This is an optimization exercise on Yosys and OpenROAD, whose aim is small area and a short achievable clock period, not a production implementation.
Where RTL was checked, it was by simulation tests only, not by an equivalence proof against the original.
Not every run is shown, and edits may drop behaviour that the tests do not exercise.
Function not checked in runs 2 to 5: the RTL went through the layout flow alone.

==> run_1/pdn.png <==
Pins as bars on the die edge. Tap cells in gray.
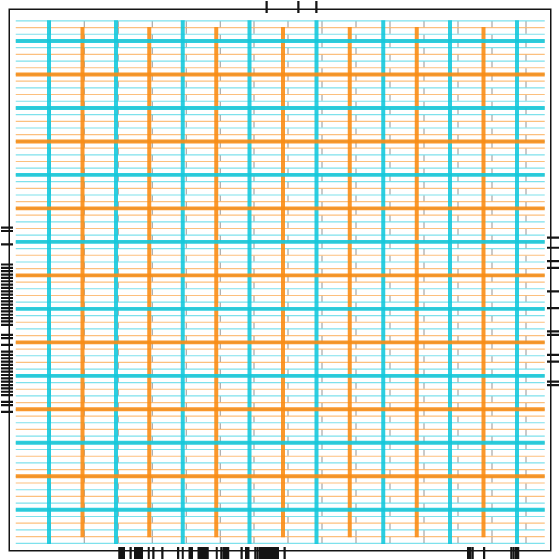
==> run_1/cell_classes.png <==
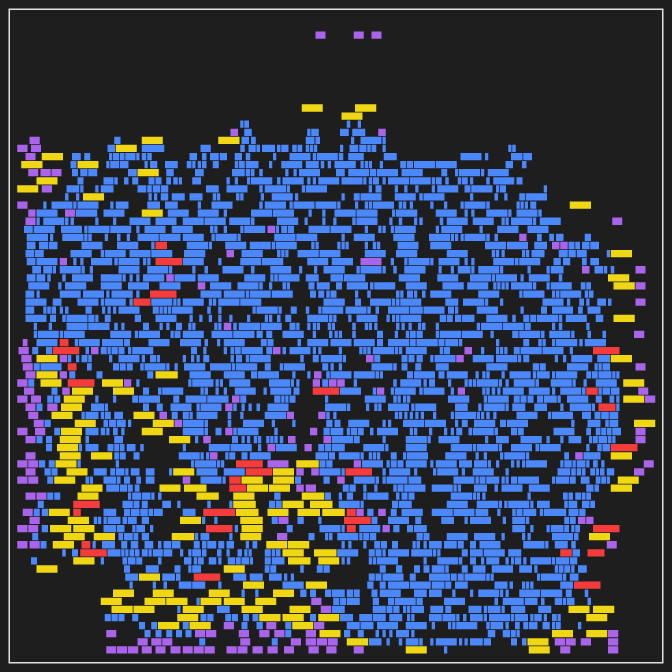
==> run_1/clock_map.png <==
The bar under the picture is 50 µm long.
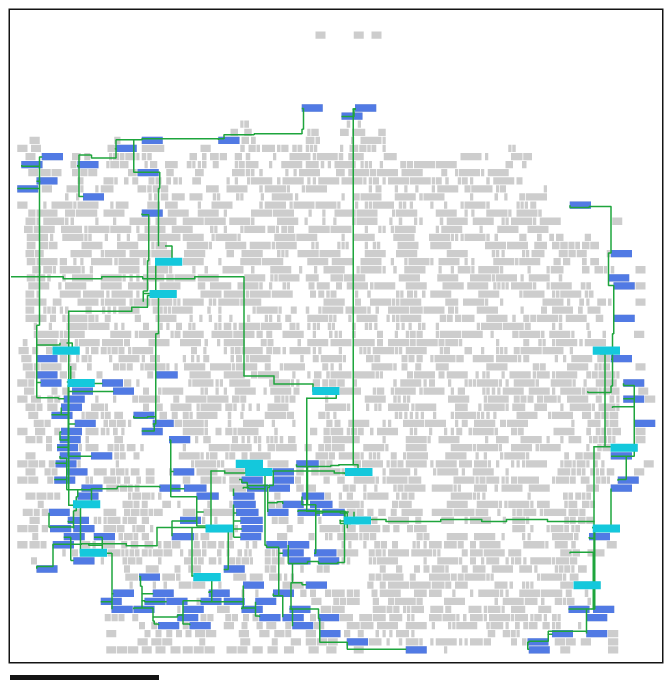
[flow/run.sh]
#!/bin/bash
# synth_recipe.tcl (not shown) runs the flow's synth.tcl, then flattens the netlist and writes it again
# the make line also repeats each setting of config.mk as NAME=value (left out here)
make -C /OpenROAD-flow-scripts/flow DESIGN_CONFIG=/design/flow/config.mk WORK_HOME=/design/flow/orfs CLKGATE_MAP_FILE= SYNTH_SCRIPT=/design/flow/synth_recipe.tcl finish
[flow/config.mk]
export PLATFORM = sky130hd
export DESIGN_NAME = mod3_1
export DESIGN_NICKNAME = mod3_1
export VERILOG_FILES = /design/flow/design.v
export SDC_FILE = /design/flow/constraint.sdc
export NUM_CORES = 4
export LEC_CHECK = 0
export CAP_MARGIN = 20
export CORE_MARGIN = 2
export CORE_UTILIZATION = 40
export SLEW_MARGIN = 20
[flow/constraint.sdc]
create_clock -name core_clock -period 7.0 [get_ports {clk}]
set_input_delay 1.4000 -clock core_clock [delete_from_list [all_inputs] [get_ports {clk}]]
set_output_delay 1.4000 -clock core_clock [all_outputs]
set_load 0.01 [all_outputs]
[flow/design.v]
`timescale 1ns / 1ps
module mod3_1(
input clk,
input reset_n,
input  signed [22:0]a,     
input  signed [22:0]b,     
input signed [16:0]c,     
output signed [39:0]y
    );
    reg signed [22:0] a1;
    reg signed [22:0] b1;
    reg signed [16:0] c1;
    reg signed [23:0] sum;
    reg signed [39:0]result;
    always@(posedge clk)
    begin
             if(!reset_n)
             begin
             a1<=0;
             b1<=0;
             c1<=0;
             sum <= 0;
             result <=0;
             end
             else begin
             a1<=a;
             b1<=b;
             c1<=c;
             sum <= a1-b1;
            result <= sum * c1;
             end
    end
  assign y = result;
endmodule
==> impl_results.md, run 1 <==
- Placed cell areas: between 0.02 and 0.025 mm²
- N_diodes: 0
- Mux share of post-synthesis cell area: less than 1%
- Final Hold Viols: 0
- Nature of the critical path startpoint: register
- Multi-input combinational area share: 66.57%
- Bufs w/o clock: 160
- CTS buffer count: 17
- Synth unique cells: 59
- GPL Wtd Cong: a little under 0.9
- Commonest non-fill, non-tap cell in the layout: inv_1
- Grt ovf: 0
- Htree depth: 4
- Fin area: approximately 0.021 mm²
- Actual slew at the worst max-slew pin: around 840 ps
- CTS tree: done
- Setup TNS: 0 ps
- Util after Layout: between 40% and 50%
- Leading area contributor after synthesis: fa_1
- Status: timing/DRC/antenna clean
- Die area: between 0.04 and 0.05 mm²
- Setup violators final: 0
- # rows: between 70 and 80
- Post-synth EDFFs: 0
- Synth Register Bits: roughly 130
- Post-route minimum period: 6653 ps
- Register area: about 0.0026 mm²
- Largest net degree at the start of global routing: between 70 and 80
- # nets final: around 2700
- Largest family of logic cells by synthesized area: adder cells
- Synthesis Warnings: 1
- Hpwl dp: about 38 mm
- GRT Resource Usage Total: a little over a fifth
- Root Buffer: clkbuf_16
- Net Count, Synth: approximately 2600
- Final period util: between 90 and 100%
- Max Used Layer: met4
- Fin cells: approximately 2700
- Mapped Area: approximately 0.019 mm²
- Met3 usage: 2.924%
- M2 GR Usage: 35.75%
- Seq/total area: approximately 12%
- Starting Density: between 40 and 50%
- Logic inverters: 443
- DRT Wirelength: 46.03 mm
- Dpl ws: -313.1 ps
- I/O pins: around 110
-- pdn.png (at the start) --
Key: cyan = VSS; orange = VDD
15 straps on met4. 600 tap cells. 15 straps on met5. 105 signal pins sit on the boundary.

-- cell_classes.png (at the start) --
Key: red = clock drivers and dummy loads [cells 32, share of their area 3.0%]; yellow = flip-flops [cells 127, share of their area 13%]; blue = all other logic [cells 1793, share of their area 77%]; purple = other buffers and delay cells [cells 160, share of their area 7.3%]

-- clock_map.png (at the start) --
Key: cyan = cells driving clock nets [count 17]; green = clock wires [length 2240 µm]; blue = flip-flops [count 127]
Position of the flops: all over the die. There are 18 routed clock nets.
worst-skew pair later-pin latency: 470 ps

==> run 1: registers in the layout, summed over array words and instances, names as in the netlist <==
register,cells
a1,23
b1,23
c1,17
result,40
sum,24
==> run 1: Yosys cell counts (all sizes together) (15+ instances only) <==
cell    number
inv        442
fa         396
and2       249
nand2      230
dfxtp      127
ha         120
nor2        83
clkbuf      68
a21oi       36
o21ai       33
xnor2       32
nor3        21
xor2        19
a21o        15
o21a        15
==> run 1: path summary, 6_finish.rpt <==
check | end | slack (ps) | depth (start not counted)
max | result[37] | 350 | 22
min | sum[0] | 520 | 2
max reg2reg | result[37] | 350 | 22
min reg2reg | sum[0] | 520 | 2
==> run 1: worst min-delay path, stage by stage (launching register included) <==
cell and delay [ps]:
dfxtp_1 330, ha_1 120, nor2_1 40
==> run 2: too many edits to list; what changed since run 1 <==
flow/design.v: 34 -> 1846 lines; modules unchanged: 0
  mod3_1: edited, 33 -> 1846 lines
==> run_2/cell_classes.png <==
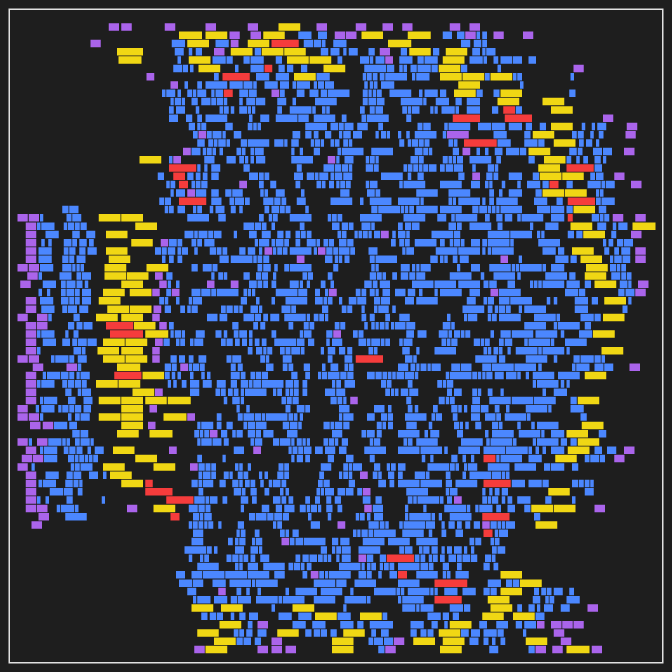
Key: blue = all other logic [cells 1891, share of their area 73%]; yellow = flip-flops [cells 145, share of their area 16%]; red = clock drivers and dummy loads [cells 32, share of their area 3.3%]; purple = other buffers and delay cells [cells 160, share of their area 7.9%]
fin area: 0.01949 mm²
Util after Layout: 45.04%
core area: 0.04327 mm²
# rows: 76

==> run_2/final_placement.png <==
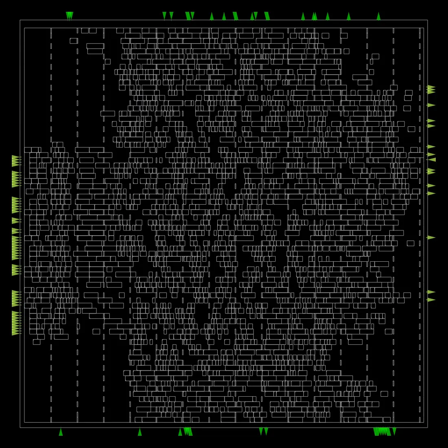
fin cells: 2813
seq_cells: 145
Taps Inserted: 585
filler instances: 4322

==> impl_results.md, run 2 <==
- Status: timing/DRC/antenna clean (unchanged)
- Final Hold Viols: 0 (unchanged)
- Flop2flop setup slack: 1660 ps (was 350 ps)
- Hpwl dp: 38.16 mm (was 38.09 mm)
- GPL Wtd Cong: 0.9397 (was 0.8845)
- First drt pass iteration count: 6 (was 5)
- Sequential area share after synthesis: 16.52% (was 13.71%)
- I/O pins: 105 (unchanged)
- Starting Density: 40.62% (was 40.68%)
- Root Buffer: clkbuf_16 (unchanged)
- Mapped Area: 0.01757 mm² (was 0.01854 mm²)
- CTS buffer count: 17 (unchanged)
- Commonest non-fill, non-tap cell in the layout: a21oi_1 (was inv_1)
- Worst reg2reg path depth: 12 (was 22)
- Clk slew on worst S/H paths: 60 ps (was 80 ps)
- Count leader, synth: a21oi_1 (was inv_1)
- # nets final: 2546 (was 2680)
- CTS tree: done (unchanged)
- Largest Register: r0 (was result)
- Actual slew at the worst max-slew pin: 1159 ps (was 837.3 ps)
- WHS Path Cells: 0 (was 2)
- Htree depth: 4 (unchanged)
- Logic inverters: 200 (was 443)
- Synth unique cells: 66 (was 59)
- GRT Resource Usage Total: 23.89% (was 20.87%)
- Synth Register Bits: 145 (was 127)
- Reg2reg end: r0[26] (was result[37])
- Commonest cells after routing, fill and taps aside: 278 x a21oi_1, 198 x inv_1, 189 x nor2_1, 162 x fa_1, 150 x nand2_1 (was 441 x inv_1, 396 x fa_1, 249 x and2_1, 230 x nand2_1, 120 x ha_1)
- Placed cell areas: 0.01887 mm² (was 0.02050 mm²)
- Final period util: 76.31% (was 95.05%)
- Leading area contributor after synthesis: fa_1 (unchanged)
- DRT Wirelength: 53.48 mm (was 46.03 mm)
- Net Count, Synth: 2618 (was 2573)
- Grt ovf: 0 (unchanged)
- WHS Endpoint: d2[17] (was sum[0])
- Fmax: 187.2 MHz (was 150.3 MHz)
- Die area: 0.04563 mm² (was 0.04809 mm²)
- Post-route minimum period: 5342 ps (was 6653 ps)
- Largest regs: r0: 40 flops, r1: 38 flops (was result: 40 flops, sum: 24 flops)
- Multi-input combinational area share: 66.65% (was 66.57%)
- N_diodes: 0 (unchanged)
- Setup TNS: 0 ps (unchanged)
- Register area: 0.002920 mm² (was 0.002560 mm²)
- Nature of the critical path startpoint: register (unchanged)
- Seq/total area: 14.98% (was 12.10%)
- Flip-flop count of the largest register after layout: 40 (unchanged)
- Synthesis Warnings: 1 (unchanged)
- Largest net degree at the start of global routing: 77 (was 79)
- Worst-skew pair later-pin latency: 470 ps (about the same)
- Bufs w/o clock: 160 (unchanged)
- Post-synth EDFFs: 0 (unchanged)
- Setup violators final: 0 (unchanged)
- Dpl ws: 1788 ps (was -313.1 ps)
==> run_2/clock_map.png <==
The bar under the picture is 50 µm long.
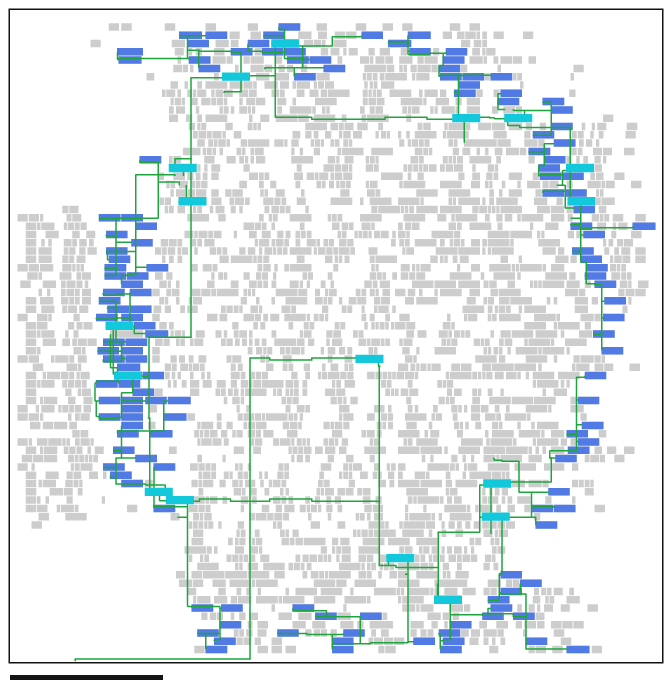
Key: blue = flip-flops [count 145]; green = clock wires [length 2180 µm]; cyan = cells driving clock nets [count 17]
Position of the flops: all over the die.
Fin Clk Skew: 16.67 ps

==> run_2/pdn.png <==
Pins as bars on the die edge. Tap cells in gray.
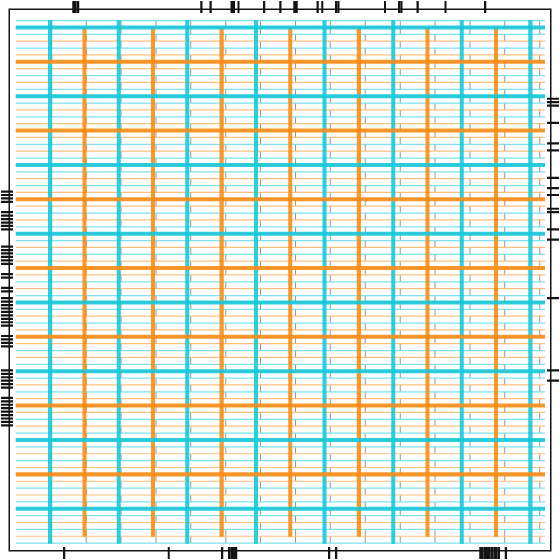
Key: cyan = VSS; orange = VDD
15 straps on met4. 105 signal pins sit on the boundary. 77 met1 rails follow the rows.
die width: 213.6 µm
die span in y: 213.6 µm

-- run 2: layer usage --
metal / vias to the layer above / GRT usage (%) / part of all wire, % / wire length [µm]
met1: 7789 / 33.62 / 43 / 23250
li1: 7741 / - / - / -
met5: - / 0 / 0 / 0
met3: 93 / 4.643 / 9.9 / 5303
met4: 0 / 9.794 / 3.2 / 1700
met2: 910 / 35.86 / 43 / 23220
-- run 2: logic make-up (layout without fill, tap and decap cells) --
kind of cell | after synthesis | count (layout) | synth area share [%]
muxes | 17 | 17 | 0.9753
adders and majority gates | 296 | 296 | 27.57
and+or+nand+nor | 525 | 525 | 13.67
DFF | 145 | 145 | 16.52
AOI/OAI and AO/OA | 766 | 766 | 27.28
xor gates and xnor gates | 87 | 87 | 4.336
buffers and inverters | 451 | 392 | 9.654
-- run 2: worst max-delay path by stage --
stage / to / slack [ps] / cells past startpoint
detailed placement: r0[26] / 1790 / 12
global route: r0[17] / 1410 / 15
CTS: y[39] / 1740 / 12
floorplan: r0[26] / 2580 / 15
global placement: r0[26] / 1800 / 12
finish: r0[26] / 1660 / 12
==> run 3, diff against run 2 <==
--- a/flow/config.mk
+++ b/flow/config.mk
@@ -7,2 +7,3 @@
 export LEC_CHECK = 0
+export ABC_AREA = 1
 export CAP_MARGIN = 20
==> run_3/final_placement.png <==
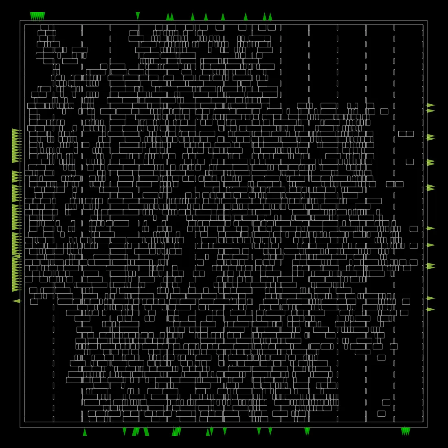
fin cells: 2441
Seq/total area: 17.01%
filler instances: 3748
core area: 0.03740 mm²
# rows: 71

==> run_3/cell_classes.png <==
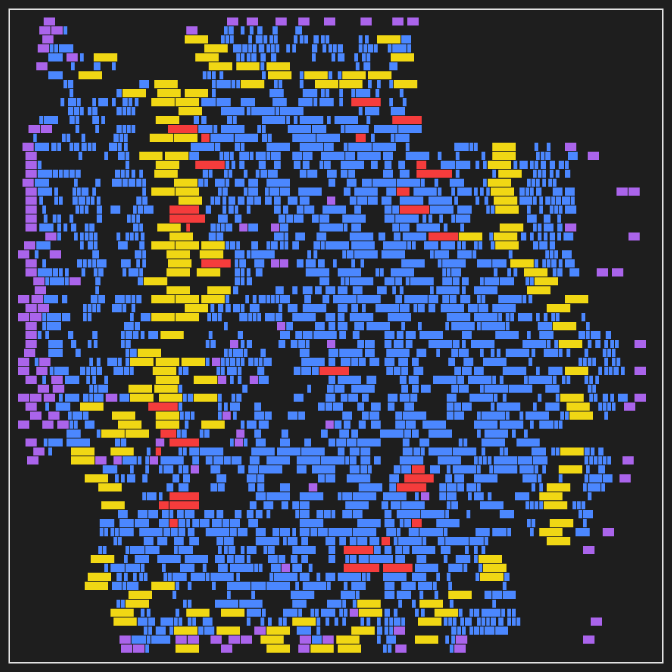
Key: purple = other buffers and delay cells [cells 127, share of their area 7.4%]; yellow = flip-flops [cells 145, share of their area 18%]; blue = all other logic [cells 1626, share of their area 71%]; red = clock drivers and dummy loads [cells 32, share of their area 3.8%]

==> impl_results.md, run 3 <==
- Actual slew at the worst max-slew pin: 1206 ps (was 1159 ps)
- Hpwl dp: 30.13 mm (was 38.16 mm)
- Synth Register Bits: 145 (unchanged)
- Flip-flop count of the largest register after layout: 40 (unchanged)
- Fmax: 184.5 MHz (was 187.2 MHz)
- First drt pass iteration count: 5 (was 6)
- Worst reg2reg path depth: 15 (was 12)
- Nature of the critical path startpoint: register (unchanged)
- Synth Flop Type: dfxtp_1 (unchanged)
- Gr busiest metal: met2 (unchanged)
- Util after Layout: 45.64% (was 45.04%)
- Dpl cells: 2409 (was 2781)
- Commonest cells post-synth: 364 x inv_1, 230 x nand2_1, 210 x xor2_1 (was 278 x a21oi_1, 204 x clkbuf_1, 198 x inv_1)
- WHS Path Cells: 0 (unchanged)
- Max Used Layer: met4 (unchanged)
- Post-Synth Simple-Gate Area: 12.44% (was 13.67%)
- Flop2flop setup slack: 1580 ps (was 1660 ps)
- Post-route minimum period: 5420 ps (was 5342 ps)
- Synthesis Warnings: 1 (unchanged)
- Mapped Area: 0.01505 mm² (was 0.01757 mm²)
- Placed cell areas: 0.01645 mm² (was 0.01887 mm²)
- Clk slew on worst S/H paths: 70 ps (was 60 ps)
- Commonest cells after routing, fill and taps aside: 363 x inv_1, 230 x nand2_1, 210 x xor2_1, 182 x o22ai_1, 162 x fa_1 (was 278 x a21oi_1, 198 x inv_1, 189 x nor2_1, 162 x fa_1, 150 x nand2_1)
- Largest net degree at the start of global routing: 55 (was 77)
- Status: timing/DRC/antenna clean (unchanged)
- Largest Register: r0 (unchanged)
- M2 GR Usage: 33.26% (was 35.86%)
- Met3 usage: 3.645% (was 4.643%)
- # nets final: 2248 (was 2546)
- Met2 Wirelength: 17.67 mm (was 23.22 mm)
- CTS tree: done (unchanged)
- Post-Synth XOR/XNOR Area: 13.10% (was 4.336%)
- GPL Wtd Cong: 0.9344 (was 0.9397)
- Setup violators final: 0 (unchanged)
- # Max-Cap Violations: 0 (unchanged)
- I/O pins: 105 (unchanged)
- Leading area contributor after synthesis: fa_1 (unchanged)
- Reg2reg end: r0[26] (unchanged)
- Synth unique cells: 38 (was 66)
- CTS buffer count: 17 (unchanged)
- Htree depth: 4 (unchanged)
- DRT Wirelength: 39.61 mm (was 53.48 mm)
- Root Buffer: clkbuf_16 (unchanged)
- Met3 routed WL: 2.911 mm (was 5.303 mm)
- Fin area: 0.01707 mm² (was 0.01949 mm²)
- Post-synthesis compound-gate area fraction: 12.62% (was 27.28%)
- GRT Resource Usage Total: 20.86% (was 23.89%)
- CTS Hold Buffers Added: 0 (unchanged)
- Count leader, synth: inv_1 (was a21oi_1)
- Setup TNS: 0 ps (unchanged)
- Starting Density: 40.24% (was 40.62%)
- Grt ovf: 0 (unchanged)
- WL met1: 17.71 mm (was 23.25 mm)
- Commonest non-fill, non-tap cell in the layout: inv_1 (was a21oi_1)
- GR Util met1: 27.92% (was 33.62%)
- Final Hold Viols: 0 (unchanged)
- Largest regs: r0: 40 flops, r1: 38 flops (unchanged)
- WHS Endpoint: d2[23] (was d2[17])
- Net Count, Synth: 2195 (was 2618)
- Largest family of logic cells by synthesized area: adder cells (unchanged)
- Dpl ws: 1607 ps (was 1788 ps)
- Mux share of post-synthesis cell area: 0% (was 0.9754%)
- Async SR Flop Fraction: 0% (unchanged)
- Post-Synth Adder-Cell Area: 30.20% (was 27.57%)
- Sequential area share after synthesis: 19.29% (was 16.52%)
==> run_3/pdn.png <==
Pins as bars on the die edge. Tap cells in gray.
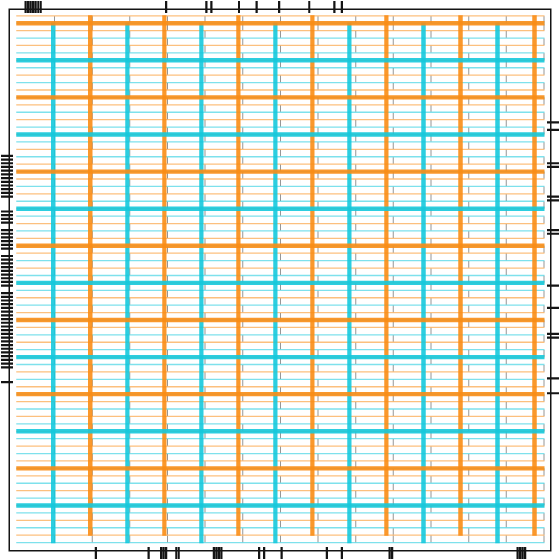
Key: cyan = VSS; orange = VDD
The core has 71 rows. 14 straps on met4.
die width: 198.0 µm
die span in y: 198.0 µm

==> run_3/clock_map.png <==
The bar under the picture is 50 µm long.
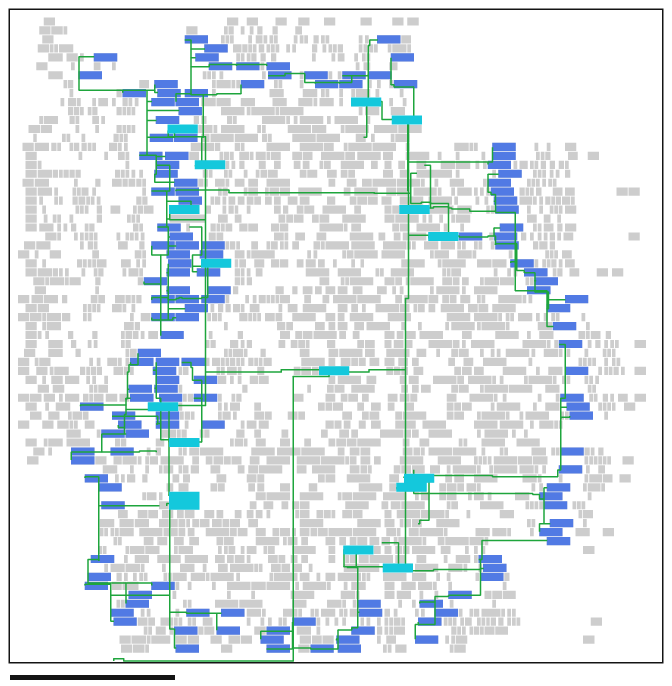
Key: cyan = cells driving clock nets [count 17]; green = clock wires [length 2180 µm]; blue = flip-flops [count 145]
There are 18 routed clock nets.
worst-skew pair later-pin latency: 440 ps
Fin Clk Skew: 11.90 ps

## run 3: worst max path at each step
stage	from	end	depth (start not counted)
final	c1[15]	r0[26]	15
after global routing	c1[15]	r0[26]	15
after CTS	c1[15]	r0[26]	15
after detailed placement	c1[15]	r0[26]	15
after global placement	c1[15]	r0[26]	15
after floorplan	c1[15]	r0[26]	16
## run 3: logic make-up (layout without fill, tap and decap cells)
logic type,count (synthesis),in the layout
flops,145,145
compound gates,312,312
fa+ha+maj,266,266
xor+xnor,225,225
buf+inv,468,534
simple gates,448,448
## run 3: area by class of cell
class / count / area [µm²] / share of cell area, %
timing repair buffer: 127 / 1214 / 7.111
multi-input combinational: 1251 / 10290 / 60.27
sequential: 145 / 2903 / 17.01
clock buffer: 19 / 442.9 / 2.595
tap: 511 / 639.4 / 3.746
inverter: 375 / 1408 / 8.247
clock inverter: 13 / 175.2 / 1.026
==> run 4, diff against run 3 <==
--- a/flow/design.v
+++ b/flow/design.v
@@ -11,4 +11,3 @@
   reg [16:0] c1;
-  reg [39:0] r0;
-  reg [39:0] r1;
+  reg [39:0] res;
   wire kill = ~reset_n | f1q;
@@ -1513,166 +1512,168 @@
   assign co631 = ci233 & co627;
-  wire [39:0] r0_d, r1_d;
-  assign r0_d[0] = (pp1 ^ neg0) & ~kill;
-  assign r1_d[0] = (pp1 & neg0) & ~kill;
-  assign r0_d[1] = (pp2) & ~kill;
+  wire [39:0] r0_d, r1_d, prod;
+  assign r0_d[0] = pp1;
+  assign r1_d[0] = neg0;
+  assign r0_d[1] = pp2;
   assign r1_d[1] = 1'b0;
-  assign r0_d[2] = (pp26 ^ s234) & ~kill;
-  assign r1_d[2] = (pp26 & s234) & ~kill;
-  assign r0_d[3] = (co235 ^ s236) & ~kill;
-  assign r1_d[3] = (co235 & s236) & ~kill;
-  assign r0_d[4] = (s238 ^ s240) & ~kill;
-  assign r1_d[4] = (s238 & s240) & ~kill;
-  assign r0_d[5] = (s242 ^ s244) & ~kill;
-  assign r1_d[5] = (s242 & s244) & ~kill;
-  assign r0_d[6] = (s248 ^ s250) & ~kill;
-  assign r1_d[6] = (s248 & s250) & ~kill;
-  assign r0_d[7] = (s254 ^ s256) & ~kill;
-  assign r1_d[7] = (s254 & s256) & ~kill;
-  assign r0_d[8] = (co257 ^ s264) & ~kill;
-  assign r1_d[8] = (co257 & s264) & ~kill;
-  assign r0_d[9] = (s270 ^ s272) & ~kill;
-  assign r1_d[9] = (s270 & s272) & ~kill;
-  assign r0_d[10] = (s280 ^ s282) & ~kill;
-  assign r1_d[10] = (s280 & s282) & ~kill;
-  assign r0_d[11] = (co283 ^ s292) & ~kill;
-  assign r1_d[11] = (co283 & s292) & ~kill;
-  assign r0_d[12] = (co293 ^ s304) & ~kill;
-  assign r1_d[12] = (co293 & s304) & ~kill;
-  assign r0_d[13] = (s314 ^ s316) & ~kill;
-  assign r1_d[13] = (s314 & s316) & ~kill;
-  assign r0_d[14] = (co317 ^ s330) & ~kill;
-  assign r1_d[14] = (co317 & s330) & ~kill;
-  assign r0_d[15] = (co331 ^ s344) & ~kill;
-  assign r1_d[15] = (co331 & s344) & ~kill;
-  assign r0_d[16] = (co345 ^ s360) & ~kill;
-  assign r1_d[16] = (co345 & s360) & ~kill;
-  assign r0_d[17] = (co361 ^ s376) & ~kill;
-  assign r1_d[17] = (co361 & s376) & ~kill;
-  assign r0_d[18] = (co377 ^ s392) & ~kill;
-  assign r1_d[18] = (co377 & s392) & ~kill;
-  assign r0_d[19] = (co393 ^ s408) & ~kill;
-  assign r1_d[19] = (co393 & s408) & ~kill;
-  assign r0_d[20] = (co409 ^ s424) & ~kill;
-  assign r1_d[20] = (co409 & s424) & ~kill;
-  assign r0_d[21] = (co425 ^ s440) & ~kill;
-  assign r1_d[21] = (co425 & s440) & ~kill;
-  assign r0_d[22] = (co441 ^ s456) & ~kill;
-  assign r1_d[22] = (co441 & s456) & ~kill;
-  assign r0_d[23] = (co457 ^ s472) & ~kill;
-  assign r1_d[23] = (co457 & s472) & ~kill;
-  assign r0_d[24] = (co473 ^ s488) & ~kill;
-  assign r1_d[24] = (co473 & s488) & ~kill;
-  assign r0_d[25] = (co489 ^ s504) & ~kill;
-  assign r1_d[25] = (co489 & s504) & ~kill;
-  assign r0_d[26] = (co505 ^ s520) & ~kill;
-  assign r1_d[26] = (co505 & s520) & ~kill;
-  assign r0_d[27] = (co521 ^ s534) & ~kill;
-  assign r1_d[27] = (co521 & s534) & ~kill;
-  assign r0_d[28] = (co535 ^ s548) & ~kill;
-  assign r1_d[28] = (co535 & s548) & ~kill;
-  assign r0_d[29] = (co549 ^ s560) & ~kill;
-  assign r1_d[29] = (co549 & s560) & ~kill;
-  assign r0_d[30] = (co561 ^ s572) & ~kill;
-  assign r1_d[30] = (co561 & s572) & ~kill;
-  assign r0_d[31] = (co573 ^ s582) & ~kill;
-  assign r1_d[31] = (co573 & s582) & ~kill;
-  assign r0_d[32] = (co583 ^ s592) & ~kill;
-  assign r1_d[32] = (co583 & s592) & ~kill;
-  assign r0_d[33] = (co593 ^ s600) & ~kill;
-  assign r1_d[33] = (co593 & s600) & ~kill;
-  assign r0_d[34] = (co601 ^ s608) & ~kill;
-  assign r1_d[34] = (co601 & s608) & ~kill;
-  assign r0_d[35] = (co609 ^ s614) & ~kill;
-  assign r1_d[35] = (co609 & s614) & ~kill;
-  assign r0_d[36] = (co615 ^ s620) & ~kill;
-  assign r1_d[36] = (co615 & s620) & ~kill;
-  assign r0_d[37] = (co621 ^ s624) & ~kill;
-  assign r1_d[37] = (co621 & s624) & ~kill;
-  assign r0_d[38] = (co625 ^ s628) & ~kill;
-  assign r1_d[38] = (co625 & s628) & ~kill;
-  assign r0_d[39] = (co629 ^ s630) & ~kill;
-  assign r1_d[39] = (co629 & s630) & ~kill;
-  wire [39:0] sum;
-  assign pg632 = r1[1] | (r0[1] & r1[0]);
-  assign pp633 = r0[1] & r0[0];
-  assign pg634 = r1[3] | (r0[3] & r1[2]);
-  assign pp635 = r0[3] & r0[2];
-  assign pg636 = r1[5] | (r0[5] & r1[4]);
-  assign pp637 = r0[5] & r0[4];
-  assign pg638 = r1[7] | (r0[7] & r1[6]);
-  assign pp639 = r0[7] & r0[6];
-  assign pg640 = r1[9] | (r0[9] & r1[8]);
-  assign pp641 = r0[9] & r0[8];
-  assign pg642 = r1[11] | (r0[11] & r1[10]);
-  assign pp643 = r0[11] & r0[10];
-  assign pg644 = r1[13] | (r0[13] & r1[12]);
-  assign pp645 = r0[13] & r0[12];
-  assign pg646 = r1[15] | (r0[15] & r1[14]);
-  assign pp647 = r0[15] & r0[14];
-  assign pg648 = r1[17] | (r0[17] & r1[16]);
-  assign pp649 = r0[17] & r0[16];
-  assign pg650 = r1[19] | (r0[19] & r1[18]);
-  assign pp651 = r0[19] & r0[18];
-  assign pg652 = r1[21] | (r0[21] & r1[20]);
-  assign pp653 = r0[21] & r0[20];
-  assign pg654 = r1[23] | (r0[23] & r1[22]);
-  assign pp655 = r0[23] & r0[22];
-  assign pg656 = r1[25] | (r0[25] & r1[24]);
-  assign pp657 = r0[25] & r0[24];
-  assign pg658 = r1[27] | (r0[27] & r1[26]);
-  assign pp659 = r0[27] & r0[26];
-  assign pg660 = r1[29] | (r0[29] & r1[28]);
-  assign pp661 = r0[29] & r0[28];
-  assign pg662 = r1[31] | (r0[31] & r1[30]);
-  assign pp663 = r0[31] & r0[30];
-  assign pg664 = r1[33] | (r0[33] & r1[32]);
-  assign pp665 = r0[33] & r0[32];
-  assign pg666 = r1[35] | (r0[35] & r1[34]);
-  assign pp667 = r0[35] & r0[34];
-  assign pg668 = r1[37] | (r0[37] & r1[36]);
-  assign pp669 = r0[37] & r0[36];
-  assign pg670 = r1[39] | (r0[39] & r1[38]);
-  assign pp671 = r0[39] & r0[38];
-  assign pg672 = r1[2] | (r0[2] & pg632);
-  assign pp673 = r0[2] & pp633;
+  assign r0_d[2] = pp26;
+  assign r1_d[2] = s234;
+  assign r0_d[3] = co235;
+  assign r1_d[3] = s236;
+  assign r0_d[4] = s238;
+  assign r1_d[4] = s240;
+  assign r0_d[5] = s242;
+  assign r1_d[5] = s244;
+  assign r0_d[6] = s248;
+  assign r1_d[6] = s250;
+  assign r0_d[7] = s254;
+  assign r1_d[7] = s256;
+  assign r0_d[8] = co257;
+  assign r1_d[8] = s264;
+  assign r0_d[9] = s270;
+  assign r1_d[9] = s272;
+  assign r0_d[10] = s280;
+  assign r1_d[10] = s282;
+  assign r0_d[11] = co283;
+  assign r1_d[11] = s292;
+  assign r0_d[12] = co293;
+  assign r1_d[12] = s304;
+  assign r0_d[13] = s314;
+  assign r1_d[13] = s316;
+  assign r0_d[14] = co317;
+  assign r1_d[14] = s330;
+  assign r0_d[15] = co331;
+  assign r1_d[15] = s344;
+  assign r0_d[16] = co345;
+  assign r1_d[16] = s360;
+  assign r0_d[17] = co361;
+  assign r1_d[17] = s376;
+  assign r0_d[18] = co377;
+  assign r1_d[18] = s392;
+  assign r0_d[19] = co393;
+  assign r1_d[19] = s408;
+  assign r0_d[20] = co409;
+  assign r1_d[20] = s424;
+  assign r0_d[21] = co425;
+  assign r1_d[21] = s440;
+  assign r0_d[22] = co441;
+  assign r1_d[22] = s456;
+  assign r0_d[23] = co457;
+  assign r1_d[23] = s472;
+  assign r0_d[24] = co473;
+  assign r1_d[24] = s488;
+  assign r0_d[25] = co489;
+  assign r1_d[25] = s504;
+  assign r0_d[26] = co505;
+  assign r1_d[26] = s520;
+  assign r0_d[27] = co521;
+  assign r1_d[27] = s534;
+  assign r0_d[28] = co535;
+  assign r1_d[28] = s548;
+  assign r0_d[29] = co549;
+  assign r1_d[29] = s560;
+  assign r0_d[30] = co561;
+  assign r1_d[30] = s572;
+  assign r0_d[31] = co573;
+  assign r1_d[31] = s582;
+  assign r0_d[32] = co583;
+  assign r1_d[32] = s592;
+  assign r0_d[33] = co593;
+  assign r1_d[33] = s600;
+  assign r0_d[34] = co601;
+  assign r1_d[34] = s608;
+  assign r0_d[35] = co609;
+  assign r1_d[35] = s614;
+  assign r0_d[36] = co615;
+  assign r1_d[36] = s620;
+  assign r0_d[37] = co621;
+  assign r1_d[37] = s624;
+  assign r0_d[38] = co625;
+  assign r1_d[38] = s628;
+  assign r0_d[39] = co629;
+  assign r1_d[39] = s630;
+  wire [39:0] fp, fg;
+  assign fp = r0_d ^ r1_d;
+  assign fg = r0_d & r1_d;
+  assign pg632 = fg[1] | (fp[1] & fg[0]);
+  assign pp633 = fp[1] & fp[0];
+  assign pg634 = fg[3] | (fp[3] & fg[2]);
+  assign pp635 = fp[3] & fp[2];
+  assign pg636 = fg[5] | (fp[5] & fg[4]);
+  assign pp637 = fp[5] & fp[4];
+  assign pg638 = fg[7] | (fp[7] & fg[6]);
+  assign pp639 = fp[7] & fp[6];
+  assign pg640 = fg[9] | (fp[9] & fg[8]);
+  assign pp641 = fp[9] & fp[8];
+  assign pg642 = fg[11] | (fp[11] & fg[10]);
+  assign pp643 = fp[11] & fp[10];
+  assign pg644 = fg[13] | (fp[13] & fg[12]);
+  assign pp645 = fp[13] & fp[12];
+  assign pg646 = fg[15] | (fp[15] & fg[14]);
+  assign pp647 = fp[15] & fp[14];
+  assign pg648 = fg[17] | (fp[17] & fg[16]);
+  assign pp649 = fp[17] & fp[16];
+  assign pg650 = fg[19] | (fp[19] & fg[18]);
+  assign pp651 = fp[19] & fp[18];
+  assign pg652 = fg[21] | (fp[21] & fg[20]);
+  assign pp653 = fp[21] & fp[20];
+  assign pg654 = fg[23] | (fp[23] & fg[22]);
+  assign pp655 = fp[23] & fp[22];
+  assign pg656 = fg[25] | (fp[25] & fg[24]);
+  assign pp657 = fp[25] & fp[24];
+  assign pg658 = fg[27] | (fp[27] & fg[26]);
+  assign pp659 = fp[27] & fp[26];
+  assign pg660 = fg[29] | (fp[29] & fg[28]);
+  assign pp661 = fp[29] & fp[28];
+  assign pg662 = fg[31] | (fp[31] & fg[30]);
+  assign pp663 = fp[31] & fp[30];
+  assign pg664 = fg[33] | (fp[33] & fg[32]);
+  assign pp665 = fp[33] & fp[32];
+  assign pg666 = fg[35] | (fp[35] & fg[34]);
+  assign pp667 = fp[35] & fp[34];
+  assign pg668 = fg[37] | (fp[37] & fg[36]);
+  assign pp669 = fp[37] & fp[36];
+  assign pg670 = fg[39] | (fp[39] & fg[38]);
+  assign pp671 = fp[39] & fp[38];
+  assign pg672 = fg[2] | (fp[2] & pg632);
+  assign pp673 = fp[2] & pp633;
   assign pg674 = pg634 | (pp635 & pg632);
   assign pp675 = pp635 & pp633;
-  assign pg676 = r1[6] | (r0[6] & pg636);
-  assign pp677 = r0[6] & pp637;
+  assign pg676 = fg[6] | (fp[6] & pg636);
+  assign pp677 = fp[6] & pp637;
   assign pg678 = pg638 | (pp639 & pg636);
   assign pp679 = pp639 & pp637;
-  assign pg680 = r1[10] | (r0[10] & pg640);
-  assign pp681 = r0[10] & pp641;
+  assign pg680 = fg[10] | (fp[10] & pg640);
+  assign pp681 = fp[10] & pp641;
   assign pg682 = pg642 | (pp643 & pg640);
   assign pp683 = pp643 & pp641;
-  assign pg684 = r1[14] | (r0[14] & pg644);
-  assign pp685 = r0[14] & pp645;
+  assign pg684 = fg[14] | (fp[14] & pg644);
+  assign pp685 = fp[14] & pp645;
   assign pg686 = pg646 | (pp647 & pg644);
   assign pp687 = pp647 & pp645;
-  assign pg688 = r1[18] | (r0[18] & pg648);
-  assign pp689 = r0[18] & pp649;
+  assign pg688 = fg[18] | (fp[18] & pg648);
+  assign pp689 = fp[18] & pp649;
   assign pg690 = pg650 | (pp651 & pg648);
   assign pp691 = pp651 & pp649;
-  assign pg692 = r1[22] | (r0[22] & pg652);
-  assign pp693 = r0[22] & pp653;
+  assign pg692 = fg[22] | (fp[22] & pg652);
+  assign pp693 = fp[22] & pp653;
   assign pg694 = pg654 | (pp655 & pg652);
   assign pp695 = pp655 & pp653;
-  assign pg696 = r1[26] | (r0[26] & pg656);
-  assign pp697 = r0[26] & pp657;
+  assign pg696 = fg[26] | (fp[26] & pg656);
+  assign pp697 = fp[26] & pp657;
   assign pg698 = pg658 | (pp659 & pg656);
   assign pp699 = pp659 & pp657;
-  assign pg700 = r1[30] | (r0[30] & pg660);
-  assign pp701 = r0[30] & pp661;
+  assign pg700 = fg[30] | (fp[30] & pg660);
+  assign pp701 = fp[30] & pp661;
   assign pg702 = pg662 | (pp663 & pg660);
   assign pp703 = pp663 & pp661;
-  assign pg704 = r1[34] | (r0[34] & pg664);
-  assign pp705 = r0[34] & pp665;
+  assign pg704 = fg[34] | (fp[34] & pg664);
+  assign pp705 = fp[34] & pp665;
   assign pg706 = pg666 | (pp667 & pg664);
   assign pp707 = pp667 & pp665;
-  assign pg708 = r1[38] | (r0[38] & pg668);
-  assign pp709 = r0[38] & pp669;
+  assign pg708 = fg[38] | (fp[38] & pg668);
+  assign pp709 = fp[38] & pp669;
   assign pg710 = pg670 | (pp671 & pg668);
   assign pp711 = pp671 & pp669;
-  assign pg712 = r1[4] | (r0[4] & pg674);
-  assign pp713 = r0[4] & pp675;
+  assign pg712 = fg[4] | (fp[4] & pg674);
+  assign pp713 = fp[4] & pp675;
   assign pg714 = pg636 | (pp637 & pg674);
@@ -1683,4 +1684,4 @@
   assign pp719 = pp679 & pp675;
-  assign pg720 = r1[12] | (r0[12] & pg682);
-  assign pp721 = r0[12] & pp683;
+  assign pg720 = fg[12] | (fp[12] & pg682);
+  assign pp721 = fp[12] & pp683;
   assign pg722 = pg644 | (pp645 & pg682);
@@ -1691,4 +1692,4 @@
   assign pp727 = pp687 & pp683;
-  assign pg728 = r1[20] | (r0[20] & pg690);
-  assign pp729 = r0[20] & pp691;
+  assign pg728 = fg[20] | (fp[20] & pg690);
+  assign pp729 = fp[20] & pp691;
   assign pg730 = pg652 | (pp653 & pg690);
@@ -1699,4 +1700,4 @@
   assign pp735 = pp695 & pp691;
-  assign pg736 = r1[28] | (r0[28] & pg698);
-  assign pp737 = r0[28] & pp699;
+  assign pg736 = fg[28] | (fp[28] & pg698);
+  assign pp737 = fp[28] & pp699;
   assign pg738 = pg660 | (pp661 & pg698);
@@ -1707,4 +1708,4 @@
   assign pp743 = pp703 & pp699;
-  assign pg744 = r1[36] | (r0[36] & pg706);
-  assign pp745 = r0[36] & pp707;
+  assign pg744 = fg[36] | (fp[36] & pg706);
+  assign pp745 = fp[36] & pp707;
   assign pg746 = pg668 | (pp669 & pg706);
@@ -1715,4 +1716,4 @@
   assign pp751 = pp711 & pp707;
-  assign pg752 = r1[8] | (r0[8] & pg718);
-  assign pp753 = r0[8] & pp719;
+  assign pg752 = fg[8] | (fp[8] & pg718);
+  assign pp753 = fp[8] & pp719;
   assign pg754 = pg640 | (pp641 & pg718);
@@ -1731,4 +1732,4 @@
   assign pp767 = pp727 & pp719;
-  assign pg768 = r1[24] | (r0[24] & pg734);
-  assign pp769 = r0[24] & pp735;
+  assign pg768 = fg[24] | (fp[24] & pg734);
+  assign pp769 = fp[24] & pp735;
   assign pg770 = pg656 | (pp657 & pg734);
@@ -1747,4 +1748,4 @@
   assign pp783 = pp743 & pp735;
-  assign pg784 = r1[16] | (r0[16] & pg766);
-  assign pp785 = r0[16] & pp767;
+  assign pg784 = fg[16] | (fp[16] & pg766);
+  assign pp785 = fp[16] & pp767;
   assign pg786 = pg648 | (pp649 & pg766);
@@ -1779,4 +1780,4 @@
   assign pp815 = pp783 & pp767;
-  assign pg816 = r1[32] | (r0[32] & pg814);
-  assign pp817 = r0[32] & pp815;
+  assign pg816 = fg[32] | (fp[32] & pg814);
+  assign pp817 = fp[32] & pp815;
   assign pg818 = pg664 | (pp665 & pg814);
@@ -1795,43 +1796,43 @@
   assign pp831 = pp751 & pp815;
-  assign sum[0] = r0[0];
-  assign sum[1] = r0[1] ^ r1[0];
-  assign sum[2] = r0[2] ^ pg632;
-  assign sum[3] = r0[3] ^ pg672;
-  assign sum[4] = r0[4] ^ pg674;
-  assign sum[5] = r0[5] ^ pg712;
-  assign sum[6] = r0[6] ^ pg714;
-  assign sum[7] = r0[7] ^ pg716;
-  assign sum[8] = r0[8] ^ pg718;
-  assign sum[9] = r0[9] ^ pg752;
-  assign sum[10] = r0[10] ^ pg754;
-  assign sum[11] = r0[11] ^ pg756;
-  assign sum[12] = r0[12] ^ pg758;
-  assign sum[13] = r0[13] ^ pg760;
-  assign sum[14] = r0[14] ^ pg762;
-  assign sum[15] = r0[15] ^ pg764;
-  assign sum[16] = r0[16] ^ pg766;
-  assign sum[17] = r0[17] ^ pg784;
-  assign sum[18] = r0[18] ^ pg786;
-  assign sum[19] = r0[19] ^ pg788;
-  assign sum[20] = r0[20] ^ pg790;
-  assign sum[21] = r0[21] ^ pg792;
-  assign sum[22] = r0[22] ^ pg794;
-  assign sum[23] = r0[23] ^ pg796;
-  assign sum[24] = r0[24] ^ pg798;
-  assign sum[25] = r0[25] ^ pg800;
-  assign sum[26] = r0[26] ^ pg802;
-  assign sum[27] = r0[27] ^ pg804;
-  assign sum[28] = r0[28] ^ pg806;
-  assign sum[29] = r0[29] ^ pg808;
-  assign sum[30] = r0[30] ^ pg810;
-  assign sum[31] = r0[31] ^ pg812;
-  assign sum[32] = r0[32] ^ pg814;
-  assign sum[33] = r0[33] ^ pg816;
-  assign sum[34] = r0[34] ^ pg818;
-  assign sum[35] = r0[35] ^ pg820;
-  assign sum[36] = r0[36] ^ pg822;
-  assign sum[37] = r0[37] ^ pg824;
-  assign sum[38] = r0[38] ^ pg826;
-  assign sum[39] = r0[39] ^ pg828;
-  assign y = sum;
+  assign prod[0] = fp[0];
+  assign prod[1] = fp[1] ^ fg[0];
+  assign prod[2] = fp[2] ^ pg632;
+  assign prod[3] = fp[3] ^ pg672;
+  assign prod[4] = fp[4] ^ pg674;
+  assign prod[5] = fp[5] ^ pg712;
+  assign prod[6] = fp[6] ^ pg714;
+  assign prod[7] = fp[7] ^ pg716;
+  assign prod[8] = fp[8] ^ pg718;
+  assign prod[9] = fp[9] ^ pg752;
+  assign prod[10] = fp[10] ^ pg754;
+  assign prod[11] = fp[11] ^ pg756;
+  assign prod[12] = fp[12] ^ pg758;
+  assign prod[13] = fp[13] ^ pg760;
+  assign prod[14] = fp[14] ^ pg762;
+  assign prod[15] = fp[15] ^ pg764;
+  assign prod[16] = fp[16] ^ pg766;
+  assign prod[17] = fp[17] ^ pg784;
+  assign prod[18] = fp[18] ^ pg786;
+  assign prod[19] = fp[19] ^ pg788;
+  assign prod[20] = fp[20] ^ pg790;
+  assign prod[21] = fp[21] ^ pg792;
+  assign prod[22] = fp[22] ^ pg794;
+  assign prod[23] = fp[23] ^ pg796;
+  assign prod[24] = fp[24] ^ pg798;
+  assign prod[25] = fp[25] ^ pg800;
+  assign prod[26] = fp[26] ^ pg802;
+  assign prod[27] = fp[27] ^ pg804;
+  assign prod[28] = fp[28] ^ pg806;
+  assign prod[29] = fp[29] ^ pg808;
+  assign prod[30] = fp[30] ^ pg810;
+  assign prod[31] = fp[31] ^ pg812;
+  assign prod[32] = fp[32] ^ pg814;
+  assign prod[33] = fp[33] ^ pg816;
+  assign prod[34] = fp[34] ^ pg818;
+  assign prod[35] = fp[35] ^ pg820;
+  assign prod[36] = fp[36] ^ pg822;
+  assign prod[37] = fp[37] ^ pg824;
+  assign prod[38] = fp[38] ^ pg826;
+  assign prod[39] = fp[39] ^ pg828;
+  assign y = res;
   always @(posedge clk) begin
@@ -1842,4 +1843,3 @@
     c1 <= c;
-    r0 <= r0_d;
-    r1 <= r1_d;
+    res <= prod & {40{~kill}};
   end
--- a/flow/config.mk
+++ b/flow/config.mk
@@ -7,3 +7,2 @@
 export LEC_CHECK = 0
-export ABC_AREA = 1
 export CAP_MARGIN = 20
==> run_4/metal_stack.png <==
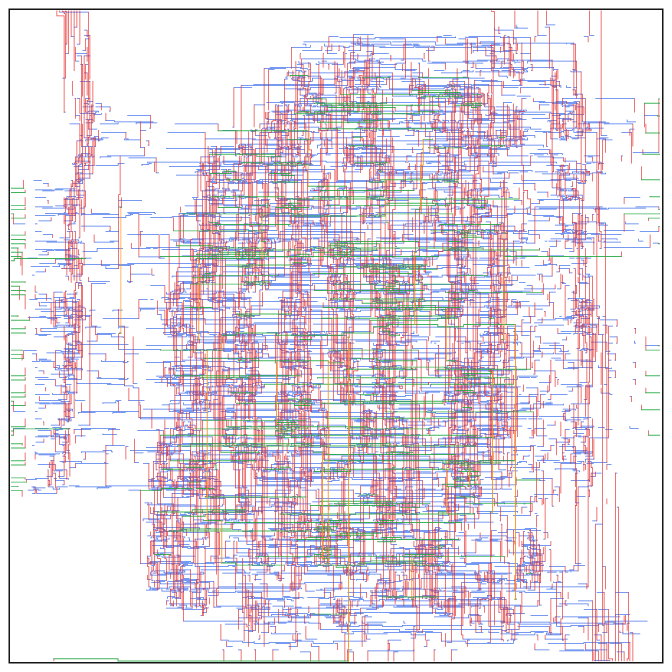
Key: blue = met1 [wire length 21.8 mm]; green = met3 [wire length 4580 µm]; orange = met4 [wire length 671 µm]; red = met2 [wire length 20.6 mm]

==> run_4/clock_map.png <==
The bar under the picture is 50 µm long.
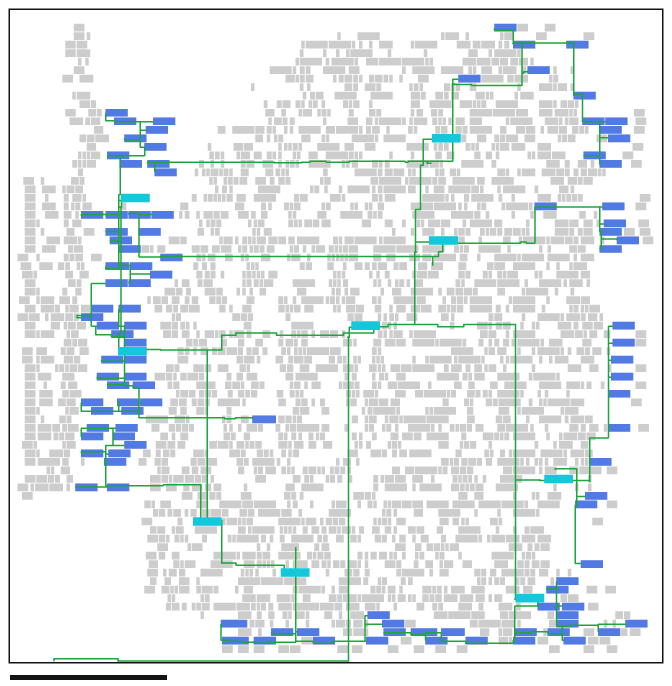
Key: green = clock wires [length 1900 µm]; cyan = cells driving clock nets [count 9]; blue = flip-flops [count 107]
There are 10 routed clock nets. Position of the flops: all over the die.

==> impl_results.md, run 4 <==
- Synth unique cells: 62 (was 38)
- GRT Resource Usage Total: 22.05% (was 20.86%)
- CTS Hold Buffers Added: 0 (unchanged)
- Sequential area share after synthesis: 12.84% (was 19.29%)
- Fmax: 154.9 MHz (was 184.5 MHz)
- Max Used Layer: met4 (unchanged)
- DRT Wirelength: 47.72 mm (was 39.61 mm)
- # rows: 74 (was 71)
- Post-Synth Adder-Cell Area: 30.33% (was 30.20%)
- Setup TNS: 0 ps (unchanged)
- WHS Endpoint: d2[19] (was d2[23])
- Largest regs: res: 40 flops, d1: 24 flops, d2: 24 flops (was r0: 40 flops, r1: 38 flops)
- M2 GR Usage: 33.32% (was 33.26%)
- Final period util: 92.21% (was 77.43%)
- WL met1: 21.82 mm (was 17.71 mm)
- Setup violators final: 0 (unchanged)
- Met3 routed WL: 4.580 mm (was 2.911 mm)
- Mapped Area: 0.01669 mm² (was 0.01505 mm²)
- Synthesis Warnings: 1 (unchanged)
- Net Count, Synth: 2583 (was 2195)
- Status: timing/DRC/antenna clean (unchanged)
- Count leader, synth: inv_1 (unchanged)
- CP Launch Point: c1[9] (was c1[15])
- Synth Flop Type: dfxtp_1 (unchanged)
- Largest net degree at the start of global routing: 112 (was 55)
- Post-synth EDFFs: 0 (unchanged)
- Worst-skew pair later-pin latency: 410 ps (was 440 ps)
- I/O pins: 105 (unchanged)
- WHS Path Cells: 0 (unchanged)
- Post-Synth XOR/XNOR Area: 3.516% (was 13.10%)
- Htree depth: 3 (was 4)
- Starting Density: 40.69% (was 40.24%)
- Final Hold Viols: 0 (unchanged)
- Gr busiest metal: met2 (unchanged)
- Largest Register: res (was r0)
- Flip-flop count of the largest register after layout: 40 (unchanged)
- CTS buffer count: 9 (was 17)
- Async SR Flop Fraction: 0% (unchanged)
==> run_4/pdn.png <==
Pins as bars on the die edge. Tap cells in gray.
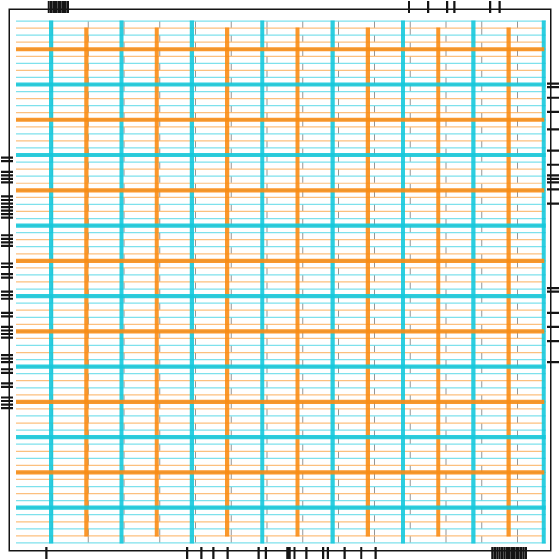
Key: orange = VDD; cyan = VSS
15 straps on met4. 14 straps on met5. 105 signal pins sit on the boundary. The core has 74 rows.

==> run_4/final_placement.png <==
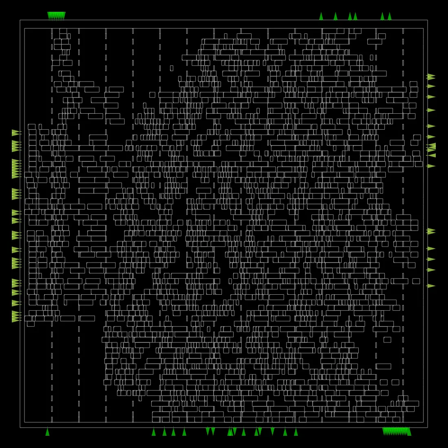
core area: 0.04102 mm²
Taps Inserted: 532

-- run 4: worst max-delay path, stage by stage (launching register included) --
cell and delay [ps]:
dfxtp_2 440, buf_4 260, nand2_1 390, o22ai_1 160
nor2_1 140, nor2_1 40, a221oi_1 410, fa_1 520
fa_1 460, fa_1 560, inv_1 60, fa_1 520
inv_1 40, ha_1 290, ha_1 360, a21o_1 170
a21o_1 170, a21oi_1 190, o21ai_0 170, a21oi_1 190
o21a_2 250, o31ai_2 110, or4_1 410, nand3_1 90
-- run 4: area by class of cell --
cell class	instances	area (µm²)
fillers	4134	22610
multi-input cells	1634	12630
flip-flops and latches	107	2157
repair buffers	181	1644
inverters	269	1010
well taps	532	665.6
clock buffers	9	225.2
clock inverters	7	68.82
-- run 4: metrics by stage --
step	utilization, %	area [µm²]	hold WS (ps)	cells
floorplan	-	16690	309.6	2252
global placement	44.15	18110	313.7	2723
detailed placement	44.15	18110	312.1	2723
CTS	44.87	18400	313.2	2739
global route	44.87	18400	333.9	2739
finish	44.87	18400	310.2	2739
==> run 5: too many edits to list; what changed since run 4 <==
flow/design.v: 1846 -> 1736 lines; modules unchanged: 0
  mod3_1: edited, 1846 -> 1736 lines
--- a/flow/config.mk
+++ b/flow/config.mk
@@ -6,4 +6,5 @@
 export NUM_CORES = 4
 export LEC_CHECK = 0
+export ABC_AREA = 1
 export CAP_MARGIN = 20
 export CORE_MARGIN = 2
==> run_5/clock_map.png <==
The bar under the picture is 50 µm long.
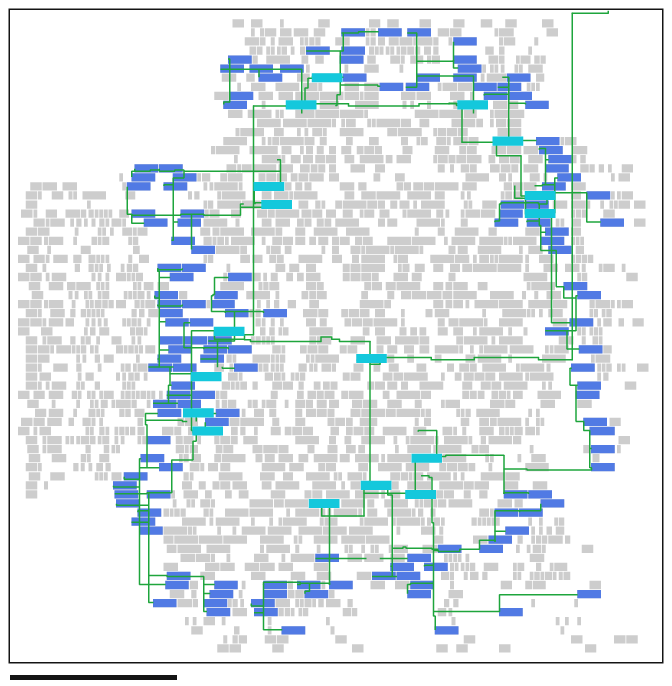
Key: cyan = cells driving clock nets [count 17]; green = clock wires [length 2060 µm]; blue = flip-flops [count 146]
There are 18 routed clock nets. Position of the flops: all over the die.

==> run_5/pdn.png <==
Pins as bars on the die edge. Tap cells in gray.
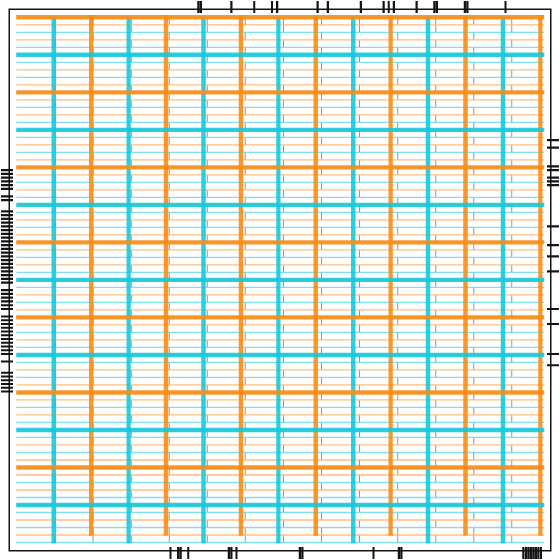
Key: orange = VDD; cyan = VSS
14 straps on met4. 468 tap cells. The core has 70 rows. 14 straps on met5.
core area: 0.03643 mm²
die width: 195.8 µm

==> impl_results.md, run 5 <==
- Status: timing/DRC/antenna clean (unchanged)
- Htree depth: 4 (was 3)
- Commonest cells after routing, fill and taps aside: 284 x inv_1, 205 x xor2_1, 173 x nand2_1, 162 x fa_1, 146 x o22ai_1 (was 267 x inv_1, 224 x nor2_1, 211 x a21oi_1, 204 x nand2_1, 167 x fa_1)
- Flip-flop count of the largest register after layout: 40 (unchanged)
- Clk slew on worst S/H paths: 70 ps (was 100 ps)
- Final period util: 71.29% (was 92.21%)
- # rows: 70 (was 74)
- CTS tree: done (unchanged)
- Largest regs: r0: 40 flops, r1: 38 flops (was res: 40 flops, d1: 24 flops, d2: 24 flops)
- Setup violators final: 0 (unchanged)
- Mux share of post-synthesis cell area: 0% (was 2.692%)
- Commonest cells post-synth: 284 x inv_1, 205 x xor2_1, 173 x nand2_1 (was 267 x inv_1, 226 x nor2_1, 211 x a21oi_1)
- Largest family of logic cells by synthesized area: adder cells (unchanged)
- Commonest non-fill, non-tap cell in the layout: inv_1 (unchanged)
- Fmax: 200.4 MHz (was 154.9 MHz)
- Synth Register Bits: 146 (was 107)
- WHS Endpoint: d2[0] (was d2[19])
- Post-synth EDFFs: 0 (unchanged)
- First drt pass iteration count: 6 (was 8)
- Worst-skew pair later-pin latency: 440 ps (was 410 ps)
- # nets final: 2074 (was 2533)
- Mapped Area: 0.01471 mm² (was 0.01669 mm²)
- Net Count, Synth: 2017 (was 2583)
- Fin cells: 2210 (was 2739)
- Post-synthesis compound-gate area fraction: 14.36% (was 25.35%)
- Largest net degree at the start of global routing: 41 (was 112)
- Setup TNS: 0 ps (unchanged)
- CTS Hold Buffers Added: 0 (unchanged)
- Count leader, synth: inv_1 (unchanged)
- WHS Path Cells: 0 (unchanged)
- Synth unique cells: 41 (was 62)
- Worst reg2reg path depth: 15 (was 23)
- Die area: 0.03833 mm² (was 0.04337 mm²)
- Crit path capture: r0[29] (was res[38])
- CP Launch Point: c1[15] (was c1[9])
- Starting Density: 40.37% (was 40.69%)
- Flop2flop setup slack: 2010 ps (was 540 ps)
- Nature of the critical path startpoint: register (unchanged)
- GPL Wtd Cong: 0.9414 (was 0.8752)
- Fin Clk Skew: 10.37 ps (was 21.36 ps)
- Synthesis Warnings: 1 (unchanged)
- Root Buffer: clkbuf_16 (unchanged)
- Leading area contributor after synthesis: fa_1 (unchanged)
- DRT Wirelength: 38.30 mm (was 47.72 mm)
- Hold Slack: 326.6 ps (was 310.2 ps)
- Dpl cells: 2177 (was 2723)
==> run_5/cell_classes.png <==
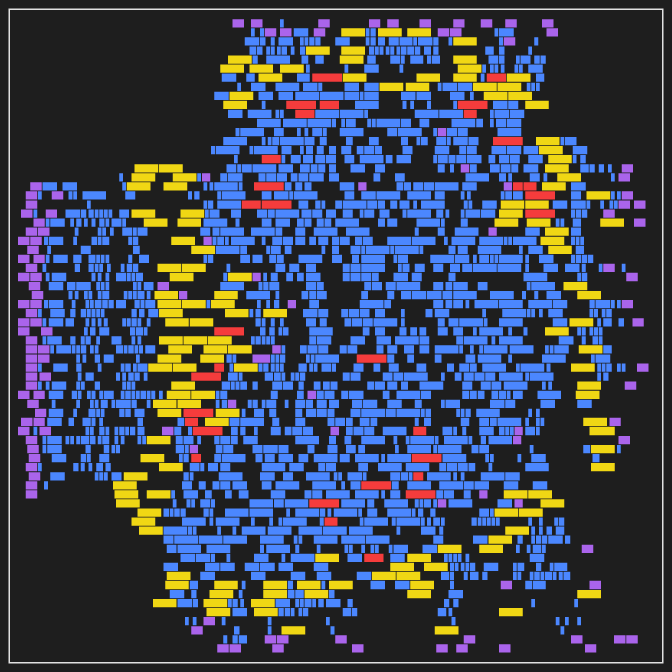
Key: red = clock drivers and dummy loads [cells 32, share of their area 3.8%]; yellow = flip-flops [cells 146, share of their area 18%]; blue = all other logic [cells 1439, share of their area 70%]; purple = other buffers and delay cells [cells 125, share of their area 7.5%]

==> run_5/metal_stack.png <==
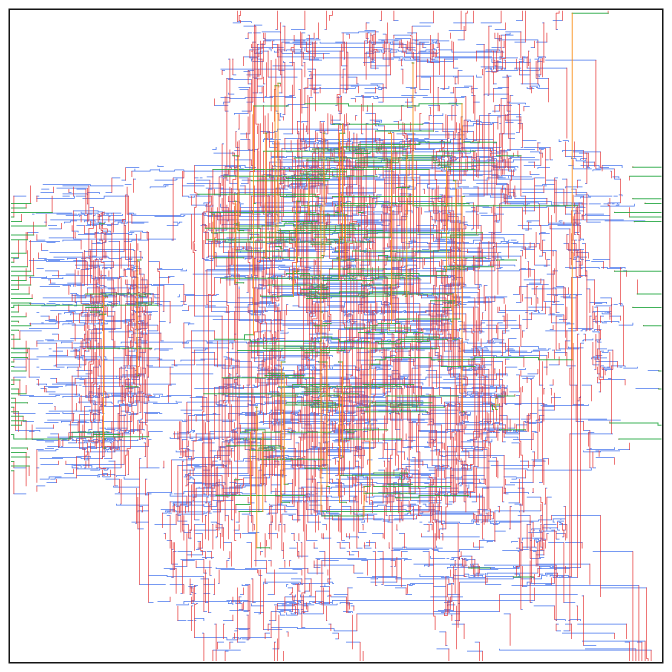
Key: red = met2 [wire length 17800 µm]; orange = met4 [wire length 1310 µm]; blue = met1 [wire length 16100 µm]; green = met3 [wire length 3120 µm]
wire length per cell: 17.33 µm
GRT Resource Usage Total: 20.50%

## run 5: per-stage QoR
step | util, % | setup WS [ps] | cell area [µm²]
detailed placement | 43.99 | 1792 | 16030
floorplan | - | 3055 | 14710
finish | 45.71 | 2010 | 16660
global route | 45.71 | 1817 | 16660
CTS | 45.67 | 1780 | 16640
global placement | 43.99 | 1812 | 16030
## run 5: worst max-delay path: stages, from the launching register on
cell and delay, ps:
dfxtp_1 650, buf_8 240, inv_2 50, o21ai_2 790, buf_4 360, o22ai_2 90
xor2_1 190, fa_1 500, inv_1 50, fa_1 350, inv_1 80, fa_1 420
fa_1 490, inv_1 40, ha_1 280, ha_1 270
## run 5: cell type report
class / instances / area (µm²)
timing repair buffer: 125 / 1206
sequential: 146 / 2924
clock buffer: 17 / 425.4
fill: 3540 / 19780
multi-input combinational: 1142 / 10210
clock inverter: 15 / 188.9
tap: 468 / 585.6
inverter: 297 / 1115
## run 5: layer usage
| layer | track usage [%] | routed length [µm] |
|---|---|---|
| met4 | 8.726 | 1311 |
| met5 | 0 | 0 |
| met2 | 33.60 | 17790 |
| met3 | 4.246 | 3118 |
| met1 | 26.34 | 16080 |

==> layout pictures side by side <==
Metal layers overlaid.
Plate I
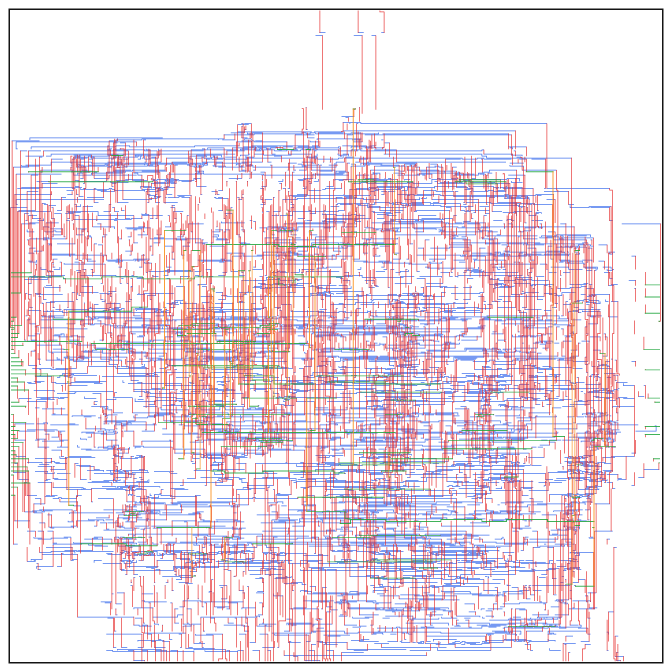
Plate II
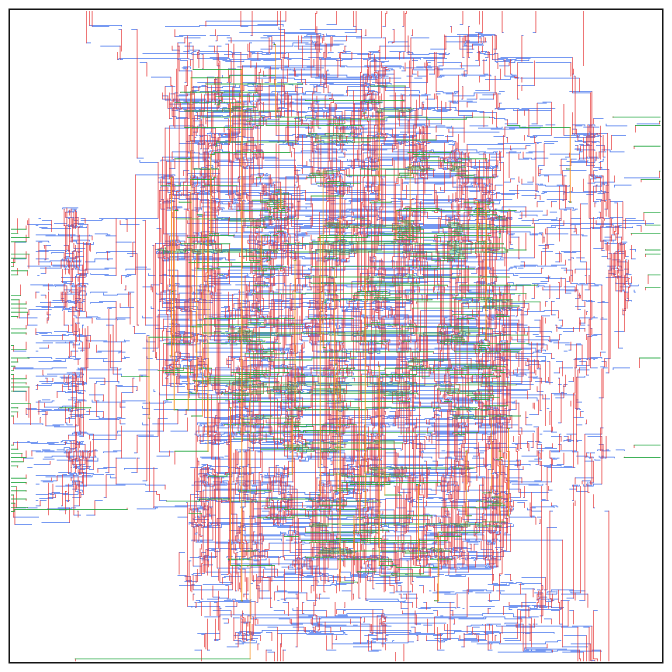
Plate III
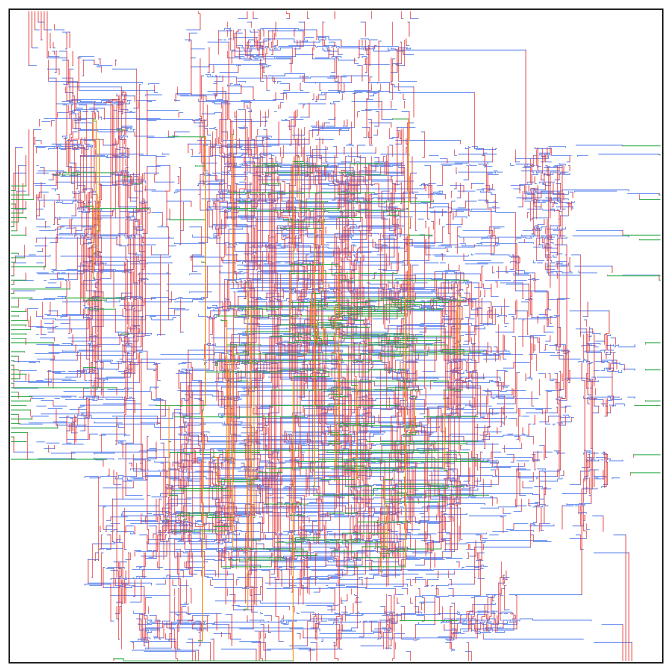
Plate II comes from run 2.
Plate I comes from run 1.
Plate III comes from run 3.
The one with the most wire is Plate II.

## afterwards: timing with drivers on the ports
In the flow no input, the clock included, has a driving cell. The finished layouts below were timed again as built, in two steps. Step 1 sets driving cells, clkbuf_16 on the clock port and buf_2 on the other inputs (assumed; they add their load-dependent delay and slew). Step 2 moves the port delays by t, midway between the first and last clock arrival at a register: inputs arrive t later, outputs are due t later. That takes back most of the time a late clock gives input paths. Slacks: ideal ports / drivers / drivers and shift; pairs: ideal ports / drivers.
run | t, ns | setup WS [ns] | clock arrival spread, ns | worst data-port slew with drivers (ns)
run 1 | 0.506 | 0.347 / 0.347 / 0.347 | 0.023 / 0.023 | 0.06
run 2 | 0.518 | 1.658 / 1.658 / 1.658 | 0.017 / 0.017 | 0.05
run 3 | 0.487 | 1.580 / 1.580 / 1.580 | 0.012 / 0.012 | 0.04
run 4 | 0.448 | 0.545 / 0.545 / 0.545 | 0.024 / 0.024 | 0.07
run 5 | 0.489 | 2.009 / 2.009 / 2.009 | 0.012 / 0.011 | 0.06
After both steps setup and hold are still met in every run listed.
